Source: an optimization exercise on an open RTL-to-GDS flow (aim: small area and a short achievable clock period). Production flows keep margins and buffers that such runs may drop. Where RTL was checked, it was by simulation tests only, not by an equivalence proof against the original. Some runs may be left out. An edit can pass the tests and still lose a function that they never use. Function not checked in runs 1 to 6: the RTL went through the layout flow alone. Power is estimated from default activity; no workload was simulated.

Fig. 1: run 1, placed standard cells
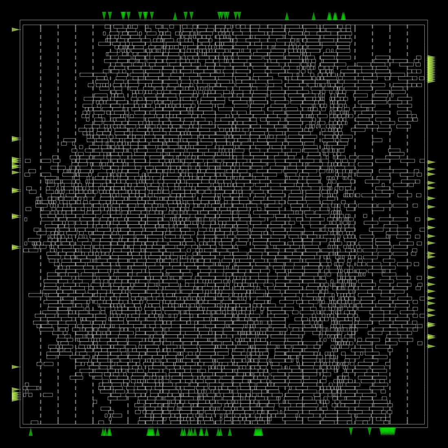
Fig. 2: run 1, CTS result over the die
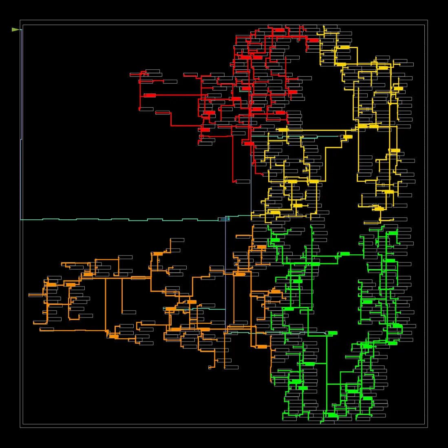
Fig. 3: run 1, drive-strength map
Bar = 100 µm.
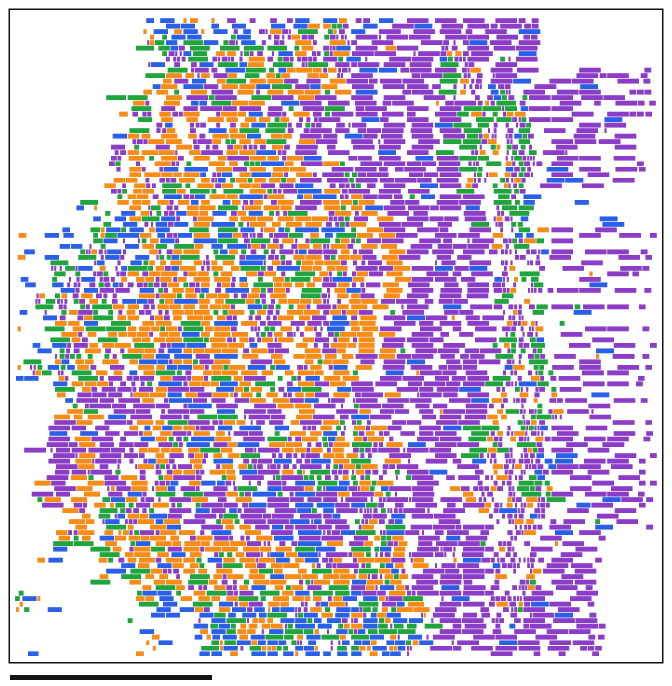
--- flow/design.v: outline only ---
// module halfAdder: 10 lines
// module fullAdder: 11 lines
// module PipelinedRadix4BoothWallace32: 2244 lines
module PipelinedRadix4BoothWallace32
(
    input logic clk,
    input logic run,
    input logic signedFlag,  
    input logic [32 - 1 : 0] multiplicand,
    input logic [32 - 1 : 0] multiplier,
    output logic [64 - 1 : 0] out
);
  // ...
==> flow/run.sh <==
#!/bin/bash
# synth_recipe.tcl (not shown) runs the flow's synth.tcl, then flattens the netlist and writes it again
# the make line also repeats each setting of config.mk as NAME=value (left out here)
make -C /OpenROAD-flow-scripts/flow DESIGN_CONFIG=/design/flow/config.mk WORK_HOME=/design/flow/orfs CLKGATE_MAP_FILE= SYNTH_SCRIPT=/design/flow/synth_recipe.tcl finish
==> flow/config.mk <==
export PLATFORM = sky130hd
export DESIGN_NAME = PipelinedRadix4BoothWallace32
export DESIGN_NICKNAME = PipelinedRadix4BoothWallace32
export VERILOG_FILES = /design/flow/design.v
export SDC_FILE = /design/flow/constraint.sdc
export NUM_CORES = 4
export LEC_CHECK = 0
export ABC_CLOCK_PERIOD_IN_PS = 2500
export CAP_MARGIN = 20
export CORE_MARGIN = 2
export CORE_UTILIZATION = 40
export PLACE_DENSITY = 0.6
export SETUP_SLACK_MARGIN = 1.7
export SLEW_MARGIN = 20
export SYNTH_HIERARCHICAL = 1
export SYNTH_MINIMUM_KEEP_SIZE = 0
==> flow/constraint.sdc <==
create_clock -name core_clock -period 4.2 [get_ports {clk}]
set_input_delay 0.8400 -clock core_clock [delete_from_list [all_inputs] [get_ports {clk}]]
set_output_delay 0.8400 -clock core_clock [all_outputs]
set_load 0.01 [all_outputs]
==> flow_metrics.env, run 1 <==
export IMPL_final_layout_size_suffix_gt1_share_pct=47.8
export IMPL_wl_met3_um=15100
export IMPL_hold_viol=0
export IMPL_wl_per_cell_um=28.8
export IMPL_globalplace_congestion=0.901
export IMPL_synth_area_leaders="edfxtp_1 (40%), fa_1 (23%), xnor2_1 (12%), o22ai_1 (7.5%), ha_1 (4.0%)"
export IMPL_largest_reg_flops=222
export IMPL_grt_max_degree=95
export IMPL_top_layer="met5"
export IMPL_cp_end_kind="register"
export IMPL_rsz0062_at_grt="true"
export IMPL_crit_top_cell="fa_2"
export IMPL_clock_skew_ns=0.0285
export IMPL_crit_family="adder cells"
export IMPL_postCtsSetupRepairBufs=220
export IMPL_finalSetupTns_ns=0
export IMPL_layout_nets=4421
export IMPL_critical_path_arrival_ns=3.56
export IMPL_reg2reg_slack_ns=1.34
export IMPL_pg_seq_mw=10.8
export IMPL_slowest_delay_ns=0.58
export IMPL_vdd_drop_max_v=0.000393
export IMPL_fin_crit_sh_pct=75.6
export IMPL_clock_latency_ns=0.67
export IMPL_intPower_mw=23.7
export IMPL_power_frac_comb_pct=59.7
export IMPL_numCtsBuffers=60
export IMPL_p_sw_share_pct=40.3
export IMPL_hold_class="register to register"
export IMPL_rows=116
export IMPL_drt_iter0_markers=3312
export IMPL_vias_per_cell=5.93
export IMPL_cp_cell_sequence="buf_6, buf_12, buf_4, nand2b_4, buf_12, clkinv_16, xnor2_1, o22ai_1, fa_2, fa_2, fa_2"
export IMPL_sequentialPowerShare_pct=27.3
export IMPL_async_flop_share_pct=0
export IMPL_status="no timing/DRC/antenna violations"
export IMPL_switchingPower_mw=16.0
export IMPL_required_ns=4.59
export IMPL_synthMostInstantiatedCell="edfxtp_1"
export IMPL_power_frac_clock_pct=13.0
export IMPL_startpoint_type="primary input"
export IMPL_initial_utilization_pct=40.4
export IMPL_die_y_um=322
export IMPL_area_growth_synth_to_final_pct=48.3
export IMPL_postLayoutCellArea_um2=60000
export IMPL_wl_met2_um=63500
export IMPL_syn_cell_area_um2=40500
export IMPL_r2r_cells=10
export IMPL_dp_cells=4640
export IMPL_dpl_worst_slack_ns=-0.156
export IMPL_maxPowerGroup="combinational logic"
export IMPL_drc=0
export IMPL_leakage_nw=22.2
export IMPL_cts_tree="yes"
export IMPL_met2_usage_pct=40.6
About Fig. 1:
Seq area share: 26.9%
non-filler cells, final: 5102

About Fig. 2:
H-tree level count: 2
root buf cell: clkbuf_16

About Fig. 3:
size	color	cells	share
_2 cells	orange	885	23%
_0 and _1 cells	purple	1984	52%
_3 and _4 cells	green	512	13%
_6 and larger	blue	422	11%

[run 1: cells by family after synthesis]
| logic type | after synthesis | synth area share (%) |
|---|---|---|
| AO/OA/AOI/OAI | 825 | 13.0 |
| adder cells (fa/ha/maj) | 598 | 27.2 |
| XOR/XNOR | 585 | 12.7 |
| flip-flops | 538 | 39.9 |
| buffers and inverters | 349 | 3.29 |
| AND/OR/NAND/NOR | 336 | 3.90 |
| multiplexers | 2 | 0.0495 |
[run 1: layout make-up]
type	instances	area share (%)
inverter	103	0.948
sequential	538	26.9
timing repair buffer	685	14.8
timing repair inverter	22	0.575
clock buffer	73	2.58
tap	1298	2.71
multi-input combinational	2346	50.9
clock inverter	36	0.625
antenna	1	0.00417
[run 1: placed cells by master, fill, tap and decap left out, types with 47 or more instances in the layout]
master	instances
edfxtp_1	538
buf_4	268
fa_2	265
o22ai_1	248
xnor2_2	225
o22ai_2	225
fa_1	205
xnor2_1	200
buf_12	152
nand2_1	109
xnor2_4	109
buf_6	85
inv_1	83
ha_1	72
clkbuf_16	69
nor2_1	64
clkdlybuf4s50_1	64
a21oi_1	62
o21ai_0	54
xor2_1	47
## Run 2: large edit since run 1, in outline
flow/design.v: 2265 -> 1890 lines; modules unchanged: 2
  mul3Adder: new, 254 lines
  pgNode: new, 12 lines
  PipelinedRadix4BoothWallace32: edited, 2244 -> 1603 lines
==> module pgNode as of run 2 <==
module pgNode
(
    input logic gh,
    input logic ph,
    input logic gl,
    input logic pl,
    output logic g,
    output logic p
);
assign g = gh | (ph & gl);
assign p = ph & pl;
endmodule
--- a/flow/config.mk
+++ b/flow/config.mk
@@ -6,9 +6,10 @@
 export NUM_CORES = 4
 export LEC_CHECK = 0
-export ABC_CLOCK_PERIOD_IN_PS = 2500
 export CAP_MARGIN = 20
 export CORE_MARGIN = 2
-export CORE_UTILIZATION = 40
-export PLACE_DENSITY = 0.6
+export CORE_UTILIZATION = 50
+export CTS_BUF_LIST = sky130_fd_sc_hd__clkbuf_4 sky130_fd_sc_hd__clkbuf_8
+export CTS_CLUSTER_SIZE = 30
+export PLACE_DENSITY = 0.65
 export SETUP_SLACK_MARGIN = 1.7
 export SLEW_MARGIN = 20
Fig. 4: run 2, metal 1
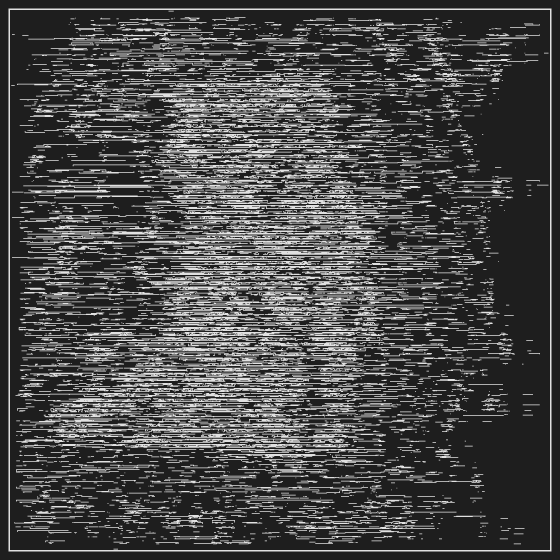
wire length on this layer	48.6 mm
longest straight run	76.8 µm
nets with wire on the layer	3677
share of all routed wire	37%
main direction	horizontal

Fig. 5: run 2, cells colored by class
Fill, decap, tap and diode cells in gray.
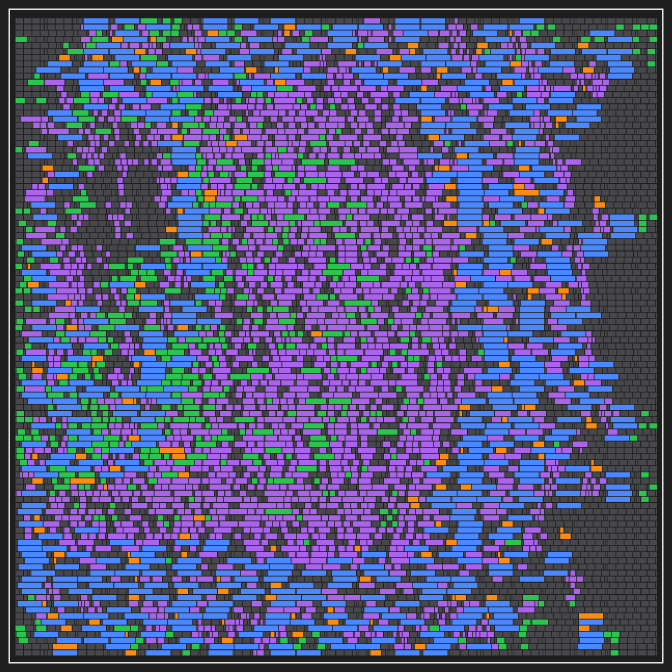
class	color	cells	share of their area
flops	blue	587	35%
other buffers and delay cells	green	536	13%
combinational and other logic	purple	2185	49%
clock drivers and dummy loads	orange	173	3.9%

==> flow_metrics.env, run 2 <==
export IMPL_drc=0
export IMPL_power_frac_clock_pct=15.4
export IMPL_postCtsSetupRepairBufs=165
export IMPL_layout_nets=3919
export IMPL_final_cell_mix="edfxtp_1 (587), xnor2_1 (392), a22o_1 (340)"
export IMPL_intPower_mw=20.7
export IMPL_sequentialPowerShare_pct=34.8
export IMPL_largest_reg_flops=214
export IMPL_final_common_cell="edfxtp_1"
export IMPL_required_ns=4.65
export IMPL_clock_skew_ns=0.0348
export IMPL_r2r_cells=7
export IMPL_critical_path_arrival_ns=3.22
export IMPL_final_layout_size_suffix_gt1_share_pct=29.9
export IMPL_maxPowerGroup="combinational logic"
export IMPL_cp_cell_sequence="buf_6, clkbuf_16, buf_4, a221oi_2, xnor2_1, fa_2, fa_1"
export IMPL_cp_end_kind="register"
export IMPL_drt_iter0_markers=4522
export IMPL_startpoint_type="register"
export IMPL_numCtsBuffers=98
export IMPL_finalSetupTns_ns=0
export IMPL_clock_latency_ns=0.72
export IMPL_hold_class="register to register"
export IMPL_leakage_nw=19.4
export IMPL_h_tree_depth=3
export IMPL_syn_cell_area_um2=40600
export IMPL_grt_max_degree=107
export IMPL_wl_per_cell_um=29.3
export IMPL_p_sw_share_pct=37.0
export IMPL_fin_crit_sh_pct=66.1
export IMPL_crit_family="adder cells"
export IMPL_status="no timing/DRC/antenna violations"
export IMPL_area_growth_synth_to_final_pct=27.4
export IMPL_rsz0062_at_grt="true"
export IMPL_reg2reg_slack_ns=1.42
export IMPL_dpl_worst_slack_ns=0.878
export IMPL_clockRootBuffer="clkbuf_8"
export IMPL_rows=104
export IMPL_initial_utilization_pct=50.5
export IMPL_die_y_um=289
export IMPL_grt_overflow_total=0
export IMPL_globalplace_congestion=0.925
export IMPL_switchingPower_mw=12.1
export IMPL_slowest_delay_ns=0.61
export IMPL_vias_per_cell=6.75
run 2: cell count changes in the layout (fill, tap and decap cells not counted), sizes merged, moves of 75 or more:
cell | before | now
buf | 570 | 382
xnor2 | 534 | 421
o22ai | 483 | 1
a21o | 31 | 106
a221oi | 4 | 340
nand2 | 121 | 35
a21oi | 124 | 40
o21ai | 99 | 17
fa | 470 | 289
a22o | 3 | 341
run 2: layer usage:
layer | part of all wire, % | GRT usage [%]
met4 | 6.3 | 13.2
met5 | 0.058 | 0
met2 | 42 | 43.9
met1 | 37 | 38.1
met3 | 15 | 12.2
run 2: final cells by class:
class	count	area (µm²)	area share, %
multi-input cells	2110	24200	46.8
flip-flops and latches	587	17600	34.0
clock buffers	123	1540	2.98
repair buffers	536	6340	12.2
well taps	1060	1330	2.56
clock inverters	50	409	0.790
inverters	75	282	0.544
diodes	2	5.00	0.00967
run 2: through the flow:
stage / area (µm²) / std cells / hold WS, ns
global route: 51800 / 4542 / 0.429
global placement: 43200 / 4086 / 0.403
CTS: 48900 / 4438 / 0.418
detailed placement: 43200 / 4088 / 0.405
floorplan: 41100 / 3141 / 0.400
finish: 51800 / 4543 / 0.421
--- run 3: outline of the changes from run 2 ---
flow/design.v: 1890 -> 2280 lines; modules unchanged: 2
  PipelinedRadix4BoothWallace32: edited, 1603 -> 2259 lines
  removed: mul3Adder, pgNode
==> flow/config.mk (replaced) <==
export PLATFORM = sky130hd
export DESIGN_NAME = PipelinedRadix4BoothWallace32
export DESIGN_NICKNAME = PipelinedRadix4BoothWallace32
export VERILOG_FILES = /design/flow/design.v
export SDC_FILE = /design/flow/constraint.sdc
export NUM_CORES = 4
export LEC_CHECK = 0
export ABC_CLOCK_PERIOD_IN_PS = 2400
export CAP_MARGIN = 20
export CORE_MARGIN = 2
export CORE_UTILIZATION = 40
export PLACE_DENSITY = 0.6
export SETUP_SLACK_MARGIN = 1.2
export SLEW_MARGIN = 20
export SYNTH_HIERARCHICAL = 1
export SYNTH_MINIMUM_KEEP_SIZE = 0
Fig. 6: run 3, placed standard cells
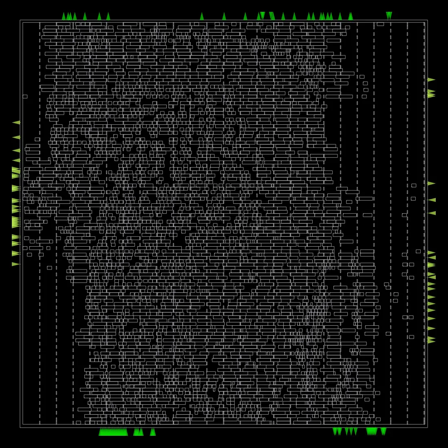
Util after Layout: 45.9%
n_taps: 1488
core footprint: 110000 µm²
Seq area share: 38.4%
fillers: 9786

Fig. 7: run 3, metal 1
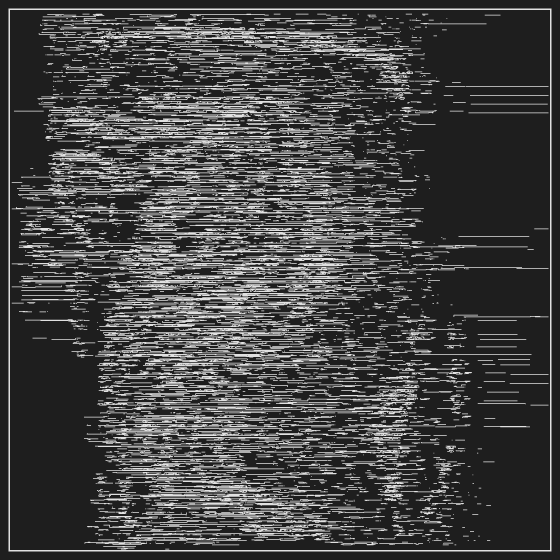
wire length on this layer	52.1 mm
main direction	horizontal
share of all routed wire	48%
longest straight run	76.8 µm

==> flow_metrics.env, run 3 <==
export IMPL_whs_ns=0.416
export IMPL_startpoint_type="register"
export IMPL_wl_met3_um=7050
export IMPL_buffers=281
export IMPL_power_frac_comb_pct=51.6
export IMPL_ys_ff_latch=647
export IMPL_final_cells=4775
export IMPL_drc=0
export IMPL_synthMostInstantiatedCell="edfxtp_1"
export IMPL_final_nonclk_buf_share_pct=5.32
export IMPL_relSlewSlack_pct=35.0
export IMPL_dp_cells=4598
export IMPL_rsz0062_at_grt="true"
export IMPL_async_flop_share_pct=0
export IMPL_vdd_drop_max_v=0.000439
export IMPL_multi_input_area_um2=23900
export IMPL_clk_share_pct=5.00
export IMPL_final_common_cell="edfxtp_1"
export IMPL_postLayoutCellArea_um2=50600
export IMPL_top_layer="met4"
export IMPL_worst_slack_ns=1.19
export IMPL_multi_input_area_share_pct=47.2
export IMPL_fin_crit_sh_pct=71.7
export IMPL_nFlopsAndLatches=647
export IMPL_cp_end_kind="register"
export IMPL_drt_iter0_markers=2348
export IMPL_final_cell_mix="edfxtp_1 (647), xor2_1 (564), a22o_1 (522)"
export IMPL_status="no timing/DRC/antenna violations"
export IMPL_area_growth_synth_to_final_pct=14.3
export IMPL_leakage_nw=19.4
export IMPL_crit_family="compound AO/OA/AOI/OAI gates"
export IMPL_wl_met2_um=48100
export IMPL_clock_latency_ns=0.65
export IMPL_grt_usage_pct=19.5
export IMPL_hold_viol=0
export IMPL_cp_cell_sequence="fa_1, ha_2, nand2_1, o21ai_1, a2111o_1, a41o_1, a221oi_2, o21bai_1, xnor2_1"
export IMPL_cts_tree="yes"
export IMPL_reg2reg_slack_ns=1.19
export IMPL_dpl_cell_area_um2=47300
export IMPL_layout_nets=3889
export IMPL_wl_per_cell_um=22.9
export IMPL_n_multi_input_combinational_cell=2176
export IMPL_die_y_um=337
export IMPL_clockRootBuffer="clkbuf_16"
export IMPL_finalSetupTns_ns=0
export IMPL_hold_class="register to register"
export IMPL_power_frac_clock_pct=16.5
export IMPL_grt_pass1_vias=27067
export IMPL_required_ns=4.60
export IMPL_largest_reg_flops=299
export IMPL_clock_skew_ns=0.0369
export IMPL_globalplace_congestion=0.857
export IMPL_rows=122
export IMPL_syn_cell_area_um2=44200
export IMPL_dpl_worst_slack_ns=0.713
export IMPL_p_sw_share_pct=38.4
export IMPL_slew_violations=0
export IMPL_slowest_delay_ns=0.57
export IMPL_inv_count=51
export IMPL_clockBufferDepth=3
export IMPL_clk_pin_slew_ns=0.06
export IMPL_numCtsBuffers=73
export IMPL_initial_utilization_pct=40.1
export IMPL_vias_per_cell=5.46
export IMPL_num_antenna_cells=0
export IMPL_grt_overflow_total=0
export IMPL_sequentialPowerShare_pct=31.9
export IMPL_grt_max_degree=84
export IMPL_critPathKind="register to register"
export IMPL_synth_area_leaders="edfxtp_1 (44%), fa_1 (22%), xor2_1 (11%), a22o_1 (10%), ha_1 (3.2%)"
export IMPL_critical_path_arrival_ns=3.41
export IMPL_synth_ff_type="edfxtp_1"
export IMPL_r2r_cells=9
export IMPL_h_tree_depth=3
export IMPL_powerDensity_nw_per_um2=801
export IMPL_final_layout_size_suffix_gt1_share_pct=9.61
export IMPL_layout_area_top_class="multi-input gates"
export IMPL_switchingPower_mw=15.6
export IMPL_nClkBuffers=84
-- run 3: cell types whose count changed in the layout (fill, tap and decap cells not counted), sizes merged, moves of 86 or more --
cell,delta
a21o,-86
a221oi,-339
a22o,+181
buf,-230
fa,+191
xnor2,-370
xor2,+453
-- run 3: layer usage --
metal,track usage [%],vias up
met5,0,-
met1,29.6,13440
met2,29.1,870
met4,4.77,0
li1,-,11608
met3,3.02,166
-- run 3: logic make-up (layout without fill, tap and decap cells) --
logic type / count (synthesis) / count (layout) / share of synthesized area (%)
xor gates and xnor gates: 615 / 615 / 12.2
DFF: 647 / 647 / 43.9
adders and majority gates: 592 / 592 / 24.9
buffers and inverters: 323 / 464 / 2.77
AOI/OAI and AO/OA: 715 / 715 / 13.1
and+or+nand+nor: 254 / 254 / 3.16
-- run 3: power groups by stage --
stage	logic (mW)	registers, mW	clock network [mW]
6_report	20.9	12.9	6.69
5_1_grt	23.4	13.2	7.08
4_1_cts	20.5	13.0	6.87
3_5_place_dp	20.0	13.2	0
3_3_place_gp	19.8	13.1	0
2_1_floorplan	13.2	12.7	0
-- run 3: what timing repair did --
item,CTS,global route
setup endpoints to repair,78,27
resized for setup,25,35
buffers inserted,28,15
cloned,0,0
pin swaps,7,17
==> run 4: changes to the inputs <==
--- a/flow/config.mk
+++ b/flow/config.mk
@@ -10,7 +10,7 @@
 export CORE_MARGIN = 2
 export CORE_UTILIZATION = 40
 export PLACE_DENSITY = 0.6
-export SETUP_SLACK_MARGIN = 1.2
+export SETUP_SLACK_MARGIN = 1.8
 export SLEW_MARGIN = 20
 export SYNTH_HIERARCHICAL = 1
 export SYNTH_MINIMUM_KEEP_SIZE = 0
Fig. 8: run 4, placed standard cells
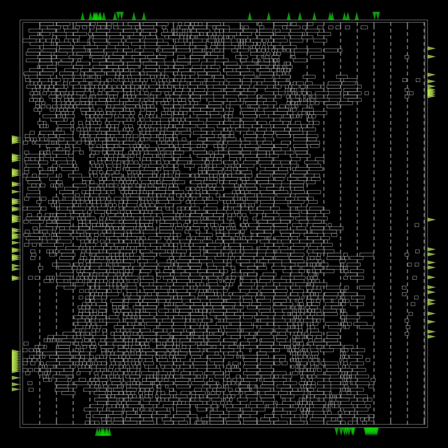
Seq area share: 34.9%
non-filler cells, final: 4978
Site Rows: 122
Util after Layout: 50.6%

Fig. 9: run 4, placement density heat map
The die is cut into 34 by 34 equal tiles; white is low, dark blue is high, 0 to 100% covered.
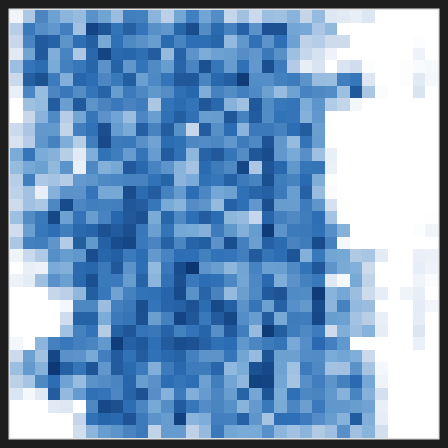
nearly empty tiles	19%
tiles over 75% full	18%
mean over tiles	48%
fullest tile	98%
emptiest ninth of the die	north-east

==> flow_metrics.env, run 4 <==
export IMPL_wl_per_cell_um=25.3
export IMPL_clk_share_pct=4.00
export IMPL_fin_crit_sh_pct=69.4
export IMPL_synthMostInstantiatedCell="edfxtp_1"
export IMPL_layout_area_top_class="multi-input gates"
export IMPL_coreArea_um2=110000
export IMPL_clockRootBuffer="clkbuf_16"
export IMPL_drt_iter0_markers=2605
export IMPL_postCtsSetupRepairBufs=152
export IMPL_synth_top_family_by_area="adder cells"
export IMPL_final_nonclk_buf_share_pct=10.5
export IMPL_leakage_nw=21.0
export IMPL_globalplace_congestion=0.880
export IMPL_numCtsBuffers=73
export IMPL_cts_resized_gates=431
export IMPL_slew_violations=0
export IMPL_syn_cell_area_um2=44200
export IMPL_seq_area_um2=19400
export IMPL_slowest_delay_ns=0.54
export IMPL_synth_mux_area_share_pct=0
export IMPL_met1_usage_pct=33.2
export IMPL_wl_met3_um=11900
export IMPL_drt_met1_wl_um=57000
export IMPL_inv_count=51
export IMPL_die_y_um=337
export IMPL_finalSetupTns_ns=0
export IMPL_relSlewSlack_pct=31.0
export IMPL_switchingPower_mw=17.1
export IMPL_final_layout_size_suffix_gt1_share_pct=26.3
export IMPL_async_flop_share_pct=0
export IMPL_grt_overflow_total=0
export IMPL_grt_max_degree=96
export IMPL_met2_usage_pct=31.1
export IMPL_postLayoutCellArea_um2=55700
export IMPL_power_frac_comb_pct=56.5
export IMPL_fillers=9363
export IMPL_reg2reg_slack_ns=1.28
export IMPL_required_ns=4.58
export IMPL_dpl_cell_area_um2=47500
export IMPL_yosys_area_share_simple_pct=3.16
export IMPL_tap_cell_count=1488
export IMPL_nClkBuffers=84
export IMPL_initial_utilization_pct=40.1
export IMPL_dp_cells=4604
export IMPL_num_antenna_cells=0
export IMPL_largest_reg_flops=299
export IMPL_clock_latency_ns=0.65
export IMPL_area_growth_synth_to_final_pct=26.0
export IMPL_power_frac_clock_pct=13.9
export IMPL_nFlopsAndLatches=647
export IMPL_powerDensity_nw_per_um2=788
export IMPL_vdd_drop_max_v=0.000521
export IMPL_cp_end_kind="register"
export IMPL_synth_xor_area_share_pct=12.2
export IMPL_clk_pin_slew_ns=0.06
export IMPL_p_sw_share_pct=39.0
export IMPL_clock_skew_ns=0.0345
export IMPL_status="no timing/DRC/antenna violations"
export IMPL_rsz0062_at_grt="true"
export IMPL_synth_ff_type="edfxtp_1"
export IMPL_multi_input_area_share_pct=47.0
export IMPL_final_cell_mix="edfxtp_1 (647), a22o_1 (522), xor2_1 (454)"
export IMPL_vias_per_cell=5.60
export IMPL_critical_path_arrival_ns=3.30
export IMPL_synth_area_leaders="edfxtp_1 (44%), fa_1 (22%), xor2_1 (11%), a22o_1 (10%), ha_1 (3.2%)"
export IMPL_top_layer="met4"
[run 4: cell count changes in the layout (fill, tap and decap cells not counted), sizes merged]
cell / delta
buf: +194
bufbuf: +1
bufinv: -8
clkbuf: +10
clkdlybuf4s50: -31
clkinv: +1
dlygate4sd2: +29
dlymetal6s2s: +2
inv: +5
[run 4: per-stage QoR]
| stage | setup slack [ns] | hold WS [ns] |
|---|---|---|
| after floorplan | 1.43 | 0.400 |
| after global placement | 1.17 | 0.401 |
| after detailed placement | 1.15 | 0.405 |
| after CTS | 1.24 | 0.410 |
| after global routing | 1.18 | 0.427 |
| final | 1.28 | 0.412 |
[run 4: critical path: cells and delay by family, from the launching register on]
kind / cells / cell delay (ns)
compound gates: 4 / 0.84
flops: 1 / 0.40
fa+ha+maj: 3 / 1.10
simple gates: 2 / 0.20
xor+xnor: 1 / 0.13
[run 4: power by group through the flow]
| stage | logic, mW | registers [mW] | clock network (mW) |
|---|---|---|---|
| after global placement | 19.9 | 13.3 | 0 |
| after global routing | 27.4 | 13.3 | 6.47 |
| final | 24.8 | 13.0 | 6.09 |
| after detailed placement | 20.2 | 13.4 | 0 |
| after floorplan | 14.0 | 12.7 | 0 |
| after CTS | 22.8 | 13.0 | 6.26 |
==> run 5: changes to the inputs <==
--- a/flow/design.v
+++ b/flow/design.v
@@ -1087,8 +1087,8 @@
 wire c1050;
 wire s1051;
 wire c1052;
-reg [32:0] r4_lo;
-reg [31:0] r4_hi;
+reg [63:0] r4_s;
+reg [2:0] r4_c;
 reg [63:0] r5;
 wire [32:0] ax = {signedFlag & multiplicand[31], multiplicand};
 wire [34:0] bx = {signedFlag & multiplier[31], signedFlag & multiplier[31], multiplier, 1'b0};
@@ -2270,11 +2270,18 @@
 fullAdder fa_l6_479 (.x(r3[124]), .y(r3[125]), .cin(r3[126]), .sum(s1051), .cout(c1052));
 wire [63:0] opx = {r3[135], r3[134], r3[132], r3[131], r3[129], r3[128], c1052, s1051, c1050, s1049, c1048, s1047, c1046, c1044, c1042, c1040, c1038, c1036, c1034, c1032, c1030, c1028, c1026, c1024, c1022, c1020, c1018, c1016, c1014, c1012, c1010, c1008, c1006, c1004, c1002, c1000, c998, c996, c994, c992, c990, c988, c986, c984, c982, c980, c978, c976, c974, c972, c970, c968, c966, c964, c962, c960, s959, r3[7], r3[6], r3[5], r3[4], r3[3], r3[2], r3[0]};
 wire [63:0] opy = {r3[136], 1'b0, r3[133], 1'b0, r3[130], 1'b0, r3[127], 1'b0, r3[123], 1'b0, r3[119], 1'b0, r3[115], s1045, s1043, s1041, s1039, s1037, s1035, s1033, s1031, s1029, s1027, s1025, s1023, s1021, s1019, s1017, s1015, s1013, s1011, s1009, s1007, s1005, s1003, s1001, s999, s997, s995, s993, s991, s989, s987, s985, s983, s981, s979, s977, s975, s973, s971, s969, s967, s965, s963, s961, 1'b0, 1'b0, 1'b0, 1'b0, 1'b0, 1'b0, 1'b0, r3[1]};
-wire [32:0] sum_lo = {1'b0, opx[31:0]} + {1'b0, opy[31:0]};
-wire [31:0] sum_hi = opx[63:32] + opy[63:32];
-always_ff @(posedge clk) if (run) r4_lo <= sum_lo;
-always_ff @(posedge clk) if (run) r4_hi <= sum_hi;
-wire [63:0] prod = {r4_hi + {31'b0, r4_lo[32]}, r4_lo[31:0]};
+wire [16:0] bs0 = {1'b0, opx[15:0]} + {1'b0, opy[15:0]};
+wire [16:0] bs1 = {1'b0, opx[31:16]} + {1'b0, opy[31:16]};
+wire [16:0] bs2 = {1'b0, opx[47:32]} + {1'b0, opy[47:32]};
+wire [16:0] bs3 = {1'b0, opx[63:48]} + {1'b0, opy[63:48]};
+always_ff @(posedge clk) if (run) r4_s <= {bs3[15:0], bs2[15:0], bs1[15:0], bs0[15:0]};
+always_ff @(posedge clk) if (run) r4_c <= {bs2[16], bs1[16], bs0[16]};
+wire [3:0] bcin;
+assign bcin[0] = 1'b0;
+assign bcin[1] = r4_c[0] | ((&r4_s[15:0]) & bcin[0]);
+assign bcin[2] = r4_c[1] | ((&r4_s[31:16]) & bcin[1]);
+assign bcin[3] = r4_c[2] | ((&r4_s[47:32]) & bcin[2]);
+wire [63:0] prod = {(r4_s[63:48] + {15'b0, bcin[3]}), (r4_s[47:32] + {15'b0, bcin[2]}), (r4_s[31:16] + {15'b0, bcin[1]}), (r4_s[15:0] + {15'b0, bcin[0]})};
 always_ff @(posedge clk) if (run) r5 <= prod;
 assign out = r5;
 endmodule
==> flow/config.mk (replaced) <==
export PLATFORM = sky130hd
export DESIGN_NAME = PipelinedRadix4BoothWallace32
export DESIGN_NICKNAME = PipelinedRadix4BoothWallace32
export VERILOG_FILES = /design/flow/design.v
export SDC_FILE = /design/flow/constraint.sdc
export NUM_CORES = 4
export LEC_CHECK = 0
export CAP_MARGIN = 20
export CORE_MARGIN = 2
export CORE_UTILIZATION = 50
export PLACE_DENSITY = 0.65
export SETUP_SLACK_MARGIN = 1.7
export SLEW_MARGIN = 20
export SYNTH_HIERARCHICAL = 1
export SYNTH_MINIMUM_KEEP_SIZE = 0
Fig. 10: run 5, placement density heat map
The die is cut into 30 by 30 equal tiles; white is low, dark blue is high, 0 to 100% covered.
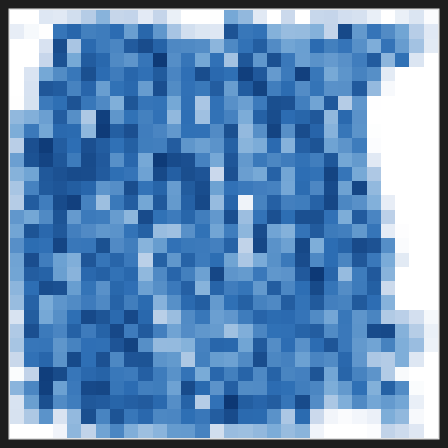
tiles over 75% full	28%
fullest tile	97%
nearly empty tiles	10%
emptiest ninth of the die	north-east

Fig. 11: run 5, CTS result over the die
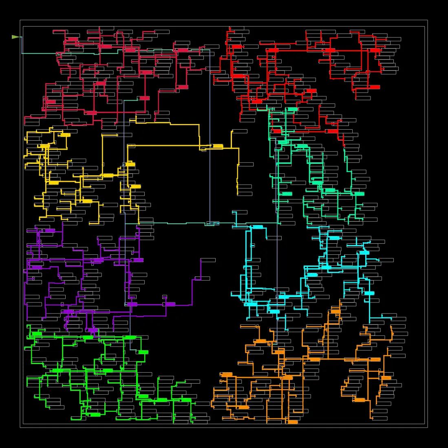
H-tree level count: 3
CTS Sinks: 649

==> flow_metrics.env, run 5 <==
export IMPL_ys_ff_latch=649
export IMPL_met3_usage_pct=4.78
export IMPL_critical_path_arrival_ns=3.16
export IMPL_postLayoutCellArea_um2=52600
export IMPL_grt_pass1_vias=29201
export IMPL_sequentialPowerShare_pct=32.6
export IMPL_crit_family="adder cells"
export IMPL_clockRootBuffer="clkbuf_16"
export IMPL_clockBufferDepth=3
export IMPL_maxPowerGroup="combinational logic"
export IMPL_clock_latency_ns=0.63
export IMPL_finalSetupTns_ns=0
export IMPL_clock_skew_ns=0.0265
export IMPL_intPower_mw=25.0
export IMPL_p_comb_mw=20.7
export IMPL_worst_slack_ns=1.41
export IMPL_layout_nets=4019
export IMPL_drt_iter0_markers=2768
export IMPL_pg_seq_mw=13.0
export IMPL_synth_area_leaders="edfxtp_1 (44%), fa_1 (22%), xor2_1 (11%), a22o_1 (10%), ha_1 (3.3%)"
export IMPL_fin_util_pct=60.3
export IMPL_cp_end_kind="register"
export IMPL_power_frac_clock_pct=15.6
export IMPL_final_cell_mix="edfxtp_1 (649), xor2_1 (531), a22o_1 (522)"
export IMPL_met2_usage_pct=39.3
export IMPL_rsz0062_at_grt="true"
export IMPL_clk_pin_slew_ns=0.06
export IMPL_critPathKind="register to register"
export IMPL_leakage_nw=20.4
export IMPL_numCtsBuffers=74
export IMPL_vias_per_cell=6.11
export IMPL_slowest_delay_ns=0.55
export IMPL_async_flop_share_pct=0
export IMPL_final_cells=4564
export IMPL_startpoint_type="register"
export IMPL_reg2reg_slack_ns=1.41
export IMPL_status="no timing/DRC/antenna violations"
export IMPL_drt_met1_wl_um=48400
export IMPL_p_sw_share_pct=37.4
export IMPL_wl_met2_um=54500
export IMPL_area_growth_synth_to_final_pct=19.1
export IMPL_hold_class="register to register"
export IMPL_globalplace_congestion=0.869
export IMPL_dpl_worst_slack_ns=0.908
export IMPL_fin_crit_sh_pct=66.4
==> run 5: cell types whose count changed after synthesis, sizes merged, moves of 6 or more <==
cell,before,now
a21o,20,14
a21oi,39,32
and3,20,14
buf,35,106
clkbuf,237,160
nand2,49,42
nand4,10,16
o21ai,65,51
xnor2,51,66
xor2,564,557
==> run 5: cells by family after synthesis <==
kind of cell / after synthesis / share of synthesized area [%]
adder cells (fa/ha/maj): 599 / 25.2
AND/OR/NAND/NOR: 224 / 2.75
flip-flops: 649 / 44.1
AO/OA/AOI/OAI: 681 / 12.7
buffers and inverters: 322 / 2.94
XOR/XNOR: 623 / 12.4
==> run 5: final cells by class <==
cell class	instances	area, µm²	share of cell area (%)
multi-input cells	2127	24200	46.0
flip-flops and latches	649	19500	37.1
repair buffers	445	4940	9.40
clock buffers	90	1980	3.76
well taps	1155	1450	2.75
clock inverters	40	323	0.614
inverters	56	210	0.400
diodes	2	5.00	0.00952
==> run 5: timing repair <==
item	4_1_cts	5_1_grt
endpoints found under the setup margin	291	126
resized for setup	112	153
pin swaps	59	199
gates cloned	0	31
setup buffers	109	71
==> run 6: changes to the inputs <==
--- a/flow/design.v
+++ b/flow/design.v
@@ -1088,7 +1088,7 @@
 wire s1051;
 wire c1052;
 reg [63:0] r4_s;
-reg [2:0] r4_c;
+reg [6:0] r4_c;
 reg [63:0] r5;
 wire [32:0] ax = {signedFlag & multiplicand[31], multiplicand};
 wire [34:0] bx = {signedFlag & multiplier[31], signedFlag & multiplier[31], multiplier, 1'b0};
@@ -2270,18 +2270,26 @@
 fullAdder fa_l6_479 (.x(r3[124]), .y(r3[125]), .cin(r3[126]), .sum(s1051), .cout(c1052));
 wire [63:0] opx = {r3[135], r3[134], r3[132], r3[131], r3[129], r3[128], c1052, s1051, c1050, s1049, c1048, s1047, c1046, c1044, c1042, c1040, c1038, c1036, c1034, c1032, c1030, c1028, c1026, c1024, c1022, c1020, c1018, c1016, c1014, c1012, c1010, c1008, c1006, c1004, c1002, c1000, c998, c996, c994, c992, c990, c988, c986, c984, c982, c980, c978, c976, c974, c972, c970, c968, c966, c964, c962, c960, s959, r3[7], r3[6], r3[5], r3[4], r3[3], r3[2], r3[0]};
 wire [63:0] opy = {r3[136], 1'b0, r3[133], 1'b0, r3[130], 1'b0, r3[127], 1'b0, r3[123], 1'b0, r3[119], 1'b0, r3[115], s1045, s1043, s1041, s1039, s1037, s1035, s1033, s1031, s1029, s1027, s1025, s1023, s1021, s1019, s1017, s1015, s1013, s1011, s1009, s1007, s1005, s1003, s1001, s999, s997, s995, s993, s991, s989, s987, s985, s983, s981, s979, s977, s975, s973, s971, s969, s967, s965, s963, s961, 1'b0, 1'b0, 1'b0, 1'b0, 1'b0, 1'b0, 1'b0, r3[1]};
-wire [16:0] bs0 = {1'b0, opx[15:0]} + {1'b0, opy[15:0]};
-wire [16:0] bs1 = {1'b0, opx[31:16]} + {1'b0, opy[31:16]};
-wire [16:0] bs2 = {1'b0, opx[47:32]} + {1'b0, opy[47:32]};
-wire [16:0] bs3 = {1'b0, opx[63:48]} + {1'b0, opy[63:48]};
-always_ff @(posedge clk) if (run) r4_s <= {bs3[15:0], bs2[15:0], bs1[15:0], bs0[15:0]};
-always_ff @(posedge clk) if (run) r4_c <= {bs2[16], bs1[16], bs0[16]};
-wire [3:0] bcin;
+wire [8:0] bs0 = {1'b0, opx[7:0]} + {1'b0, opy[7:0]};
+wire [8:0] bs1 = {1'b0, opx[15:8]} + {1'b0, opy[15:8]};
+wire [8:0] bs2 = {1'b0, opx[23:16]} + {1'b0, opy[23:16]};
+wire [8:0] bs3 = {1'b0, opx[31:24]} + {1'b0, opy[31:24]};
+wire [8:0] bs4 = {1'b0, opx[39:32]} + {1'b0, opy[39:32]};
+wire [8:0] bs5 = {1'b0, opx[47:40]} + {1'b0, opy[47:40]};
+wire [8:0] bs6 = {1'b0, opx[55:48]} + {1'b0, opy[55:48]};
+wire [8:0] bs7 = {1'b0, opx[63:56]} + {1'b0, opy[63:56]};
+always_ff @(posedge clk) if (run) r4_s <= {bs7[7:0], bs6[7:0], bs5[7:0], bs4[7:0], bs3[7:0], bs2[7:0], bs1[7:0], bs0[7:0]};
+always_ff @(posedge clk) if (run) r4_c <= {bs6[8], bs5[8], bs4[8], bs3[8], bs2[8], bs1[8], bs0[8]};
+wire [7:0] bcin;
 assign bcin[0] = 1'b0;
-assign bcin[1] = r4_c[0] | ((&r4_s[15:0]) & bcin[0]);
-assign bcin[2] = r4_c[1] | ((&r4_s[31:16]) & bcin[1]);
-assign bcin[3] = r4_c[2] | ((&r4_s[47:32]) & bcin[2]);
-wire [63:0] prod = {(r4_s[63:48] + {15'b0, bcin[3]}), (r4_s[47:32] + {15'b0, bcin[2]}), (r4_s[31:16] + {15'b0, bcin[1]}), (r4_s[15:0] + {15'b0, bcin[0]})};
+assign bcin[1] = r4_c[0] | ((&r4_s[7:0]) & bcin[0]);
+assign bcin[2] = r4_c[1] | ((&r4_s[15:8]) & bcin[1]);
+assign bcin[3] = r4_c[2] | ((&r4_s[23:16]) & bcin[2]);
+assign bcin[4] = r4_c[3] | ((&r4_s[31:24]) & bcin[3]);
+assign bcin[5] = r4_c[4] | ((&r4_s[39:32]) & bcin[4]);
+assign bcin[6] = r4_c[5] | ((&r4_s[47:40]) & bcin[5]);
+assign bcin[7] = r4_c[6] | ((&r4_s[55:48]) & bcin[6]);
+wire [63:0] prod = {(r4_s[63:56] + {7'b0, bcin[7]}), (r4_s[55:48] + {7'b0, bcin[6]}), (r4_s[47:40] + {7'b0, bcin[5]}), (r4_s[39:32] + {7'b0, bcin[4]}), (r4_s[31:24] + {7'b0, bcin[3]}), (r4_s[23:16] + {7'b0, bcin[2]}), (r4_s[15:8] + {7'b0, bcin[1]}), (r4_s[7:0] + {7'b0, bcin[0]})};
 always_ff @(posedge clk) if (run) r5 <= prod;
 assign out = r5;
 endmodule
Fig. 12: run 6, CTS result over the die
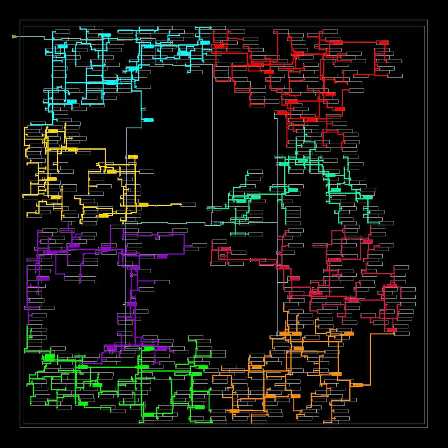
seq_cells: 653
CTS Sinks: 653

Fig. 13: run 6, drive-strength map
Bar = 100 µm.
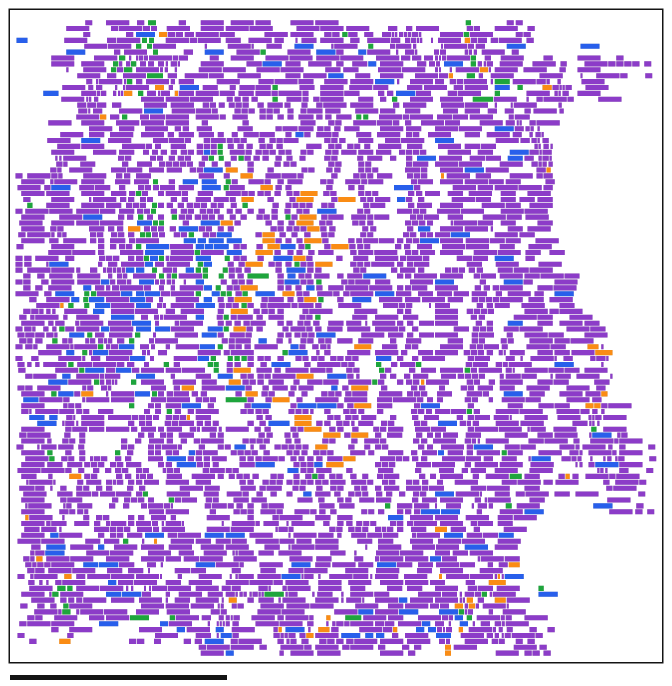
size	color	cells	share
_6 and larger	blue	202	6.1%
_3 and _4 cells	green	143	4.3%
_0 and _1 cells	purple	2857	87%
_2 cells	orange	89	2.7%

==> flow_metrics.env, run 6 <==
export IMPL_status="no timing/DRC/antenna violations"
export IMPL_inv_count=77
export IMPL_async_flop_share_pct=0
export IMPL_synthAdderAreaFrac_pct=25.6
export IMPL_final_nonclk_buf_share_pct=8.00
export IMPL_final_cell_mix="edfxtp_1 (653), xor2_1 (524), a22o_1 (522)"
export IMPL_powerDensity_nw_per_um2=730
export IMPL_cts_tree="yes"
export IMPL_synth_ff_type="edfxtp_1"
export IMPL_r2r_cells=11
export IMPL_p_sw_share_pct=36.0
export IMPL_grt_usage_pct=24.4
export IMPL_fillers=6712
export IMPL_postLayoutCellArea_um2=51300
export IMPL_h_tree_depth=3
export IMPL_rows=108
export IMPL_intPower_mw=24.0
export IMPL_fin_crit_sh_pct=67.1
export IMPL_cp_end_kind="register"
export IMPL_dpl_cell_area_um2=46600
export IMPL_drc=0
export IMPL_slowest_delay_ns=0.40
export IMPL_area_growth_synth_to_final_pct=16.4
export IMPL_ys_ff_latch=653
export IMPL_numCtsBuffers=76
export IMPL_synth_mux_area_share_pct=0.0227
export IMPL_pg_seq_mw=13.1
export IMPL_switchingPower_mw=13.5
export IMPL_synthMostInstantiatedCell="edfxtp_1"
export IMPL_syn_cell_area_um2=44100
export IMPL_synth_area_leaders="edfxtp_1 (44%), fa_1 (22%), xor2_1 (11%), a22o_1 (10%), ha_1 (3.5%)"
export IMPL_synth_xor_area_share_pct=12.1
export IMPL_multi_input_area_share_pct=45.8
export IMPL_vdd_drop_max_v=0.000426
export IMPL_crit_family="compound AO/OA/AOI/OAI gates"
export IMPL_hold_class="register to register"
export IMPL_cp_num_cells=11
export IMPL_yosys_area_share_simple_pct=2.58
export IMPL_whs_ns=0.418
export IMPL_critical_path_arrival_ns=3.19
export IMPL_clockBufferDepth=3
export IMPL_nClkBuffers=93
export IMPL_startpoint_type="register"
export IMPL_setup_violations=0
export IMPL_multi_input_area_um2=23500
export IMPL_layout_area_top_class="multi-input gates"
export IMPL_p_comb_mw=18.1
export IMPL_power_frac_comb_pct=48.2
export IMPL_buffers=364
export IMPL_hold_viol=0
export IMPL_clock_skew_ns=0.0299
export IMPL_clockRootBuffer="clkbuf_16"
export IMPL_vias_per_cell=6.06
export IMPL_seq_share_pct=38.2
export IMPL_ys_seq_area_share_pct=44.5
export IMPL_n_multi_input_combinational_cell=2063
export IMPL_final_layout_size_suffix_gt1_share_pct=13.2
export IMPL_crit_buf_inv=1
export IMPL_clk_share_pct=4.59
export IMPL_worst_slack_ns=1.38
export IMPL_power_frac_clock_pct=16.8
export IMPL_cp_cell_sequence="and3_4, a31oi_4, a211oi_4, buf_12, a21oi_4, o31ai_4, ha_4, and3_4, nand3_2, or2_4, xnor2_1"
export IMPL_globalplace_congestion=0.904
export IMPL_slew_violations=0
export IMPL_maxPowerGroup="combinational logic"
export IMPL_rsz0062_at_grt="true"
export IMPL_critPathKind="register to register"
export IMPL_final_common_cell="edfxtp_1"
export IMPL_grt_pass1_vias=28405
export IMPL_reg2reg_slack_ns=1.38
export IMPL_finalSetupTns_ns=0
export IMPL_tap_cell_count=1155
export IMPL_num_antenna_cells=0
export IMPL_dp_hpwl_um=77700
export IMPL_fin_util_pct=59.0
export IMPL_grt_max_degree=100
export IMPL_relSlewSlack_pct=30.5
export IMPL_fin_crit_ns=2.82
export IMPL_leakage_nw=19.9
export IMPL_dpl_worst_slack_ns=0.557
export IMPL_grt_overflow_total=0
export IMPL_coreArea_um2=87000
export IMPL_dp_cells=4183
export IMPL_clock_latency_ns=0.63
export IMPL_clk_pin_slew_ns=0.06
export IMPL_final_cells=4446
export IMPL_largest_reg_flops=299
export IMPL_crit_top_cell="and3_4"
export IMPL_required_ns=4.57
export IMPL_initial_utilization_pct=50.7
export IMPL_power_clock_mw=6.28
## run 6: cell count changes after synthesis, moves of 6 or more
cell | previous run | this run
a21o_1 | 14 | 6
a21oi_1 | 31 | 14
buf_2 | 73 | 127
clkbuf_1 | 160 | 102
ha_1 | 117 | 125
inv_1 | 56 | 77
nand2_1 | 42 | 25
o21ai_1 | 6 | 0
xnor2_1 | 66 | 59
xor2_1 | 557 | 548
## run 6: per-layer routing
layer / vias up / share of wire, % / track usage [%] / wire length, µm
li1: 11385 / - / - / -
met1: 13977 / 41 / 34.1 / 47200
met2: 1279 / 46 / 38.5 / 52900
met3: 282 / 8.8 / 5.04 / 9970
met4: 12 / 3.3 / 7.91 / 3730
met5: - / 0.070 / 0 / 80
## run 6: cells by family after synthesis
| kind of cell | Yosys count |
|---|---|
| muxes | 1 |
| xor gates and xnor gates | 607 |
| adders and majority gates | 610 |
| AOI/OAI and AO/OA | 640 |
| and+or+nand+nor | 205 |
| DFF | 653 |
| buffers and inverters | 338 |
## run 6: timing repair
action | CTS | global route
cloned | 1 | 20
gates resized for setup | 68 | 129
buffers inserted | 72 | 36
pin swaps | 23 | 145
setup endpoints to repair | 280 | 123
endpoints found under the hold margin | 0 | 0
==> run 7: changes to the inputs <==
--- a/flow/design.v
+++ b/flow/design.v
@@ -1089,6 +1089,20 @@
 wire c1052;
 reg [63:0] r4_s;
 reg [6:0] r4_c;
+wire bg1, bp1;
+wire bg2, bp2;
+wire bg3, bp3;
+wire bg4, bp4;
+wire bg5, bp5;
+wire bg6, bp6;
+wire bg7, bp7;
+wire bg8, bp8;
+wire bg9, bp9;
+wire bg10, bp10;
+wire bg11, bp11;
+wire bg12, bp12;
+wire bg13, bp13;
+wire bg14, bp14;
 reg [63:0] r5;
 wire [32:0] ax = {signedFlag & multiplicand[31], multiplicand};
 wire [34:0] bx = {signedFlag & multiplier[31], signedFlag & multiplier[31], multiplier, 1'b0};
@@ -2280,16 +2294,53 @@
 wire [8:0] bs7 = {1'b0, opx[63:56]} + {1'b0, opy[63:56]};
 always_ff @(posedge clk) if (run) r4_s <= {bs7[7:0], bs6[7:0], bs5[7:0], bs4[7:0], bs3[7:0], bs2[7:0], bs1[7:0], bs0[7:0]};
 always_ff @(posedge clk) if (run) r4_c <= {bs6[8], bs5[8], bs4[8], bs3[8], bs2[8], bs1[8], bs0[8]};
+wire [7:0] ball;
+assign ball[0] = &r4_s[7:0];
+assign ball[1] = &r4_s[15:8];
+assign ball[2] = &r4_s[23:16];
+assign ball[3] = &r4_s[31:24];
+assign ball[4] = &r4_s[39:32];
+assign ball[5] = &r4_s[47:40];
+assign ball[6] = &r4_s[55:48];
+assign ball[7] = &r4_s[63:56];
+assign bg1 = r4_c[1] | (ball[1] & r4_c[0]);
+assign bp1 = ball[1] & ball[0];
+assign bg2 = r4_c[2] | (ball[2] & r4_c[1]);
+assign bp2 = ball[2] & ball[1];
+assign bg3 = r4_c[3] | (ball[3] & r4_c[2]);
+assign bp3 = ball[3] & ball[2];
+assign bg4 = r4_c[4] | (ball[4] & r4_c[3]);
+assign bp4 = ball[4] & ball[3];
+assign bg5 = r4_c[5] | (ball[5] & r4_c[4]);
+assign bp5 = ball[5] & ball[4];
+assign bg6 = r4_c[6] | (ball[6] & r4_c[5]);
+assign bp6 = ball[6] & ball[5];
+assign bg7 = bg2 | (bp2 & r4_c[0]);
+assign bp7 = bp2 & ball[0];
+assign bg8 = bg3 | (bp3 & bg1);
+assign bp8 = bp3 & bp1;
+assign bg9 = bg4 | (bp4 & bg2);
+assign bp9 = bp4 & bp2;
+assign bg10 = bg5 | (bp5 & bg3);
+assign bp10 = bp5 & bp3;
+assign bg11 = bg6 | (bp6 & bg4);
+assign bp11 = bp6 & bp4;
+assign bg12 = bg9 | (bp9 & r4_c[0]);
+assign bp12 = bp9 & ball[0];
+assign bg13 = bg10 | (bp10 & bg1);
+assign bp13 = bp10 & bp1;
+assign bg14 = bg11 | (bp11 & bg7);
+assign bp14 = bp11 & bp7;
 wire [7:0] bcin;
 assign bcin[0] = 1'b0;
-assign bcin[1] = r4_c[0] | ((&r4_s[7:0]) & bcin[0]);
-assign bcin[2] = r4_c[1] | ((&r4_s[15:8]) & bcin[1]);
-assign bcin[3] = r4_c[2] | ((&r4_s[23:16]) & bcin[2]);
-assign bcin[4] = r4_c[3] | ((&r4_s[31:24]) & bcin[3]);
-assign bcin[5] = r4_c[4] | ((&r4_s[39:32]) & bcin[4]);
-assign bcin[6] = r4_c[5] | ((&r4_s[47:40]) & bcin[5]);
-assign bcin[7] = r4_c[6] | ((&r4_s[55:48]) & bcin[6]);
-wire [63:0] prod = {(r4_s[63:56] + {7'b0, bcin[7]}), (r4_s[55:48] + {7'b0, bcin[6]}), (r4_s[47:40] + {7'b0, bcin[5]}), (r4_s[39:32] + {7'b0, bcin[4]}), (r4_s[31:24] + {7'b0, bcin[3]}), (r4_s[23:16] + {7'b0, bcin[2]}), (r4_s[15:8] + {7'b0, bcin[1]}), (r4_s[7:0] + {7'b0, bcin[0]})};
+assign bcin[1] = r4_c[0];
+assign bcin[2] = bg1;
+assign bcin[3] = bg7;
+assign bcin[4] = bg8;
+assign bcin[5] = bg12;
+assign bcin[6] = bg13;
+assign bcin[7] = bg14;
+wire [63:0] prod = {(r4_s[63] ^ (bcin[7] & (&r4_s[62:56]))), (r4_s[62] ^ (bcin[7] & (&r4_s[61:56]))), (r4_s[61] ^ (bcin[7] & (&r4_s[60:56]))), (r4_s[60] ^ (bcin[7] & (&r4_s[59:56]))), (r4_s[59] ^ (bcin[7] & (&r4_s[58:56]))), (r4_s[58] ^ (bcin[7] & (&r4_s[57:56]))), (r4_s[57] ^ (bcin[7] & (&r4_s[56:56]))), (r4_s[56] ^ bcin[7]), (r4_s[55] ^ (bcin[6] & (&r4_s[54:48]))), (r4_s[54] ^ (bcin[6] & (&r4_s[53:48]))), (r4_s[53] ^ (bcin[6] & (&r4_s[52:48]))), (r4_s[52] ^ (bcin[6] & (&r4_s[51:48]))), (r4_s[51] ^ (bcin[6] & (&r4_s[50:48]))), (r4_s[50] ^ (bcin[6] & (&r4_s[49:48]))), (r4_s[49] ^ (bcin[6] & (&r4_s[48:48]))), (r4_s[48] ^ bcin[6]), (r4_s[47] ^ (bcin[5] & (&r4_s[46:40]))), (r4_s[46] ^ (bcin[5] & (&r4_s[45:40]))), (r4_s[45] ^ (bcin[5] & (&r4_s[44:40]))), (r4_s[44] ^ (bcin[5] & (&r4_s[43:40]))), (r4_s[43] ^ (bcin[5] & (&r4_s[42:40]))), (r4_s[42] ^ (bcin[5] & (&r4_s[41:40]))), (r4_s[41] ^ (bcin[5] & (&r4_s[40:40]))), (r4_s[40] ^ bcin[5]), (r4_s[39] ^ (bcin[4] & (&r4_s[38:32]))), (r4_s[38] ^ (bcin[4] & (&r4_s[37:32]))), (r4_s[37] ^ (bcin[4] & (&r4_s[36:32]))), (r4_s[36] ^ (bcin[4] & (&r4_s[35:32]))), (r4_s[35] ^ (bcin[4] & (&r4_s[34:32]))), (r4_s[34] ^ (bcin[4] & (&r4_s[33:32]))), (r4_s[33] ^ (bcin[4] & (&r4_s[32:32]))), (r4_s[32] ^ bcin[4]), (r4_s[31] ^ (bcin[3] & (&r4_s[30:24]))), (r4_s[30] ^ (bcin[3] & (&r4_s[29:24]))), (r4_s[29] ^ (bcin[3] & (&r4_s[28:24]))), (r4_s[28] ^ (bcin[3] & (&r4_s[27:24]))), (r4_s[27] ^ (bcin[3] & (&r4_s[26:24]))), (r4_s[26] ^ (bcin[3] & (&r4_s[25:24]))), (r4_s[25] ^ (bcin[3] & (&r4_s[24:24]))), (r4_s[24] ^ bcin[3]), (r4_s[23] ^ (bcin[2] & (&r4_s[22:16]))), (r4_s[22] ^ (bcin[2] & (&r4_s[21:16]))), (r4_s[21] ^ (bcin[2] & (&r4_s[20:16]))), (r4_s[20] ^ (bcin[2] & (&r4_s[19:16]))), (r4_s[19] ^ (bcin[2] & (&r4_s[18:16]))), (r4_s[18] ^ (bcin[2] & (&r4_s[17:16]))), (r4_s[17] ^ (bcin[2] & (&r4_s[16:16]))), (r4_s[16] ^ bcin[2]), (r4_s[15] ^ (bcin[1] & (&r4_s[14:8]))), (r4_s[14] ^ (bcin[1] & (&r4_s[13:8]))), (r4_s[13] ^ (bcin[1] & (&r4_s[12:8]))), (r4_s[12] ^ (bcin[1] & (&r4_s[11:8]))), (r4_s[11] ^ (bcin[1] & (&r4_s[10:8]))), (r4_s[10] ^ (bcin[1] & (&r4_s[9:8]))), (r4_s[9] ^ (bcin[1] & (&r4_s[8:8]))), (r4_s[8] ^ bcin[1]), (r4_s[7] ^ (bcin[0] & (&r4_s[6:0]))), (r4_s[6] ^ (bcin[0] & (&r4_s[5:0]))), (r4_s[5] ^ (bcin[0] & (&r4_s[4:0]))), (r4_s[4] ^ (bcin[0] & (&r4_s[3:0]))), (r4_s[3] ^ (bcin[0] & (&r4_s[2:0]))), (r4_s[2] ^ (bcin[0] & (&r4_s[1:0]))), (r4_s[1] ^ (bcin[0] & (&r4_s[0:0]))), (r4_s[0] ^ bcin[0])};
 always_ff @(posedge clk) if (run) r5 <= prod;
 assign out = r5;
 endmodule
Fig. 14: run 7, placed standard cells
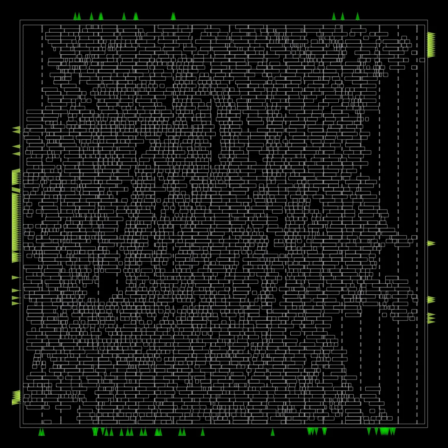
Seq area share: 38.3%
non-filler cells, final: 4427
core footprint: 86900 µm²
Util after Layout: 59.0%

Fig. 15: run 7, cells colored by class
Fill, decap, tap and diode cells in gray.
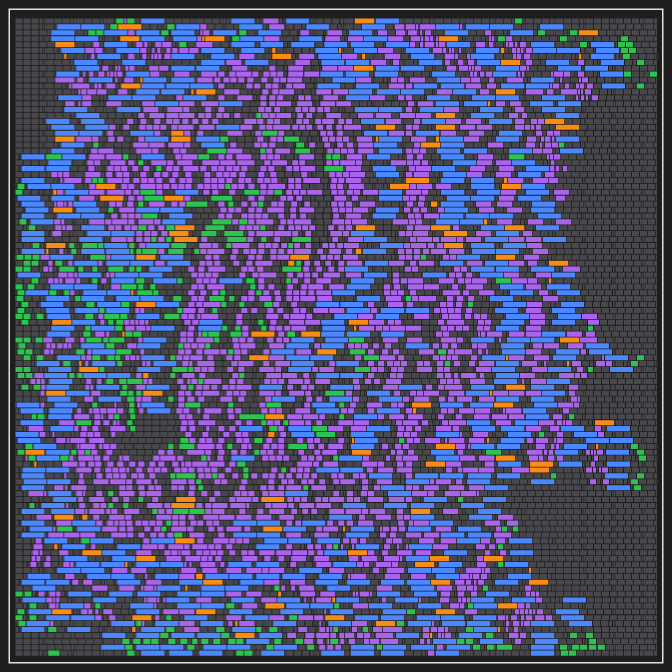
class	color	cells	share of their area
clock drivers and dummy loads	orange	137	5.1%
other buffers and delay cells	green	370	8.2%
flops	blue	653	39%
combinational and other logic	purple	2112	47%

==> flow_metrics.env, run 7 <==
export IMPL_critPathKind="register to register"
export IMPL_powerDensity_nw_per_um2=729
export IMPL_clk_pin_slew_ns=0.06
export IMPL_relSlewSlack_pct=47.9
export IMPL_dp_cells=4154
export IMPL_synth_compound_area_share_pct=12.0
export IMPL_crit_top_cell="fa_1"
export IMPL_drc=0
export IMPL_dp_hpwl_um=78000
export IMPL_fillers=6589
export IMPL_ys_ff_latch=653
export IMPL_die_y_um=300
export IMPL_slew_violations=0
export IMPL_p_sw_share_pct=35.4
export IMPL_grt_pass1_vias=27703
export IMPL_wl_per_cell_um=25.0
export IMPL_p_comb_mw=17.5
export IMPL_drt_met1_wl_um=47000
export IMPL_largest_reg_flops=299
export IMPL_intPower_mw=24.1
export IMPL_final_layout_size_suffix_gt1_share_pct=13.8
export IMPL_met1_usage_pct=34.6
export IMPL_crit_family="adder cells"
export IMPL_synth_xor_area_share_pct=12.4
export IMPL_cp_num_cells=7
export IMPL_startpoint_type="register"
export IMPL_grt_max_degree=93
export IMPL_numCtsBuffers=75
export IMPL_initial_utilization_pct=50.5
export IMPL_vdd_drop_max_v=0.000387
export IMPL_top_layer="met5"
export IMPL_synthMostInstantiatedCell="edfxtp_1"
export IMPL_crit_buf_inv=3
export IMPL_dpl_cell_area_um2=46500
export IMPL_final_cell_mix="edfxtp_1 (653), xor2_1 (542), a22o_1 (521)"
export IMPL_synth_ff_type="edfxtp_1"
export IMPL_met2_usage_pct=37.2
export IMPL_async_flop_share_pct=0
export IMPL_reg2reg_slack_ns=1.66
export IMPL_wl_met3_um=10600
export IMPL_status="no timing/DRC/antenna violations"
export IMPL_power_clock_mw=6.67
export IMPL_postLayoutCellArea_um2=51300
export IMPL_clock_skew_ns=0.0346
export IMPL_clockRootBuffer="clkbuf_16"
export IMPL_wl_met2_um=49800
export IMPL_globalplace_congestion=0.881
export IMPL_clock_latency_ns=0.65
export IMPL_leakage_nw=20.0
export IMPL_drt_iter0_markers=2575
export IMPL_synth_mux_area_share_pct=0
export IMPL_cp_end_kind="register"
export IMPL_maxPowerGroup="combinational logic"
export IMPL_finalSetupTns_ns=0
export IMPL_h_tree_depth=3
export IMPL_ys_seq_area_share_pct=44.7
export IMPL_required_ns=4.59
export IMPL_grt_overflow_total=0
export IMPL_final_common_cell="edfxtp_1"
export IMPL_r2r_cells=7
export IMPL_dpl_worst_slack_ns=1.10
export IMPL_num_antenna_cells=0
export IMPL_rows=108
export IMPL_critical_path_arrival_ns=2.92
export IMPL_whs_ns=0.418
export IMPL_layout_nets=3882
export IMPL_pg_seq_mw=13.2
export IMPL_setup_violations=0
export IMPL_grt_busiest_layer="met2"
## run 7: cell types whose count changed after synthesis, sizes merged, moves of 6 or more
| cell | change |
|---|---|
| a21oi | +11 |
| a21o | +8 |
| a211oi | -6 |
| nor2 | -21 |
| or2 | -6 |
| buf | -108 |
| clkbuf | +110 |
| ha | -7 |
| xor2 | +14 |
| inv | -13 |
| nand2 | +14 |
## run 7: cell type report
type                            count  area [µm²]  share of cell area [%]
Sequential cell                   653       19600                    38.3
Clock inverter                     45         490                   0.957
Inverter                           64         240                   0.469
Tap cell                         1155        1450                    2.82
Multi-Input combinational cell   2048       23400                    45.6
Clock buffer                       92        2030                    3.95
Timing Repair Buffer              370        4080                    7.96
## run 7: worst reg2reg max path: stages (launching register included)
cell,delay [ns]
edfxtp_1,0.41
buf_6,0.16
clkbuf_16,0.18
buf_12,0.17
xor2_1,0.16
a22o_1,0.26
fa_1,0.53
fa_1,0.41
## run 7: what timing repair did
action | in CTS | in global routing
setup buffers | 63 | 53
setup endpoints to repair | 255 | 128
gates cloned | 3 | 17
pin swaps | 31 | 163
resized for setup | 75 | 113
==> run 8: changes to the inputs <==
--- a/flow/config.mk
+++ b/flow/config.mk
@@ -8,6 +8,8 @@
 export CAP_MARGIN = 20
 export CORE_MARGIN = 2
 export CORE_UTILIZATION = 50
+export CTS_BUF_LIST = sky130_fd_sc_hd__clkbuf_4 sky130_fd_sc_hd__clkbuf_8
+export CTS_CLUSTER_SIZE = 30
 export PLACE_DENSITY = 0.65
 export SETUP_SLACK_MARGIN = 1.7
 export SLEW_MARGIN = 20
Fig. 16: run 8, metal 1
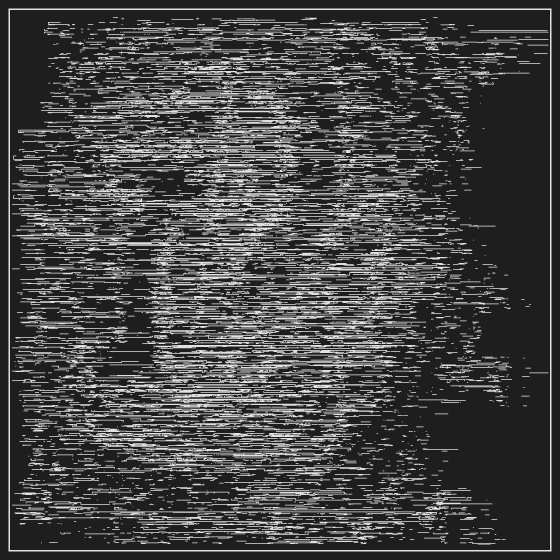
share of all routed wire	44%
longest straight run	180 µm

Fig. 17: run 8, cells colored by class
Fill, decap, tap and diode cells in gray.
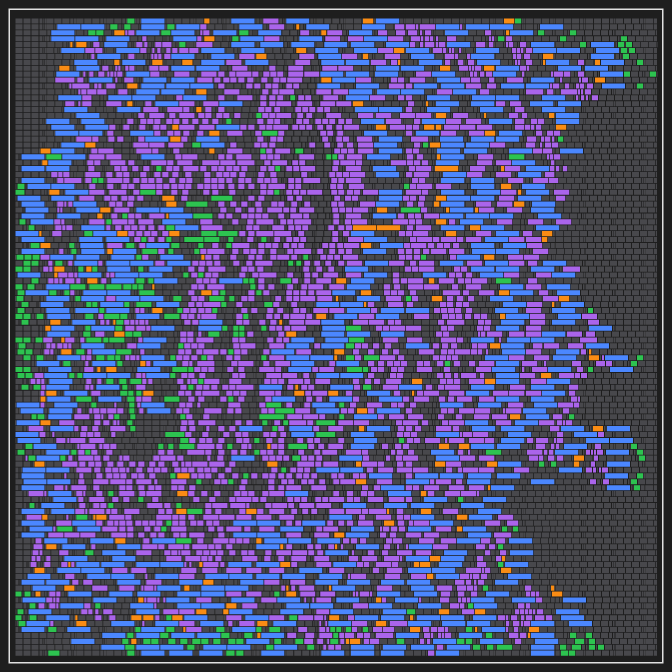
class	color	cells	share of their area
other buffers and delay cells	green	352	7.6%
flops	blue	653	40%
clock drivers and dummy loads	orange	204	4.5%
combinational and other logic	purple	2112	48%

==> flow_metrics.env, run 8 <==
export IMPL_status="no timing/DRC/antenna violations"
export IMPL_critical_path_arrival_ns=3.07
export IMPL_vias_per_cell=5.88
export IMPL_numCtsBuffers=114
export IMPL_ys_seq_area_share_pct=44.7
export IMPL_dp_hpwl_um=78000
export IMPL_fin_crit_sh_pct=61.0
export IMPL_leakage_nw=19.9
export IMPL_fin_util_pct=58.1
export IMPL_hold_class="register to register"
export IMPL_grt_overflow_total=0
export IMPL_fin_crit_ns=2.56
export IMPL_largest_reg_flops=299
export IMPL_clk_pin_slew_ns=0.07
export IMPL_worst_slack_ns=1.64
export IMPL_clockRootBuffer="clkbuf_8"
export IMPL_slew_violations=0
export IMPL_relSlewSlack_pct=47.6
export IMPL_synth_xor_area_share_pct=12.4
export IMPL_rows=108
export IMPL_clockBufferDepth=3
export IMPL_initial_utilization_pct=50.5
export IMPL_grt_busiest_layer="met2"
export IMPL_dp_cells=4154
export IMPL_cts_tree="yes"
export IMPL_syn_cell_area_um2=43900
export IMPL_final_cells=4480
export IMPL_wl_met2_um=49200
export IMPL_die_y_um=300
export IMPL_wl_per_cell_um=24.2
export IMPL_r2r_cells=6
export IMPL_clock_sinks=653
export IMPL_multi_input_area_um2=23200
export IMPL_rsz0062_at_grt="true"
export IMPL_globalplace_congestion=0.881
export IMPL_met3_usage_pct=4.91
export IMPL_cp_cell_sequence="buf_4, buf_12, xor2_1, a22o_1, fa_1, fa_1"
export IMPL_yosys_area_share_simple_pct=2.44
export IMPL_powerDensity_nw_per_um2=717
export IMPL_synth_top_family_by_area="adder cells"
export IMPL_required_ns=4.70
export IMPL_layout_nets=3903
export IMPL_reg2reg_slack_ns=1.64
export IMPL_final_layout_size_suffix_gt1_share_pct=14.5
export IMPL_grt_pass1_vias=27921
export IMPL_area_growth_synth_to_final_pct=15.1
export IMPL_finalSetupTns_ns=0
export IMPL_drt_met1_wl_um=47200
export IMPL_dpl_worst_slack_ns=1.10
export IMPL_cp_end_kind="register"
export IMPL_synthAdderAreaFrac_pct=25.5
export IMPL_critPathKind="register to register"
export IMPL_wl_met3_um=9260
run 8: critical path, delay by kind of cell (launching register included):
| family | cells | cell delay (ns) |
|---|---|---|
| buffers and inverters | 2 | 0.36 |
| AOI/OAI and AO/OA | 1 | 0.29 |
| xor gates and xnor gates | 1 | 0.17 |
| adders and majority gates | 2 | 1.02 |
| DFF | 1 | 0.46 |
run 8: through the flow:
step,hold WS [ns],instance area [µm²]
finish,0.410,50500
global route,0.421,50500
detailed placement,0.405,46500
global placement,0.404,46500
CTS,0.418,49600
floorplan,0.400,44000
run 8: layout make-up:
| cell class | count | area share (%) |
|---|---|---|
| Sequential cell | 653 | 38.9 |
| Timing Repair Buffer | 352 | 7.38 |
| Clock inverter | 59 | 0.756 |
| Antenna cell | 4 | 0.0198 |
| Multi-Input combinational cell | 2048 | 46.1 |
| Inverter | 64 | 0.476 |
| Clock buffer | 145 | 3.58 |
| Tap cell | 1155 | 2.86 |
run 8: report_power, final:
group          switching, mW  internal [mW]
sequential              1.42           11.8
combinational           9.11           8.19
clock                   2.66           3.01
run 8: what timing repair did:
action,CTS,global route
buffers inserted,68,37
setup endpoints to repair,302,124
pin swaps,31,106
gates resized for setup,111,95
cloned,3,10
hold endpoints to repair,0,0
--- run 9: outline of the changes from run 8 ---
flow/design.v: 2346 -> 2463 lines; modules unchanged: 2
  PipelinedRadix4BoothWallace32: edited, 2325 -> 2442 lines
Fig. 18: run 9, CTS result over the die
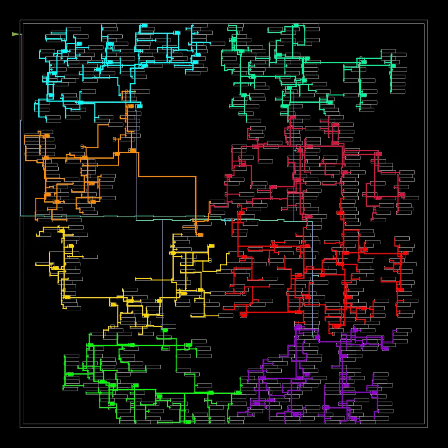
CTS Sinks: 660
TritonCTS Buffers: 113
seq_cells: 660
root buf cell: clkbuf_8

Fig. 19: run 9, placed standard cells
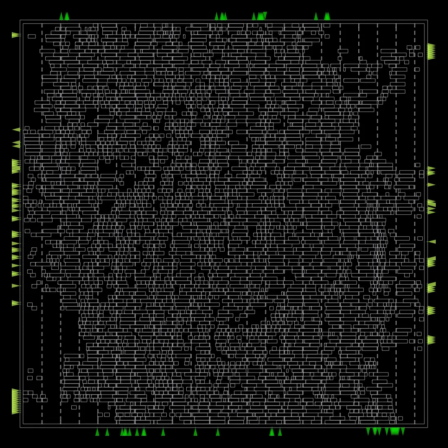
Seq area share: 39.3%
Site Rows: 109
non-filler cells, final: 4496

==> flow_metrics.env, run 9 <==
export IMPL_hold_class="register to register"
export IMPL_synth_compound_area_share_pct=12.0
export IMPL_synthMostInstantiatedCell="edfxtp_1"
export IMPL_final_layout_size_suffix_gt1_share_pct=12.7
export IMPL_p_sw_share_pct=37.3
export IMPL_switchingPower_mw=13.6
export IMPL_synthAdderAreaFrac_pct=25.7
export IMPL_clock_latency_ns=0.77
export IMPL_syn_cell_area_um2=44400
export IMPL_final_common_cell="edfxtp_1"
export IMPL_vias_per_cell=5.97
export IMPL_critPathKind="register to register"
export IMPL_whs_ns=0.402
export IMPL_postLayoutCellArea_um2=50500
export IMPL_synth_mux_area_share_pct=0
export IMPL_cts_tree="yes"
export IMPL_initial_utilization_pct=50.4
export IMPL_required_ns=4.68
export IMPL_area_growth_synth_to_final_pct=13.8
export IMPL_slew_violations=0
export IMPL_synth_ff_type="edfxtp_1"
export IMPL_drt_iter0_markers=2555
export IMPL_intPower_mw=22.8
export IMPL_synth_xor_area_share_pct=11.9
export IMPL_yosys_area_share_simple_pct=2.59
export IMPL_power_frac_clock_pct=15.6
export IMPL_maxPowerGroup="combinational logic"
export IMPL_finalSetupTns_ns=0
export IMPL_synth_area_leaders="edfxtp_1 (45%), fa_1 (22%), xor2_1 (11%), a22o_1 (10%), ha_1 (3.6%)"
export IMPL_p_comb_mw=17.3
export IMPL_grt_overflow_total=0
export IMPL_largest_reg_flops=299
export IMPL_grt_pass1_vias=28311
export IMPL_leakage_nw=20.0
export IMPL_wl_per_cell_um=25.5
export IMPL_clk_pin_slew_ns=0.06
export IMPL_layout_nets=3928
export IMPL_crit_family="adder cells"
export IMPL_ys_ff_latch=660
export IMPL_clock_skew_ns=0.0453
export IMPL_async_flop_share_pct=0
export IMPL_h_tree_depth=3
export IMPL_power_clock_mw=5.70
export IMPL_status="no timing/DRC/antenna violations"
export IMPL_worst_slack_ns=1.68
export IMPL_r2r_cells=6
==> run 9: changes by cell type in the layout (fill, tap and decap cells not counted), moves of 8 or more <==
cell,previous run,this run
fa_1,446,466
o21ai_1,9,1
inv_1,63,93
nand2b_1,20,29
buf_4,140,128
a21oi_1,12,20
a21oi_2,13,3
buf_6,32,23
dlygate4sd2_1,47,56
ha_1,113,128
xnor2_1,60,41
nand2_1,38,23
fa_2,39,24
==> run 9: layout make-up <==
class,instances,area share (%)
Multi-Input combinational cell,2048,46.1
Sequential cell,660,39.3
Timing Repair Buffer,327,6.69
Clock buffer,142,3.51
Tap cell,1165,2.89
Clock inverter,59,0.828
Inverter,93,0.692
Antenna cell,2,0.00992
==> run 9: per-layer routing <==
metal	vias up	routed length [µm]	GRT usage (%)
met2	1467	49500	37.2
met4	0	3590	8.59
li1	11425	-	-
met1	13678	50100	37.1
met5	-	0	0
met3	260	11300	5.76
==> run 9: repair_timing <==
action,4_1_cts,5_1_grt
hold endpoints to repair,0,0
hold buffers,0,0
cloned,0,2
resized for setup,98,69
setup endpoints to repair,306,95
pin swaps,2,36
setup buffers,54,18
==> run 10: changes to the inputs <==
--- a/flow/config.mk
+++ b/flow/config.mk
@@ -10,6 +10,7 @@
 export CORE_UTILIZATION = 50
 export CTS_BUF_LIST = sky130_fd_sc_hd__clkbuf_4 sky130_fd_sc_hd__clkbuf_8
 export CTS_CLUSTER_SIZE = 30
+export GPL_TIMING_DRIVEN = 0
 export PLACE_DENSITY = 0.65
 export SETUP_SLACK_MARGIN = 1.7
 export SLEW_MARGIN = 20
Fig. 20: run 10, CTS result over the die
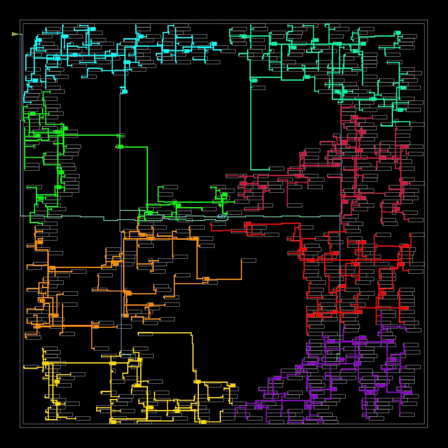
TritonCTS Buffers: 112

Fig. 21: run 10, drive-strength map
Bar = 100 µm.
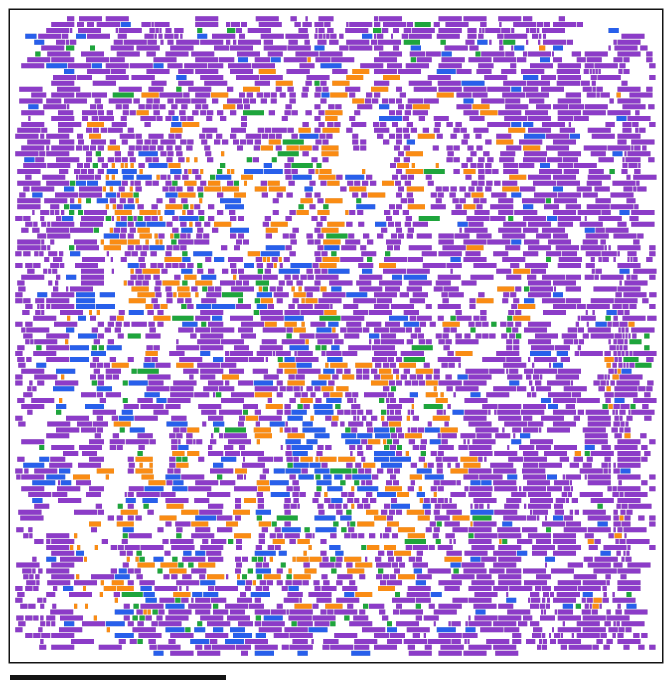
size	color	cells	share
_6 and larger	blue	316	8.9%
_2 cells	orange	356	10%
_0 and _1 cells	purple	2702	76%
_3 and _4 cells	green	193	5.4%

==> flow_metrics.env, run 10 <==
export IMPL_p_sw_share_pct=38.6
export IMPL_power_frac_comb_pct=51.2
export IMPL_coreArea_um2=88100
export IMPL_power_clock_mw=5.95
export IMPL_p_total_mw=39.4
export IMPL_clockBufferDepth=3
export IMPL_met3_usage_pct=7.51
export IMPL_slew_violations=0
export IMPL_clock_sinks=660
export IMPL_synth_area_leaders="edfxtp_1 (45%), fa_1 (22%), xor2_1 (11%), a22o_1 (10%), ha_1 (3.6%)"
export IMPL_fin_crit_sh_pct=63.6
export IMPL_clock_latency_ns=0.79
export IMPL_grt_pass1_vias=29543
export IMPL_top_layer="met5"
export IMPL_vdd_drop_max_v=0.000537
export IMPL_grt_overflow_total=0
export IMPL_finalWirelength_um=146000
export IMPL_intPower_mw=24.2
export IMPL_ys_ff_latch=660
export IMPL_grt_pass1_wl_um=205000
export IMPL_maxPowerGroup="combinational logic"
export IMPL_wl_met2_um=61900
export IMPL_fillers=6687
export IMPL_sequentialPowerShare_pct=33.7
export IMPL_drt_iter0_markers=3158
export IMPL_clock_skew_ns=0.0488
export IMPL_area_growth_synth_to_final_pct=24.3
export IMPL_final_cell_mix="edfxtp_1 (660), a22o_1 (517), xor2_1 (451)"
export IMPL_synth_ff_type="edfxtp_1"
export IMPL_hold_viol=0
export IMPL_final_cells=4734
export IMPL_hold_path_depth=0
export IMPL_rows=109
export IMPL_leakage_nw=21.8
export IMPL_switchingPower_mw=15.2
export IMPL_synth_top_area_cell="edfxtp_1"
export IMPL_clk_pin_slew_ns=0.06
export IMPL_dpl_worst_slack_ns=0.349
export IMPL_synthCells=3064
export IMPL_cp_end_kind="register"
export IMPL_reg2reg_slack_ns=1.53
export IMPL_postCtsSetupRepairBufs=98
export IMPL_startpoint_type="register"
export IMPL_vias_per_cell=6.05
export IMPL_fin_crit_ns=2.67
export IMPL_drc=0
export IMPL_rsz0062_at_grt="true"
export IMPL_power_frac_clock_pct=15.1
export IMPL_clock_fmax_mhz=374
export IMPL_pg_seq_mw=13.3
export IMPL_dp_hpwl_um=108000
export IMPL_r2r_cells=6
export IMPL_p_comb_mw=20.2
export IMPL_wl_per_cell_um=30.8
export IMPL_finalSetupTns_ns=0
export IMPL_h_tree_depth=3
export IMPL_async_flop_share_pct=0
export IMPL_synth_edff_count=660
export IMPL_worst_slack_ns=1.53
export IMPL_die_y_um=302
export IMPL_worst_path_max_delay_cell="fa_2"
export IMPL_wl_met3_um=15000
export IMPL_met1_usage_pct=46.6
export IMPL_yosys_warnings=7
export IMPL_cts_tree="yes"
export IMPL_globalplace_congestion=0.964
export IMPL_dp_cells=4365
export IMPL_synthMostInstantiatedCell="edfxtp_1"
export IMPL_final_common_cell="edfxtp_1"
export IMPL_critical_path_arrival_ns=3.20
export IMPL_drv_cap=0
export IMPL_seq_area_um2=19800
export IMPL_initial_utilization_pct=50.4
export IMPL_largest_reg_flops=299
export IMPL_grt_usage_pct=31.9
export IMPL_powerDensity_nw_per_um2=714
export IMPL_cts_hold_buf=0
export IMPL_clockRootBuffer="clkbuf_8"
export IMPL_io_buffers=130
export IMPL_whs_ns=0.414
export IMPL_required_ns=4.73
export IMPL_critPathKind="register to register"
export IMPL_status="no timing/DRC/antenna violations"
export IMPL_crit_top_cell="fa_2"
export IMPL_cts_resized_gates=725
export IMPL_layout_nets=4167
export IMPL_final_layout_size_suffix_gt1_share_pct=24.3
export IMPL_relSlewSlack_pct=49.2
export IMPL_syn_cell_area_um2=44400
export IMPL_grt_max_degree=115
export IMPL_drt_met1_wl_um=62200
export IMPL_slowest_delay_ns=0.60
export IMPL_met2_usage_pct=46.0
export IMPL_ys_seq_area_share_pct=44.7
export IMPL_setup_violations=0
export IMPL_via_count=28657
export IMPL_multi_input_area_um2=24600
export IMPL_grt_busiest_layer="met1"
export IMPL_hold_class="register to register"
export IMPL_cp_cell_sequence="buf_8, buf_12, xor2_2, a22o_1, fa_2, fa_2"
run 10: cell counts after synthesis:
No cell type changed its count.
run 10: cell type report:
cell class | instances | area share, %
timing repair buffer | 304 | 6.14
clock inverter | 44 | 0.699
tap | 1165 | 2.64
buffer | 263 | 5.86
sequential | 660 | 35.9
multi-input combinational | 2048 | 44.7
inverter | 93 | 0.633
antenna | 2 | 0.00908
clock buffer | 155 | 3.42
run 10: cell families after synthesis:
logic type | Yosys count | share of synthesized area (%)
buffers and inverters | 356 | 3.19
AO/OA/AOI/OAI | 638 | 12.0
XOR/XNOR | 601 | 11.9
flip-flops | 660 | 44.7
AND/OR/NAND/NOR | 191 | 2.59
adder cells (fa/ha/maj) | 618 | 25.7
run 10: metrics by stage:
step           util [%]  area, µm²
4_1_cts            60.6      53300
3_5_place_dp       53.8      47400
2_1_floorplan         -      44400
5_1_grt            62.6      55100
3_3_place_gp       53.6      47200
6_report           62.6      55100
run 10: worst max-delay path, delay by kind of cell (launching register included):
| kind | cells | cell delay (ns) |
|---|---|---|
| buffers and inverters | 2 | 0.40 |
| AOI/OAI and AO/OA | 1 | 0.26 |
| adders and majority gates | 2 | 1.05 |
| xor gates and xnor gates | 1 | 0.18 |
| DFF | 1 | 0.55 |
==> run 11: changes to the inputs <==
--- a/flow/config.mk
+++ b/flow/config.mk
@@ -10,9 +10,8 @@
 export CORE_UTILIZATION = 50
 export CTS_BUF_LIST = sky130_fd_sc_hd__clkbuf_4 sky130_fd_sc_hd__clkbuf_8
 export CTS_CLUSTER_SIZE = 30
-export GPL_TIMING_DRIVEN = 0
 export PLACE_DENSITY = 0.65
-export SETUP_SLACK_MARGIN = 1.7
+export SETUP_SLACK_MARGIN = 1.9
 export SLEW_MARGIN = 20
 export SYNTH_HIERARCHICAL = 1
 export SYNTH_MINIMUM_KEEP_SIZE = 0
Fig. 22: run 11, drive-strength map
Bar = 100 µm.
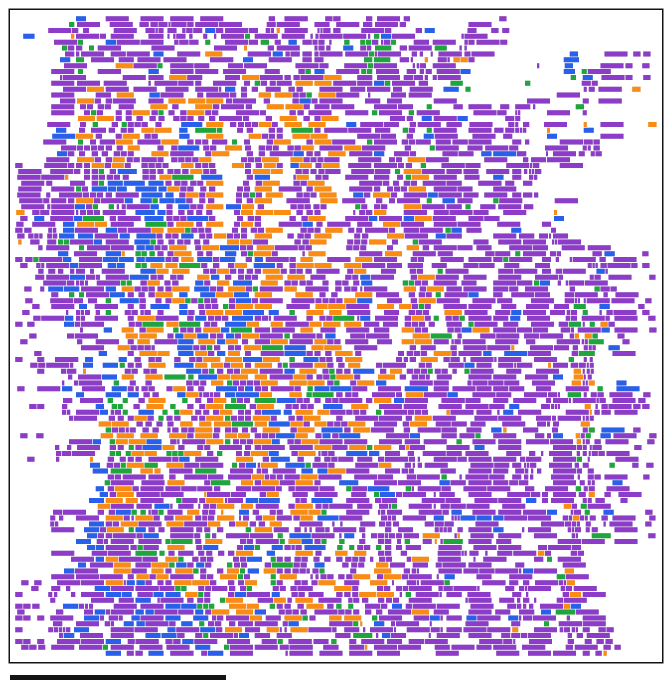
size	color	cells	share
_0 and _1 cells	purple	2507	71%
_3 and _4 cells	green	251	7.1%
_2 cells	orange	428	12%
_6 and larger	blue	330	9.4%

Fig. 23: run 11, placed standard cells
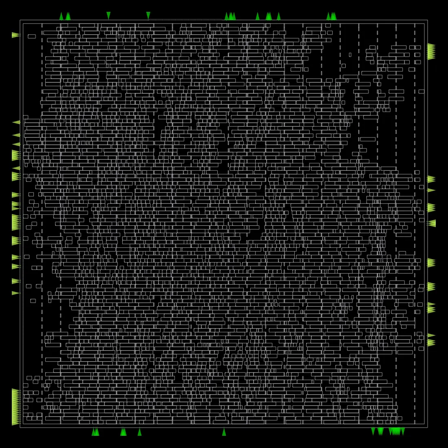
Seq area share: 35.6%
Util after Layout: 63.1%
core footprint: 88100 µm²
n_taps: 1165

==> flow_metrics.env, run 11 <==
export IMPL_finalSetupTns_ns=0
export IMPL_maxPowerGroup="combinational logic"
export IMPL_setup_violations=0
export IMPL_critPathKind="register to register"
export IMPL_inv_count=93
export IMPL_numCtsBuffers=113
export IMPL_slowest_delay_ns=0.67
export IMPL_cp_num_cells=6
export IMPL_clockBufferDepth=3
export IMPL_power_frac_comb_pct=49.9
export IMPL_dp_cells=4209
export IMPL_power_frac_clock_pct=15.4
export IMPL_drt_met1_wl_um=53400
export IMPL_critical_path_arrival_ns=3.08
export IMPL_clk_share_pct=4.09
export IMPL_largest_reg_flops=299
export IMPL_top_layer="met5"
export IMPL_hold_class="register to register"
export IMPL_postLayoutCellArea_um2=55600
export IMPL_wl_per_cell_um=28.3
export IMPL_wl_met2_um=56500
export IMPL_whs_ns=0.419
export IMPL_buffers=509
export IMPL_drv_cap=0
export IMPL_slew_violations=0
export IMPL_status="no timing/DRC/antenna violations"
export IMPL_finalWirelength_um=133000
export IMPL_hold_path_depth=0
export IMPL_cp_cell_sequence="buf_6, clkbuf_16, xor2_1, o21ai_0, fa_2, fa_2"
export IMPL_synth_top_area_cell="edfxtp_1"
export IMPL_synth_area_leaders="edfxtp_1 (45%), fa_1 (22%), xor2_1 (11%), a22o_1 (10%), ha_1 (3.6%)"
export IMPL_n_multi_input_combinational_cell=2048
export IMPL_synth_edff_count=660
export IMPL_via_count=28608
export IMPL_final_cell_mix="edfxtp_1 (660), a22o_1 (521), xor2_1 (402)"
export IMPL_fillers=6297
export IMPL_drt_iter0_markers=3451
export IMPL_h_tree_depth=3
export IMPL_dpl_worst_slack_ns=1.12
export IMPL_synthMostInstantiatedCell="edfxtp_1"
export IMPL_initial_utilization_pct=50.4
export IMPL_seq_area_um2=19800
export IMPL_drc=0
export IMPL_power_clock_mw=5.97
export IMPL_grt_pass1_vias=29510
export IMPL_syn_cell_area_um2=44400
export IMPL_ys_ff_latch=660
export IMPL_grt_usage_pct=27.9
export IMPL_relSlewSlack_pct=52.1
export IMPL_sequentialPowerShare_pct=34.7
export IMPL_clk_pin_slew_ns=0.06
export IMPL_clockRootBuffer="clkbuf_8"
export IMPL_final_layout_size_suffix_gt1_share_pct=28.7
export IMPL_hold_viol=0
export IMPL_worst_path_max_delay_cell="fa_2"
export IMPL_pg_seq_mw=13.4
export IMPL_worst_slack_ns=1.62
export IMPL_layout_nets=4110
export IMPL_grt_overflow_total=0
export IMPL_yosys_warnings=7
export IMPL_grt_pass1_wl_um=187000
export IMPL_cts_tree="yes"
export IMPL_grt_max_degree=84
export IMPL_layout_area_top_class="multi-input gates"
export IMPL_final_cells=4683
export IMPL_startpoint_type="register"
export IMPL_fin_crit_ns=2.58
export IMPL_synthCells=3064
export IMPL_cp_end_kind="register"
export IMPL_rows=109
export IMPL_ys_seq_area_share_pct=44.7
## run 11: changes by cell type in the layout (fill, tap and decap cells not counted), moves of 18 or more
| cell | previous run | this run |
|---|---|---|
| buf_2 | 22 | 2 |
| buf_4 | 114 | 174 |
| buf_6 | 19 | 67 |
| clkbuf_16 | 55 | 21 |
| clkbuf_2 | 88 | 0 |
| clkbuf_4 | 45 | 27 |
| clkdlybuf4s15_1 | 0 | 41 |
| dlygate4sd2_1 | 58 | 18 |
| fa_1 | 360 | 249 |
| fa_2 | 130 | 241 |
| xor2_1 | 451 | 402 |
| xor2_2 | 90 | 136 |
## run 11: logic make-up after synthesis
family,synth area share (%)
AO/OA/AOI/OAI,12.0
XOR/XNOR,11.9
adder cells (fa/ha/maj),25.7
buffers and inverters,3.19
flip-flops,44.7
AND/OR/NAND/NOR,2.59
## run 11: repair_timing
action / 4_1_cts / 5_1_grt
setup endpoints to repair: 358 / 258
cloned: 27 / 28
buffers inserted: 147 / 64
resized for setup: 504 / 293
pin swaps: 256 / 293
## run 11: metal layers
metal	vias to the layer above	track usage, %
met5	-	0
met4	2	11.6
met3	442	7.63
met2	1940	40.2
met1	14528	40.1
li1	11696	-
==> run 12: changes to the inputs <==
--- a/flow/config.mk
+++ b/flow/config.mk
@@ -11,7 +11,7 @@
 export CTS_BUF_LIST = sky130_fd_sc_hd__clkbuf_4 sky130_fd_sc_hd__clkbuf_8
 export CTS_CLUSTER_SIZE = 30
 export PLACE_DENSITY = 0.65
-export SETUP_SLACK_MARGIN = 1.9
+export SETUP_SLACK_MARGIN = 1.6
 export SLEW_MARGIN = 20
 export SYNTH_HIERARCHICAL = 1
 export SYNTH_MINIMUM_KEEP_SIZE = 0
Fig. 24: run 12, placed standard cells
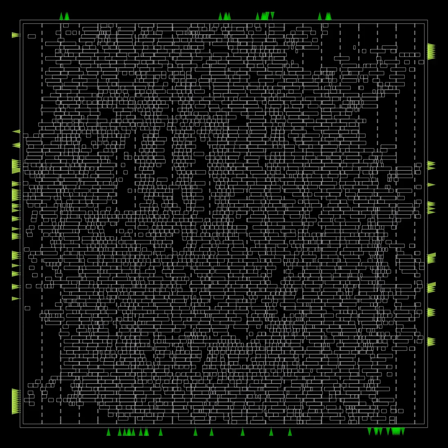
Seq area share: 39.6%
Util after Layout: 56.8%

Fig. 25: run 12, drive-strength map
Bar = 100 µm.
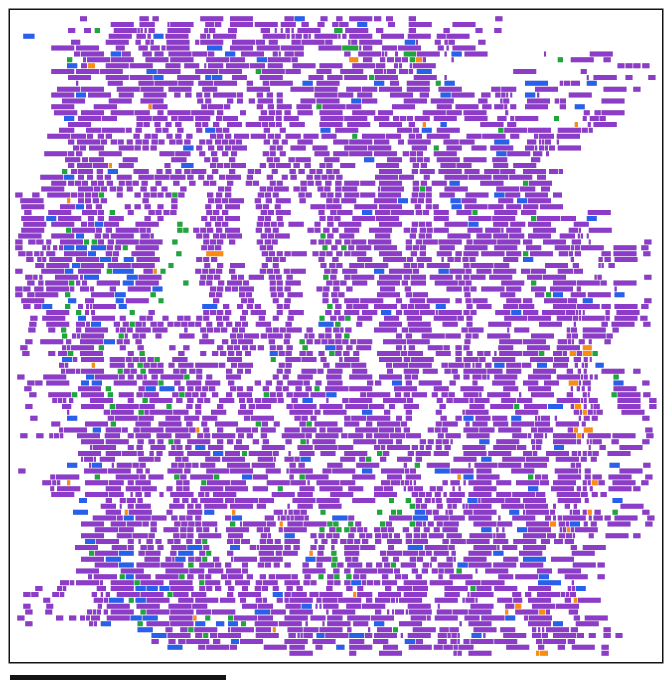
size	color	cells	share
_2 cells	orange	40	1.2%
_6 and larger	blue	177	5.4%
_3 and _4 cells	green	148	4.5%
_0 and _1 cells	purple	2937	89%

==> flow_metrics.env, run 12 <==
export IMPL_status="no timing/DRC/antenna violations"
export IMPL_grt_pass1_wl_um=171000
export IMPL_cts_tree="yes"
export IMPL_drc=0
export IMPL_startpoint_type="register"
export IMPL_grt_usage_pct=25.2
export IMPL_fin_crit_sh_pct=61.8
export IMPL_async_flop_share_pct=0
export IMPL_yosys_warnings=7
export IMPL_slew_violations=0
export IMPL_vias_per_cell=5.97
export IMPL_die_y_um=302
export IMPL_ys_seq_area_share_pct=44.7
export IMPL_h_tree_depth=3
export IMPL_fin_crit_ns=2.60
export IMPL_via_count=26692
export IMPL_grt_overflow_total=0
export IMPL_cts_hold_buf=0
export IMPL_critical_path_arrival_ns=3.08
export IMPL_io_buffers=130
export IMPL_r2r_cells=5
export IMPL_grt_pass1_vias=28131
export IMPL_power_frac_comb_pct=47.5
export IMPL_finalWirelength_um=114000
export IMPL_coreArea_um2=88100
export IMPL_maxPowerGroup="combinational logic"
export IMPL_fillers=6944
export IMPL_largest_reg_flops=299
export IMPL_synth_area_leaders="edfxtp_1 (45%), fa_1 (22%), xor2_1 (11%), a22o_1 (10%), ha_1 (3.6%)"
export IMPL_worst_path_max_delay_cell="fa_1"
export IMPL_power_frac_clock_pct=15.3
export IMPL_clock_sinks=660
export IMPL_wl_per_cell_um=25.4
export IMPL_final_cells=4471
export IMPL_clock_fmax_mhz=385
export IMPL_clockRootBuffer="clkbuf_8"
export IMPL_numCtsBuffers=111
export IMPL_sequentialPowerShare_pct=37.2
export IMPL_rows=109
export IMPL_final_layout_size_suffix_gt1_share_pct=11.1
export IMPL_intPower_mw=22.6
export IMPL_final_cell_mix="edfxtp_1 (660), xor2_1 (560), a22o_1 (522)"
export IMPL_crit_buf_inv=1
export IMPL_postLayoutCellArea_um2=50000
export IMPL_grt_max_degree=100
export IMPL_clockBufferDepth=3
export IMPL_clk_pin_slew_ns=0.07
export IMPL_cp_end_kind="register"
export IMPL_clock_skew_ns=0.0397
export IMPL_required_ns=4.69
export IMPL_globalplace_congestion=0.907
export IMPL_drt_iter0_markers=2917
export IMPL_p_sw_share_pct=37.2
export IMPL_reg2reg_slack_ns=1.60
export IMPL_crit_family="adder cells"
export IMPL_critPathKind="register to register"
export IMPL_synth_edff_count=660
export IMPL_hold_path_depth=0
export IMPL_area_growth_synth_to_final_pct=12.7
export IMPL_relSlewSlack_pct=45.2
export IMPL_crit_top_cell="fa_1"
export IMPL_final_common_cell="edfxtp_1"
export IMPL_dpl_cell_area_um2=46900
export IMPL_hold_viol=0
export IMPL_cp_cell_sequence="buf_4, xor2_1, a22o_1, fa_1, fa_1"
export IMPL_switchingPower_mw=13.4
export IMPL_dp_hpwl_um=83700
export IMPL_hold_class="register to register"
export IMPL_setup_violations=0
export IMPL_initial_utilization_pct=50.4
export IMPL_finalSetupTns_ns=0
export IMPL_p_total_mw=36.0
export IMPL_synthMostInstantiatedCell="edfxtp_1"
export IMPL_grt_busiest_layer="met2"
export IMPL_worst_slack_ns=1.60
export IMPL_dpl_worst_slack_ns=1.01
export IMPL_pg_seq_mw=13.4
export IMPL_rsz0062_at_grt="true"
export IMPL_p_comb_mw=17.1
export IMPL_syn_cell_area_um2=44400
export IMPL_synth_ff_type="edfxtp_1"
export IMPL_slowest_delay_ns=0.69
export IMPL_clock_latency_ns=0.76
export IMPL_layout_nets=3904
export IMPL_whs_ns=0.409
export IMPL_drv_cap=0
export IMPL_dp_cells=4200
export IMPL_cp_num_cells=5
export IMPL_ys_ff_latch=660
export IMPL_met3_usage_pct=5.12
export IMPL_synth_top_area_cell="edfxtp_1"
export IMPL_leakage_nw=19.7
export IMPL_synthCells=3064
export IMPL_met1_usage_pct=37.2
export IMPL_vdd_drop_max_v=0.000361
export IMPL_power_clock_mw=5.52
export IMPL_powerDensity_nw_per_um2=721
export IMPL_yosysTopAreaCellShare_pct=44.7
[run 12: cell counts after synthesis]
No cell type changed its count.
[run 12: what timing repair did]
item	4_1_cts	5_1_grt
cloned	0	0
setup buffers	52	19
setup endpoints to repair	245	47
gates resized for setup	18	26
pin swaps	2	1
[run 12: layer usage]
metal	routed length, µm	share of wire, %	vias up
met1	49600	44	13584
met5	0	0	-
li1	-	-	11361
met4	3870	3.4	0
met2	49400	43	1455
met3	10700	9.4	292
[run 12: kinds of logic after synthesis]
| family | after synthesis | synth area share [%] |
|---|---|---|
| buffers and inverters | 356 | 3.19 |
| flip-flops | 660 | 44.7 |
| AND/OR/NAND/NOR | 191 | 2.59 |
| AO/OA/AOI/OAI | 638 | 12.0 |
| adder cells (fa/ha/maj) | 618 | 25.7 |
| XOR/XNOR | 601 | 11.9 |
[run 12: layout make-up]
class                   instances  area, µm²  area share (%)
repair buffers                305       3110            6.22
well taps                    1165       1460            2.91
flip-flops and latches        660      19800            39.6
clock buffers                 135       1720            3.44
diodes                          4       10.0          0.0200
inverters                      93        349           0.698
clock inverters                61        375           0.751
multi-input cells            2048      23200            46.3
==> run 13: changes to the inputs <==
--- a/flow/config.mk
+++ b/flow/config.mk
@@ -11,7 +11,7 @@
 export CTS_BUF_LIST = sky130_fd_sc_hd__clkbuf_4 sky130_fd_sc_hd__clkbuf_8
 export CTS_CLUSTER_SIZE = 30
 export PLACE_DENSITY = 0.65
-export SETUP_SLACK_MARGIN = 1.6
+export SETUP_SLACK_MARGIN = 1.5
 export SLEW_MARGIN = 20
 export SYNTH_HIERARCHICAL = 1
 export SYNTH_MINIMUM_KEEP_SIZE = 0
Fig. 26: run 13, CTS result over the die
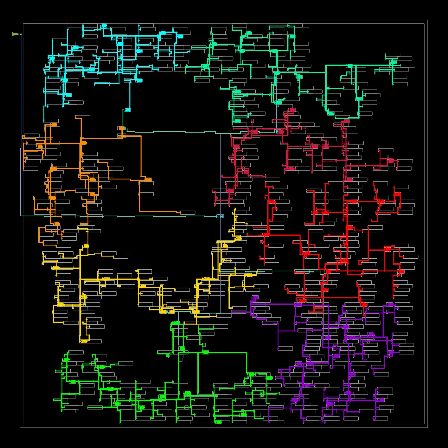

Fig. 27: run 13, placed standard cells
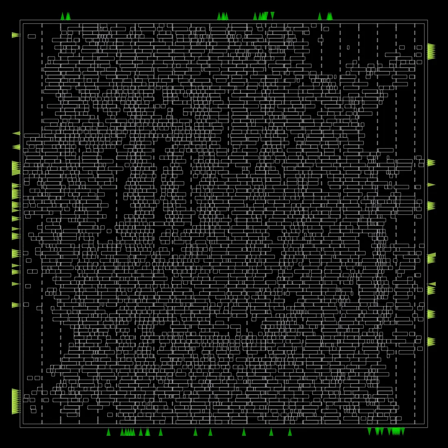
non-filler cells, final: 4478
Util after Layout: 57.0%

==> flow_metrics.env, run 13 <==
export IMPL_status="no timing/DRC/antenna violations"
export IMPL_cp_num_cells=4
export IMPL_crit_buf_inv=1
export IMPL_coreArea_um2=88100
export IMPL_synth_top_area_cell="edfxtp_1"
export IMPL_synthCells=3064
export IMPL_crit_top_cell="fa_1"
export IMPL_power_frac_comb_pct=46.8
export IMPL_synth_area_leaders="edfxtp_1 (45%), fa_1 (22%), xor2_1 (11%), a22o_1 (10%), ha_1 (3.6%)"
export IMPL_grt_max_degree=127
export IMPL_drv_cap=0
export IMPL_synth_top_family_by_area="adder cells"
export IMPL_r2r_cells=4
export IMPL_clk_pin_slew_ns=0.06
export IMPL_critical_path_arrival_ns=3.17
export IMPL_leakage_nw=19.8
export IMPL_globalplace_congestion=0.904
export IMPL_syn_cell_area_um2=44400
export IMPL_initial_utilization_pct=50.4
export IMPL_area_growth_synth_to_final_pct=13.2
export IMPL_drt_iter0_markers=2949
export IMPL_async_flop_share_pct=0
export IMPL_synth_ff_type="edfxtp_1"
export IMPL_finalWirelength_um=113000
export IMPL_sequentialPowerShare_pct=36.5
export IMPL_drc=0
export IMPL_fin_crit_sh_pct=64.7
export IMPL_powerDensity_nw_per_um2=734
export IMPL_synth_mux_area_share_pct=0
export IMPL_hold_class="register to register"
export IMPL_numCtsBuffers=112
export IMPL_slew_violations=0
export IMPL_grt_overflow_total=0
export IMPL_synthMostInstantiatedCell="edfxtp_1"
export IMPL_switchingPower_mw=13.6
export IMPL_met1_usage_pct=37.4
export IMPL_cp_end_kind="register"
export IMPL_seq_share_pct=39.5
export IMPL_final_common_cell="edfxtp_1"
export IMPL_via_count=26586
export IMPL_ys_seq_area_share_pct=44.7
export IMPL_rsz0062_at_grt="true"
export IMPL_clock_sinks=660
export IMPL_tap_cell_count=1165
export IMPL_fillers=6959
export IMPL_finalSetupTns_ns=0
export IMPL_multi_input_area_um2=23200
export IMPL_dp_hpwl_um=84000
export IMPL_relSlewSlack_pct=38.4
export IMPL_io_buffers=130
export IMPL_cts_tree="yes"
export IMPL_buffers=298
export IMPL_required_ns=4.66
export IMPL_power_frac_clock_pct=16.7
export IMPL_grt_usage_pct=25.2
export IMPL_crit_family="adder cells"
export IMPL_largest_reg_flops=299
export IMPL_die_y_um=302
export IMPL_synth_edff_count=660
export IMPL_grt_pass1_wl_um=172000
export IMPL_h_tree_depth=3
export IMPL_fin_crit_ns=2.72
export IMPL_n_multi_input_combinational_cell=2048
export IMPL_clock_latency_ns=0.77
export IMPL_layout_nets=3898
export IMPL_final_layout_size_suffix_gt1_share_pct=11.1
export IMPL_vdd_drop_max_v=0.000455
export IMPL_reg2reg_slack_ns=1.48
export IMPL_critPathKind="register to register"
export IMPL_setup_violations=0
export IMPL_layout_area_top_class="multi-input gates"
export IMPL_met2_usage_pct=37.3
export IMPL_seq_area_um2=19800
export IMPL_nClkBuffers=141
export IMPL_yosys_warnings=7
export IMPL_cp_cell_sequence="buf_4, a22o_1, fa_1, fa_1"
export IMPL_clk_share_pct=4.77
export IMPL_yosys_area_share_simple_pct=2.59
export IMPL_wl_per_cell_um=25.3
export IMPL_p_sw_share_pct=36.9
export IMPL_clockRootBuffer="clkbuf_8"
export IMPL_ys_ff_latch=660
export IMPL_vias_per_cell=5.94
export IMPL_grt_pass1_vias=28041
export IMPL_clockBufferDepth=3
export IMPL_num_antenna_cells=5
export IMPL_worst_path_max_delay_cell="edfxtp_1"
export IMPL_nFlopsAndLatches=660
export IMPL_clock_skew_ns=0.0527
export IMPL_slowest_delay_ns=0.77
## run 13: timing repair
action,4_1_cts,5_1_grt
setup endpoints to repair,242,47
buffers inserted,49,10
hold buffers,0,0
gates resized for setup,7,9
## run 13: worst register-to-register path: cells and delay by family, from the launching register on
| kind | cells | cell delay [ns] |
|---|---|---|
| adders and majority gates | 2 | 0.98 |
| DFF | 1 | 0.77 |
| buffers and inverters | 1 | 0.42 |
| AOI/OAI and AO/OA | 1 | 0.24 |
## run 13: metal layers
metal	routed length, µm	vias to the layer above
met5	0	-
met4	3600	0
met3	10300	268
met2	49000	1424
met1	50200	13540
li1	-	11354
## run 13: power by group through the flow
stage,sequential (mW),combinational (mW),clock (mW)
2_1_floorplan,13.1,10.7,0
6_report,13.5,17.3,6.15
5_1_grt,13.7,19.6,6.59
3_5_place_dp,13.7,16.9,0
4_1_cts,13.5,17.3,6.30
3_3_place_gp,13.6,16.3,0
## run 13: metrics by stage
step                      cells  worst slack [ns]  area [µm²]  hold slack [ns]
after floorplan            3064              1.51       44400            0.400
after CTS                  4459              1.44       50000            0.421
after global routing       4477              1.49       50200            0.432
after detailed placement   4201              1.01       47000            0.406
after global placement     4201              1.08       47000            0.401
final                      4478              1.48       50200            0.418
==> run 14: changes to the inputs <==
--- a/flow/config.mk
+++ b/flow/config.mk
@@ -11,7 +11,7 @@
 export CTS_BUF_LIST = sky130_fd_sc_hd__clkbuf_4 sky130_fd_sc_hd__clkbuf_8
 export CTS_CLUSTER_SIZE = 30
 export PLACE_DENSITY = 0.65
-export SETUP_SLACK_MARGIN = 1.5
+export SETUP_SLACK_MARGIN = 1.8
 export SLEW_MARGIN = 20
 export SYNTH_HIERARCHICAL = 1
 export SYNTH_MINIMUM_KEEP_SIZE = 0
Fig. 28: run 14, CTS result over the die
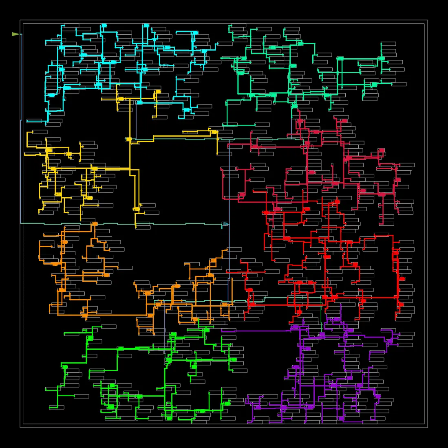
TritonCTS Buffers: 114

Fig. 29: run 14, placement density heat map
The die is cut into 30 by 30 equal tiles; white is low, dark blue is high, 0 to 100% covered.
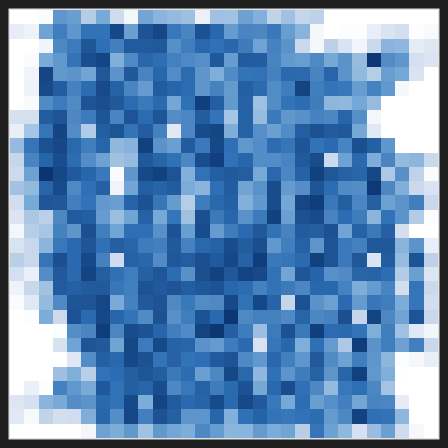
tiles over 75% full	34%
fullest tile	98%
mean over tiles	58%

==> flow_metrics.env, run 14 <==
export IMPL_drv_cap=0
export IMPL_whs_ns=0.409
export IMPL_first_pass_iters=9
export IMPL_coreArea_um2=88100
export IMPL_wl_met3_um=16100
export IMPL_synth_cell_types=47
export IMPL_dieArea_um2=91100
export IMPL_wl_per_cell_um=28.6
export IMPL_fin_crit_ns=2.60
export IMPL_wl_met2_um=56700
export IMPL_synth_edff_count=660
export IMPL_leakage_nw=21.1
export IMPL_slowest_delay_ns=0.56
export IMPL_cts_resized_gates=334
export IMPL_fin_crit_sh_pct=62.0
export IMPL_cp_num_cells=7
export IMPL_drt_met1_wl_um=52200
export IMPL_synth_area_leaders="edfxtp_1 (45%), fa_1 (22%), xor2_1 (11%), a22o_1 (10%), ha_1 (3.6%)"
export IMPL_synthTopCellsByCount="edfxtp_1 (660), xor2_1 (560), a22o_1 (522), fa_1 (490), clkbuf_1 (166)"
export IMPL_dpl_cell_area_um2=46900
export IMPL_clk_pin_slew_ns=0.06
export IMPL_status="no timing/DRC/antenna violations"
export IMPL_vias_per_cell=6.17
export IMPL_hold_viol=0
export IMPL_ys_ff_latch=660
export IMPL_clock_sinks=660
export IMPL_postCtsSetupRepairBufs=110
export IMPL_synthCells=3064
export IMPL_worstMarginPinSlew_ns=0.801
export IMPL_drc=0
export IMPL_initial_utilization_pct=50.4
export IMPL_grt_antenna_before_repair=3
export IMPL_final_antenna_net_count=0
export IMPL_die_y_um=302
export IMPL_synth_top_area_cell="edfxtp_1"
export IMPL_final_cell_mix="edfxtp_1 (660), a22o_1 (522), xor2_1 (469)"
export IMPL_grt_overflow_total=0
export IMPL_grt_usage_pct=27.9
export IMPL_grt_pass1_vias=29518
export IMPL_crit_family="adder cells"
export IMPL_synth_ff_type="edfxtp_1"
export IMPL_cp_cell_sequence="buf_12, buf_12, buf_16, xor2_2, a22o_1, fa_2, fa_2"
export IMPL_ys_seq_area_share_pct=44.7
export IMPL_slew_violations=0
export IMPL_reg2reg_slack_ns=1.60
export IMPL_area_growth_synth_to_final_pct=21.9
export IMPL_layout_nets=4048
export IMPL_critical_path_arrival_ns=3.11
export IMPL_clock_fmax_mhz=384
export IMPL_fillers=6495
export IMPL_clockBufferDepth=3
export IMPL_syn_cell_area_um2=44400
export IMPL_relSlewSlack_pct=46.6
export IMPL_r2r_cells=7
export IMPL_synthMostInstantiatedCell="edfxtp_1"
export IMPL_startpoint_type="register"
export IMPL_hold_path_depth=0
export IMPL_clock_latency_ns=0.78
export IMPL_cp_end_kind="register"
export IMPL_critPathKind="register to register"
export IMPL_final_common_cell="edfxtp_1"
export IMPL_finalSetupTns_ns=0
export IMPL_hold_class="register to register"
export IMPL_globalplace_congestion=0.890
export IMPL_cts_hold_buf=0
export IMPL_critPathMaxFanout=8
export IMPL_crit_buf_inv=3
export IMPL_ios=131
export IMPL_drt_iter0_markers=3412
export IMPL_async_flop_share_pct=0
export IMPL_grt_pass1_wl_um=187000
export IMPL_top_layer="met4"
export IMPL_h_tree_depth=3
export IMPL_finalWirelength_um=132000
export IMPL_rows=109
export IMPL_multi_input_area_um2=24600
export IMPL_final_layout_size_suffix_gt1_share_pct=22.7
export IMPL_worst_path_max_delay_cell="fa_2"
export IMPL_vdd_drop_max_v=0.000427
export IMPL_required_ns=4.71
export IMPL_setup_violations=0
export IMPL_largest_reg_flops=299
export IMPL_syn_mean_instance_area_um2=14.5
export IMPL_yosysTopAreaCellShare_pct=44.7
export IMPL_powerDensity_nw_per_um2=701
export IMPL_grt_max_degree=92
export IMPL_postLayoutCellArea_um2=54100
export IMPL_cts_tree="yes"
export IMPL_seq_area_um2=19800
export IMPL_dp_hpwl_um=84300
export IMPL_die_x_um=302
export IMPL_io_buffers=130
export IMPL_yosys_warnings=7
export IMPL_p_total_mw=37.9
export IMPL_via_count=28548
export IMPL_rsz0062_at_grt="true"
export IMPL_clockRootBuffer="clkbuf_8"
export IMPL_clock_skew_ns=0.0501
run 14: where the power goes:
part	internal (mW)	switching (mW)	leakage [nW]	total, mW
logic	8.49	9.97	13.4	18.5
clock network	3.32	2.73	1.21	6.05
registers	11.9	1.48	6.49	13.4
run 14: area by class of cell:
class                   count  share of cell area (%)
clock inverters            63                   0.948
inverters                  93                   0.645
well taps                1165                    2.69
flip-flops and latches    660                    36.6
diodes                      3                  0.0139
multi-input cells        2048                    45.4
clock buffers             146                    3.34
repair buffers            446                    10.3
run 14: logic make-up after synthesis:
family	Yosys count	share of synthesized area, %
AOI/OAI and AO/OA	638	12.0
xor gates and xnor gates	601	11.9
adders and majority gates	618	25.7
buffers and inverters	356	3.19
DFF	660	44.7
and+or+nand+nor	191	2.59
run 14: metrics by stage:
stage	setup WS (ns)	util, %	instances
4_1_cts	1.64	59.3	4545
3_3_place_gp	1.11	53.2	4192
5_1_grt	1.58	61.4	4622
3_5_place_dp	1.12	53.3	4194
6_report	1.60	61.4	4624
2_1_floorplan	1.80	-	3064
run 14: metal layers:
metal  vias up  GRT usage [%]
met4         0           11.8
met5         -              0
li1      11630              -
met1     14491           39.0
met2      1975           41.2
met3       452           7.79
==> run 15: changes to the inputs <==
--- a/flow/config.mk
+++ b/flow/config.mk
@@ -11,7 +11,7 @@
 export CTS_BUF_LIST = sky130_fd_sc_hd__clkbuf_4 sky130_fd_sc_hd__clkbuf_8
 export CTS_CLUSTER_SIZE = 30
 export PLACE_DENSITY = 0.65
-export SETUP_SLACK_MARGIN = 1.8
+export SETUP_SLACK_MARGIN = 1.75
 export SLEW_MARGIN = 20
 export SYNTH_HIERARCHICAL = 1
 export SYNTH_MINIMUM_KEEP_SIZE = 0
Fig. 30: run 15, CTS result over the die
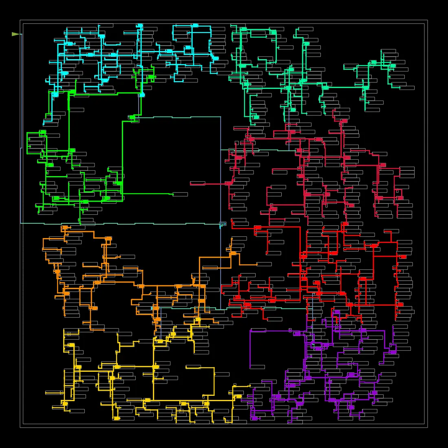
TritonCTS Buffers: 112

Fig. 31: run 15, cells colored by class
Fill, decap, tap and diode cells in gray.
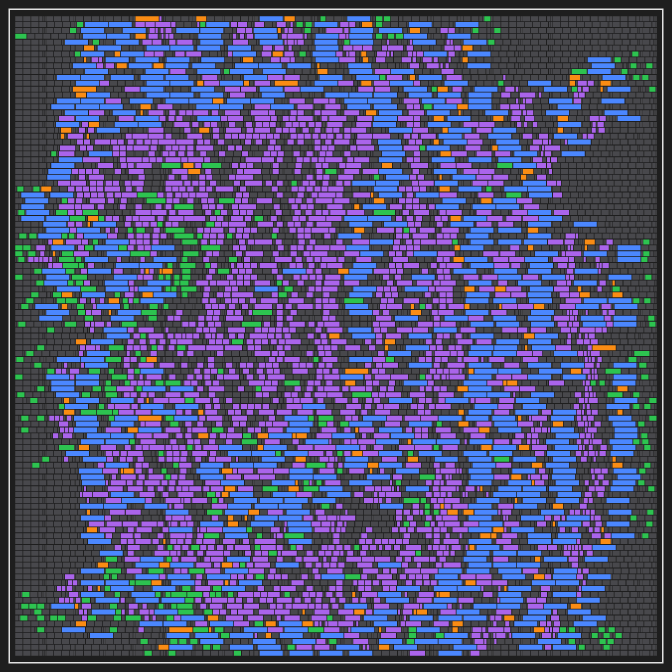
class	color	cells	share of their area
combinational and other logic	purple	2141	48%
flops	blue	660	40%
clock drivers and dummy loads	orange	203	4.4%
other buffers and delay cells	green	364	8.2%

==> flow_metrics.env, run 15 <==
export IMPL_grt_pass1_vias=28914
export IMPL_synthCells=3064
export IMPL_sequentialPowerShare_pct=36.3
export IMPL_drt_met1_wl_um=50100
export IMPL_critPathMaxFanout=11
export IMPL_die_x_um=302
export IMPL_dp_hpwl_um=84800
export IMPL_power_frac_comb_pct=48.0
export IMPL_p_total_mw=36.8
export IMPL_fin_crit_sh_pct=60.5
export IMPL_whs_ns=0.416
export IMPL_wl_met3_um=14100
export IMPL_startpoint_type="register"
export IMPL_finalWirelength_um=122000
export IMPL_grt_usage_pct=26.0
export IMPL_fin_crit_ns=2.54
export IMPL_r2r_cells=5
export IMPL_die_y_um=302
export IMPL_synth_top_area_cell="edfxtp_1"
export IMPL_synthTopCellsByCount="edfxtp_1 (660), xor2_1 (560), a22o_1 (522), fa_1 (490), clkbuf_1 (166)"
export IMPL_h_tree_depth=3
export IMPL_drv_cap=0
export IMPL_drt_iter0_markers=2936
export IMPL_ys_seq_area_share_pct=44.7
export IMPL_fillers=6829
export IMPL_final_layout_size_suffix_gt1_share_pct=15.4
export IMPL_cts_hold_buf=0
export IMPL_crit_family="adder cells"
export IMPL_final_cells=4536
export IMPL_powerDensity_nw_per_um2=714
export IMPL_grt_pass1_wl_um=177000
export IMPL_intPower_mw=23.1
export IMPL_crit_buf_inv=1
export IMPL_met1_usage_pct=37.1
export IMPL_power_clock_mw=5.81
export IMPL_synth_ff_type="edfxtp_1"
export IMPL_postLayoutCellArea_um2=51600
export IMPL_ys_ff_latch=660
export IMPL_clock_fmax_mhz=393
export IMPL_setup_violations=0
export IMPL_clock_skew_ns=0.0419
export IMPL_ios=131
export IMPL_yosysTopAreaCellShare_pct=44.7
export IMPL_first_pass_iters=5
export IMPL_final_cell_mix="edfxtp_1 (660), xor2_1 (526), a22o_1 (522)"
export IMPL_syn_mean_instance_area_um2=14.5
export IMPL_slowest_delay_ns=0.64
export IMPL_clockRootBuffer="clkbuf_8"
export IMPL_largest_reg_flops=299
export IMPL_wl_per_cell_um=26.8
export IMPL_dpl_worst_slack_ns=1.21
export IMPL_initial_utilization_pct=50.4
export IMPL_yosys_warnings=7
export IMPL_coreArea_um2=88100
export IMPL_wl_met2_um=52100
export IMPL_reg2reg_slack_ns=1.66
export IMPL_globalplace_congestion=0.901
export IMPL_top_layer="met4"
export IMPL_worst_path_max_delay_cell="fa_1"
export IMPL_critPathKind="register to register"
export IMPL_drc=0
export IMPL_hold_viol=0
export IMPL_status="no timing/DRC/antenna violations"
export IMPL_cp_cell_sequence="buf_12, xor2_1, a22o_1, fa_1, fa_2"
export IMPL_slew_violations=0
export IMPL_p_comb_mw=17.7
export IMPL_maxPowerGroup="combinational logic"
export IMPL_grt_busiest_layer="met2"
export IMPL_switchingPower_mw=13.7
export IMPL_grt_max_degree=86
export IMPL_grt_antenna_before_repair=5
export IMPL_power_frac_clock_pct=15.8
export IMPL_final_common_cell="edfxtp_1"
export IMPL_area_growth_synth_to_final_pct=16.4
export IMPL_cp_num_cells=5
export IMPL_hold_path_depth=0
export IMPL_cts_tree="yes"
export IMPL_relSlewSlack_pct=39.9
export IMPL_finalSetupTns_ns=0
export IMPL_pg_seq_mw=13.4
export IMPL_met2_usage_pct=38.0
run 15: cell types whose count changed in the layout (fill, tap and decap cells not counted), sizes merged:
cell	previous run	this run
clkinv	48	51
clkbuf	159	154
clkdlybuf4s15	1	0
bufinv	8	7
inv	100	96
clkinvlp	0	3
buf	301	220
bufbuf	3	0
dlygate4sd2	63	64
run 15: cell type report:
class / count / area (µm²) / area share [%]
Clock buffer: 139 / 1750 / 3.39
Multi-Input combinational cell: 2048 / 23600 / 45.8
Inverter: 93 / 349 / 0.676
Antenna cell: 3 / 7.51 / 0.0145
Tap cell: 1165 / 1460 / 2.82
Timing Repair Buffer: 364 / 4130 / 7.99
Sequential cell: 660 / 19800 / 38.4
Clock inverter: 64 / 479 / 0.928
run 15: timing repair:
item / in CTS / in global routing
resized for setup: 163 / 131
setup endpoints to repair: 324 / 129
buffers inserted: 77 / 20
pin swaps: 44 / 190
cloned: 1 / 24
run 15: kinds of logic after synthesis:
family                     Yosys count  share of synthesized area (%)
AOI/OAI and AO/OA                  638                           12.0
xor gates and xnor gates           601                           11.9
and+or+nand+nor                    191                           2.59
adders and majority gates          618                           25.7
DFF                                660                           44.7
buffers and inverters              356                           3.19
==> run 16: changes to the inputs <==
--- a/flow/config.mk
+++ b/flow/config.mk
@@ -11,7 +11,7 @@
 export CTS_BUF_LIST = sky130_fd_sc_hd__clkbuf_4 sky130_fd_sc_hd__clkbuf_8
 export CTS_CLUSTER_SIZE = 30
 export PLACE_DENSITY = 0.65
-export SETUP_SLACK_MARGIN = 1.75
+export SETUP_SLACK_MARGIN = 1.65
 export SLEW_MARGIN = 20
 export SYNTH_HIERARCHICAL = 1
 export SYNTH_MINIMUM_KEEP_SIZE = 0
Fig. 32: run 16, metal 1
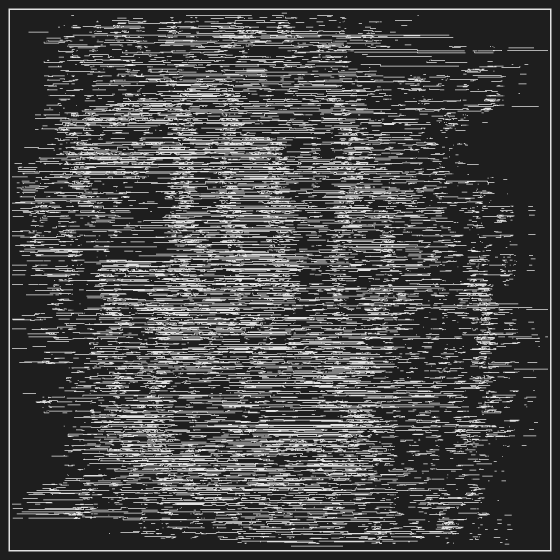
longest straight run	85.6 µm
share of all routed wire	44%
main direction	horizontal
wire length on this layer	49.8 mm

Fig. 33: run 16, drive-strength map
Bar = 100 µm.
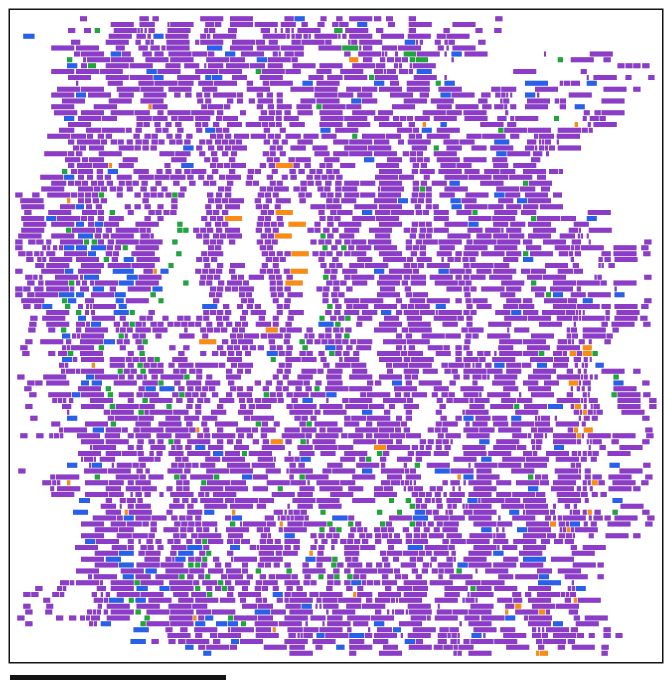
size	color	cells	share
_3 and _4 cells	green	144	4.4%
_0 and _1 cells	purple	2926	89%
_6 and larger	blue	184	5.6%
_2 cells	orange	49	1.5%

==> flow_metrics.env, run 16 <==
export IMPL_status="no timing/DRC/antenna violations"
export IMPL_clock_fmax_mhz=393
export IMPL_via_count=26681
export IMPL_dieArea_um2=91100
export IMPL_crit_buf_inv=1
export IMPL_p_total_mw=36.1
export IMPL_crit_top_cell="fa_1"
export IMPL_dp_hpwl_um=83700
export IMPL_synth_cell_types=47
export IMPL_synthCells=3064
export IMPL_fin_crit_sh_pct=60.5
export IMPL_wl_met2_um=49500
export IMPL_globalplace_congestion=0.907
export IMPL_critical_path_arrival_ns=3.04
export IMPL_fillers=6943
export IMPL_clockRootBuffer="clkbuf_8"
export IMPL_final_cells=4472
export IMPL_synth_xor_area_share_pct=11.9
export IMPL_grt_max_degree=100
export IMPL_area_growth_synth_to_final_pct=13.0
export IMPL_syn_mean_instance_area_um2=14.5
export IMPL_worst_slack_ns=1.66
export IMPL_dp_cells=4200
export IMPL_coreArea_um2=88100
export IMPL_cp_num_cells=5
export IMPL_finalWirelength_um=114000
export IMPL_synthTopCellsByCount="edfxtp_1 (660), xor2_1 (560), a22o_1 (522), fa_1 (490), clkbuf_1 (166)"
export IMPL_rsz0062_at_grt="false"
export IMPL_synth_top_area_cell="edfxtp_1"
export IMPL_final_antenna_net_count=0
export IMPL_die_y_um=302
export IMPL_startpoint_type="register"
export IMPL_drv_cap=0
export IMPL_seq_area_um2=19800
export IMPL_hold_path_depth=0
export IMPL_wl_met3_um=11100
export IMPL_worst_path_max_delay_cell="fa_1"
export IMPL_worstMarginPinSlew_ns=0.787
export IMPL_final_cell_mix="edfxtp_1 (660), xor2_1 (557), a22o_1 (522)"
export IMPL_drc=0
export IMPL_die_x_um=302
export IMPL_layout_nets=3905
export IMPL_grt_busiest_layer="met2"
export IMPL_clock_skew_ns=0.0358
export IMPL_vdd_drop_max_v=0.000360
export IMPL_drt_iter0_markers=2834
export IMPL_finalSetupTns_ns=0
export IMPL_io_buffers=130
export IMPL_critPathKind="register to register"
export IMPL_met3_usage_pct=5.54
export IMPL_final_layout_size_suffix_gt1_share_pct=11.4
export IMPL_grt_pass1_wl_um=173000
export IMPL_crit_family="adder cells"
export IMPL_largest_reg_flops=299
export IMPL_syn_cell_area_um2=44400
export IMPL_synth_top_family_by_area="adder cells"
export IMPL_rows=109
export IMPL_yosysTopAreaCellShare_pct=44.7
export IMPL_cp_cell_sequence="buf_4, xor2_1, a22o_1, fa_1, fa_1"
export IMPL_final_common_cell="edfxtp_1"
export IMPL_clk_pin_slew_ns=0.07
export IMPL_async_flop_share_pct=0
export IMPL_synthMostInstantiatedCell="edfxtp_1"
export IMPL_clock_latency_ns=0.77
export IMPL_r2r_cells=5
export IMPL_drt_met1_wl_um=49800
export IMPL_synth_area_leaders="edfxtp_1 (45%), fa_1 (22%), xor2_1 (11%), a22o_1 (10%), ha_1 (3.6%)"
export IMPL_multi_input_area_um2=23200
export IMPL_leakage_nw=19.7
export IMPL_slowest_delay_ns=0.65
export IMPL_fin_util_pct=56.9
export IMPL_ys_seq_area_share_pct=44.7
export IMPL_synth_compound_area_share_pct=12.0
export IMPL_grt_overflow_total=0
export IMPL_synth_edff_count=660
export IMPL_critPathMaxFanout=17
export IMPL_grt_usage_pct=25.4
export IMPL_met2_usage_pct=37.6
export IMPL_synthAdderAreaFrac_pct=25.7
export IMPL_ios=131
export IMPL_top_layer="met4"
export IMPL_reg2reg_slack_ns=1.66
export IMPL_vias_per_cell=5.97
export IMPL_cp_end_kind="register"
run 16: cell counts after synthesis:
Identical to the previous run, type by type.
run 16: cell type report:
cell class | count | area share [%]
Multi-Input combinational cell | 2048 | 46.3
Sequential cell | 660 | 39.5
Timing Repair Buffer | 306 | 6.31
Clock buffer | 135 | 3.43
Tap cell | 1165 | 2.91
Clock inverter | 61 | 0.749
Inverter | 93 | 0.697
Antenna cell | 4 | 0.0200
run 16: through the flow:
step           hold slack, ns  cell area [µm²]
2_1_floorplan           0.400            44400
3_3_place_gp            0.402            46900
3_5_place_dp            0.405            46900
4_1_cts                 0.408            49900
5_1_grt                 0.424            50100
6_report                0.409            50100
run 16: cell families after synthesis:
group | after synthesis
AOI/OAI and AO/OA | 638
xor gates and xnor gates | 601
adders and majority gates | 618
buffers and inverters | 356
DFF | 660
and+or+nand+nor | 191
run 16: timing repair:
item	4_1_cts	5_1_grt
pin swaps	0	13
endpoints found under the setup margin	261	80
setup buffers	65	7
hold buffers	0	0
resized for setup	36	46
hold endpoints to repair	0	0
run 16: power by group:
part / total [mW] / switching [mW] / internal (mW)
clock network: 5.51 / 2.63 / 2.88
logic: 17.2 / 9.33 / 7.84
registers: 13.4 / 1.48 / 11.9
==> run 17: changes to the inputs <==
--- a/flow/config.mk
+++ b/flow/config.mk
@@ -5,13 +5,13 @@
 export SDC_FILE = /design/flow/constraint.sdc
 export NUM_CORES = 4
 export LEC_CHECK = 0
-export CAP_MARGIN = 20
+export CAP_MARGIN = 0
 export CORE_MARGIN = 2
 export CORE_UTILIZATION = 50
 export CTS_BUF_LIST = sky130_fd_sc_hd__clkbuf_4 sky130_fd_sc_hd__clkbuf_8
 export CTS_CLUSTER_SIZE = 30
 export PLACE_DENSITY = 0.65
-export SETUP_SLACK_MARGIN = 1.65
-export SLEW_MARGIN = 20
+export SETUP_SLACK_MARGIN = 1.7
+export SLEW_MARGIN = 0
 export SYNTH_HIERARCHICAL = 1
 export SYNTH_MINIMUM_KEEP_SIZE = 0
Fig. 34: run 17, cells colored by class
Fill, decap, tap and diode cells in gray.
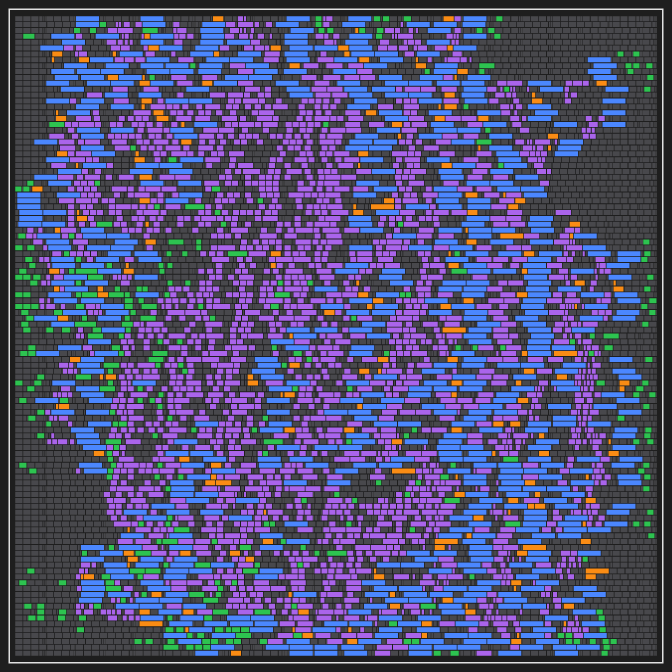
class	color	cells	share of their area
combinational and other logic	purple	2141	48%
flops	blue	660	40%
other buffers and delay cells	green	339	7.1%
clock drivers and dummy loads	orange	203	4.7%

Fig. 35: run 17, placed standard cells
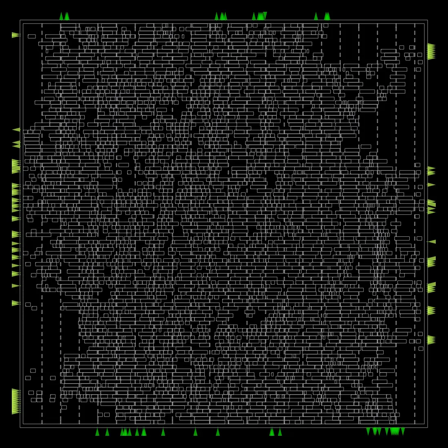
Seq area share: 39.0%
non-filler cells, final: 4510

==> flow_metrics.env, run 17 <==
export IMPL_wl_met2_um=50100
export IMPL_synth_area_leaders="edfxtp_1 (45%), fa_1 (22%), xor2_1 (11%), a22o_1 (10%), ha_1 (3.6%)"
export IMPL_power_frac_comb_pct=47.1
export IMPL_setup_violations=0
export IMPL_critical_path_arrival_ns=3.06
export IMPL_area_growth_synth_to_final_pct=14.5
export IMPL_dieArea_um2=91100
export IMPL_vias_per_cell=5.97
export IMPL_synth_mux_area_share_pct=0
export IMPL_grt_usage_pct=25.6
export IMPL_coreArea_um2=88100
export IMPL_synthCells=3064
export IMPL_via_count=26937
export IMPL_syn_mean_instance_area_um2=14.5
export IMPL_pg_seq_mw=13.4
export IMPL_vdd_drop_max_v=0.000377
export IMPL_initial_utilization_pct=50.4
export IMPL_final_common_cell="edfxtp_1"
export IMPL_relSlewSlack_pct=41.2
export IMPL_status="no timing/DRC/antenna violations"
export IMPL_final_layout_size_suffix_gt1_share_pct=13.5
export IMPL_drt_met1_wl_um=50800
export IMPL_yosys_area_share_simple_pct=2.59
export IMPL_ios=131
export IMPL_ys_ff_latch=660
export IMPL_fin_util_pct=57.7
export IMPL_first_pass_iters=5
export IMPL_ys_seq_area_share_pct=44.7
export IMPL_io_buffers=130
export IMPL_fin_crit_ns=2.56
export IMPL_yosysTopAreaCellShare_pct=44.7
export IMPL_h_tree_depth=3
export IMPL_synthTopCellsByCount="edfxtp_1 (660), xor2_1 (560), a22o_1 (522), fa_1 (490), clkbuf_1 (166)"
export IMPL_clock_skew_ns=0.0458
export IMPL_finalSetupTns_ns=0
export IMPL_cts_hold_buf=0
export IMPL_wl_met3_um=11600
export IMPL_seq_area_um2=19800
export IMPL_slew_violations=0
export IMPL_grt_overflow_total=0
export IMPL_grt_max_degree=88
export IMPL_clock_sinks=660
export IMPL_crit_buf_inv=2
export IMPL_hold_class="register to register"
export IMPL_worst_path_max_delay_cell="fa_1"
export IMPL_numCtsBuffers=113
export IMPL_final_cell_mix="edfxtp_1 (660), xor2_1 (553), a22o_1 (521)"
export IMPL_rsz0062_at_grt="true"
export IMPL_synth_edff_count=660
export IMPL_startpoint_type="register"
export IMPL_synth_ff_type="edfxtp_1"
export IMPL_fin_crit_sh_pct=61.0
export IMPL_clock_latency_ns=0.80
export IMPL_clock_fmax_mhz=390
export IMPL_sequentialPowerShare_pct=36.5
export IMPL_cts_tree="yes"
export IMPL_crit_family="adder cells"
export IMPL_die_y_um=302
export IMPL_drc=0
export IMPL_largest_reg_flops=299
export IMPL_rows=109
export IMPL_final_antenna_net_count=0
export IMPL_clk_pin_slew_ns=0.06
export IMPL_finalWirelength_um=116000
export IMPL_met1_usage_pct=37.7
export IMPL_synthMostInstantiatedCell="edfxtp_1"
export IMPL_critPathKind="register to register"
export IMPL_clockRootBuffer="clkbuf_8"
export IMPL_top_layer="met5"
export IMPL_p_sw_share_pct=37.2
export IMPL_cp_num_cells=6
export IMPL_synth_top_family_by_area="adder cells"
export IMPL_synth_compound_area_share_pct=12.0
export IMPL_slowest_delay_ns=0.51
export IMPL_cp_cell_sequence="buf_12, buf_4, xor2_1, a22o_1, fa_2, fa_1"
export IMPL_synth_xor_area_share_pct=11.9
export IMPL_synthAdderAreaFrac_pct=25.7
export IMPL_critPathMaxFanout=10
export IMPL_syn_cell_area_um2=44400
export IMPL_dp_hpwl_um=84500
export IMPL_powerDensity_nw_per_um2=724
export IMPL_wl_per_cell_um=25.8
export IMPL_worstMarginPinSlew_ns=0.881
export IMPL_power_frac_clock_pct=16.4
export IMPL_async_flop_share_pct=0
## run 17: stage by stage
step                power [mW]  setup WS (ns)  std cells  area [µm²]  hold slack (ns)
global route              39.8           1.60       4510       50800            0.395
floorplan                 23.8           1.70       3064       44400            0.400
CTS                       36.9           1.60       4482       50200            0.392
finish                    36.8           1.64       4510       50800            0.410
detailed placement        30.7           1.02       4213       47100            0.405
global placement          30.0           1.07       4213       47100            0.404
## run 17: what timing repair did
action / CTS / global route
pin swaps: 10 / 60
buffers inserted: 66 / 20
gates cloned: 0 / 6
endpoints found under the setup margin: 315 / 100
resized for setup: 109 / 87
## run 17: final cells by class
type / count / area share [%]
Antenna cell: 2 / 0.00985
Clock buffer: 134 / 3.37
Clock inverter: 69 / 1.19
Inverter: 93 / 0.687
Multi-Input combinational cell: 2048 / 46.0
Sequential cell: 660 / 39.0
Tap cell: 1165 / 2.87
Timing Repair Buffer: 339 / 6.91
## run 17: cells by family after synthesis
kind of cell / count (synthesis)
DFF: 660
AOI/OAI and AO/OA: 638
adders and majority gates: 618
xor gates and xnor gates: 601
buffers and inverters: 356
and+or+nand+nor: 191

## afterwards: timing with drivers on the ports
The results above use ideal ports. As a check the final layouts listed here were re-extracted and re-timed, cells and wires unchanged.
Step 1 assumes that a clkbuf_16 drives the clock port and a buf_2 every other input.
Step 2 times the ports against the registers' clock, not the clock port: input delays grow and output delays shrink by t, the midpoint of the rising clock arrivals with the driver on.
Slacks: no drivers / after step 1 / after step 2; pairs: no drivers / after step 1.
| run | t (ns) | slack for setup (ns) | worst setup path at the end |
|---|---|---|---|
| run 1 | 0.731 | 1.024 / 1.063 / 0.332 | input to register |
| run 2 | 0.773 | 1.425 / 1.425 / 1.020 | input to register |
| run 3 | 0.709 | 1.190 / 1.190 / 1.190 | register to register |
| run 4 | 0.711 | 1.285 / 1.285 / 1.285 | register to register |
| run 5 | 0.693 | 1.412 / 1.412 / 1.412 | register to register |
| run 6 | 0.685 | 1.381 / 1.381 / 1.381 | register to register |
| run 7 | 0.702 | 1.665 / 1.665 / 1.665 | register to register |
| run 8 | 0.818 | 1.636 / 1.636 / 1.636 | register to register |
| run 9 | 0.810 | 1.676 / 1.676 / 1.676 | register to register |
| run 10 | 0.829 | 1.529 / 1.529 / 1.219 | input to register |
| run 11 | 0.822 | 1.619 / 1.619 / 1.619 | register to register |
| run 12 | 0.809 | 1.605 / 1.605 / 1.605 | register to register |
| run 13 | 0.800 | 1.484 / 1.484 / 1.484 | register to register |
| run 14 | 0.816 | 1.596 / 1.596 / 1.596 | register to register |
| run 15 | 0.792 | 1.658 / 1.658 / 1.658 | register to register |
| run 16 | 0.814 | 1.658 / 1.655 / 1.658 | register to register |
| run 17 | 0.849 | 1.639 / 1.639 / 1.639 | register to register |
After both steps setup and hold are still met in every run listed. The setup slack of run 1, which loses most, moves by +0.039 ns with the drivers and by -0.692 ns with both steps.
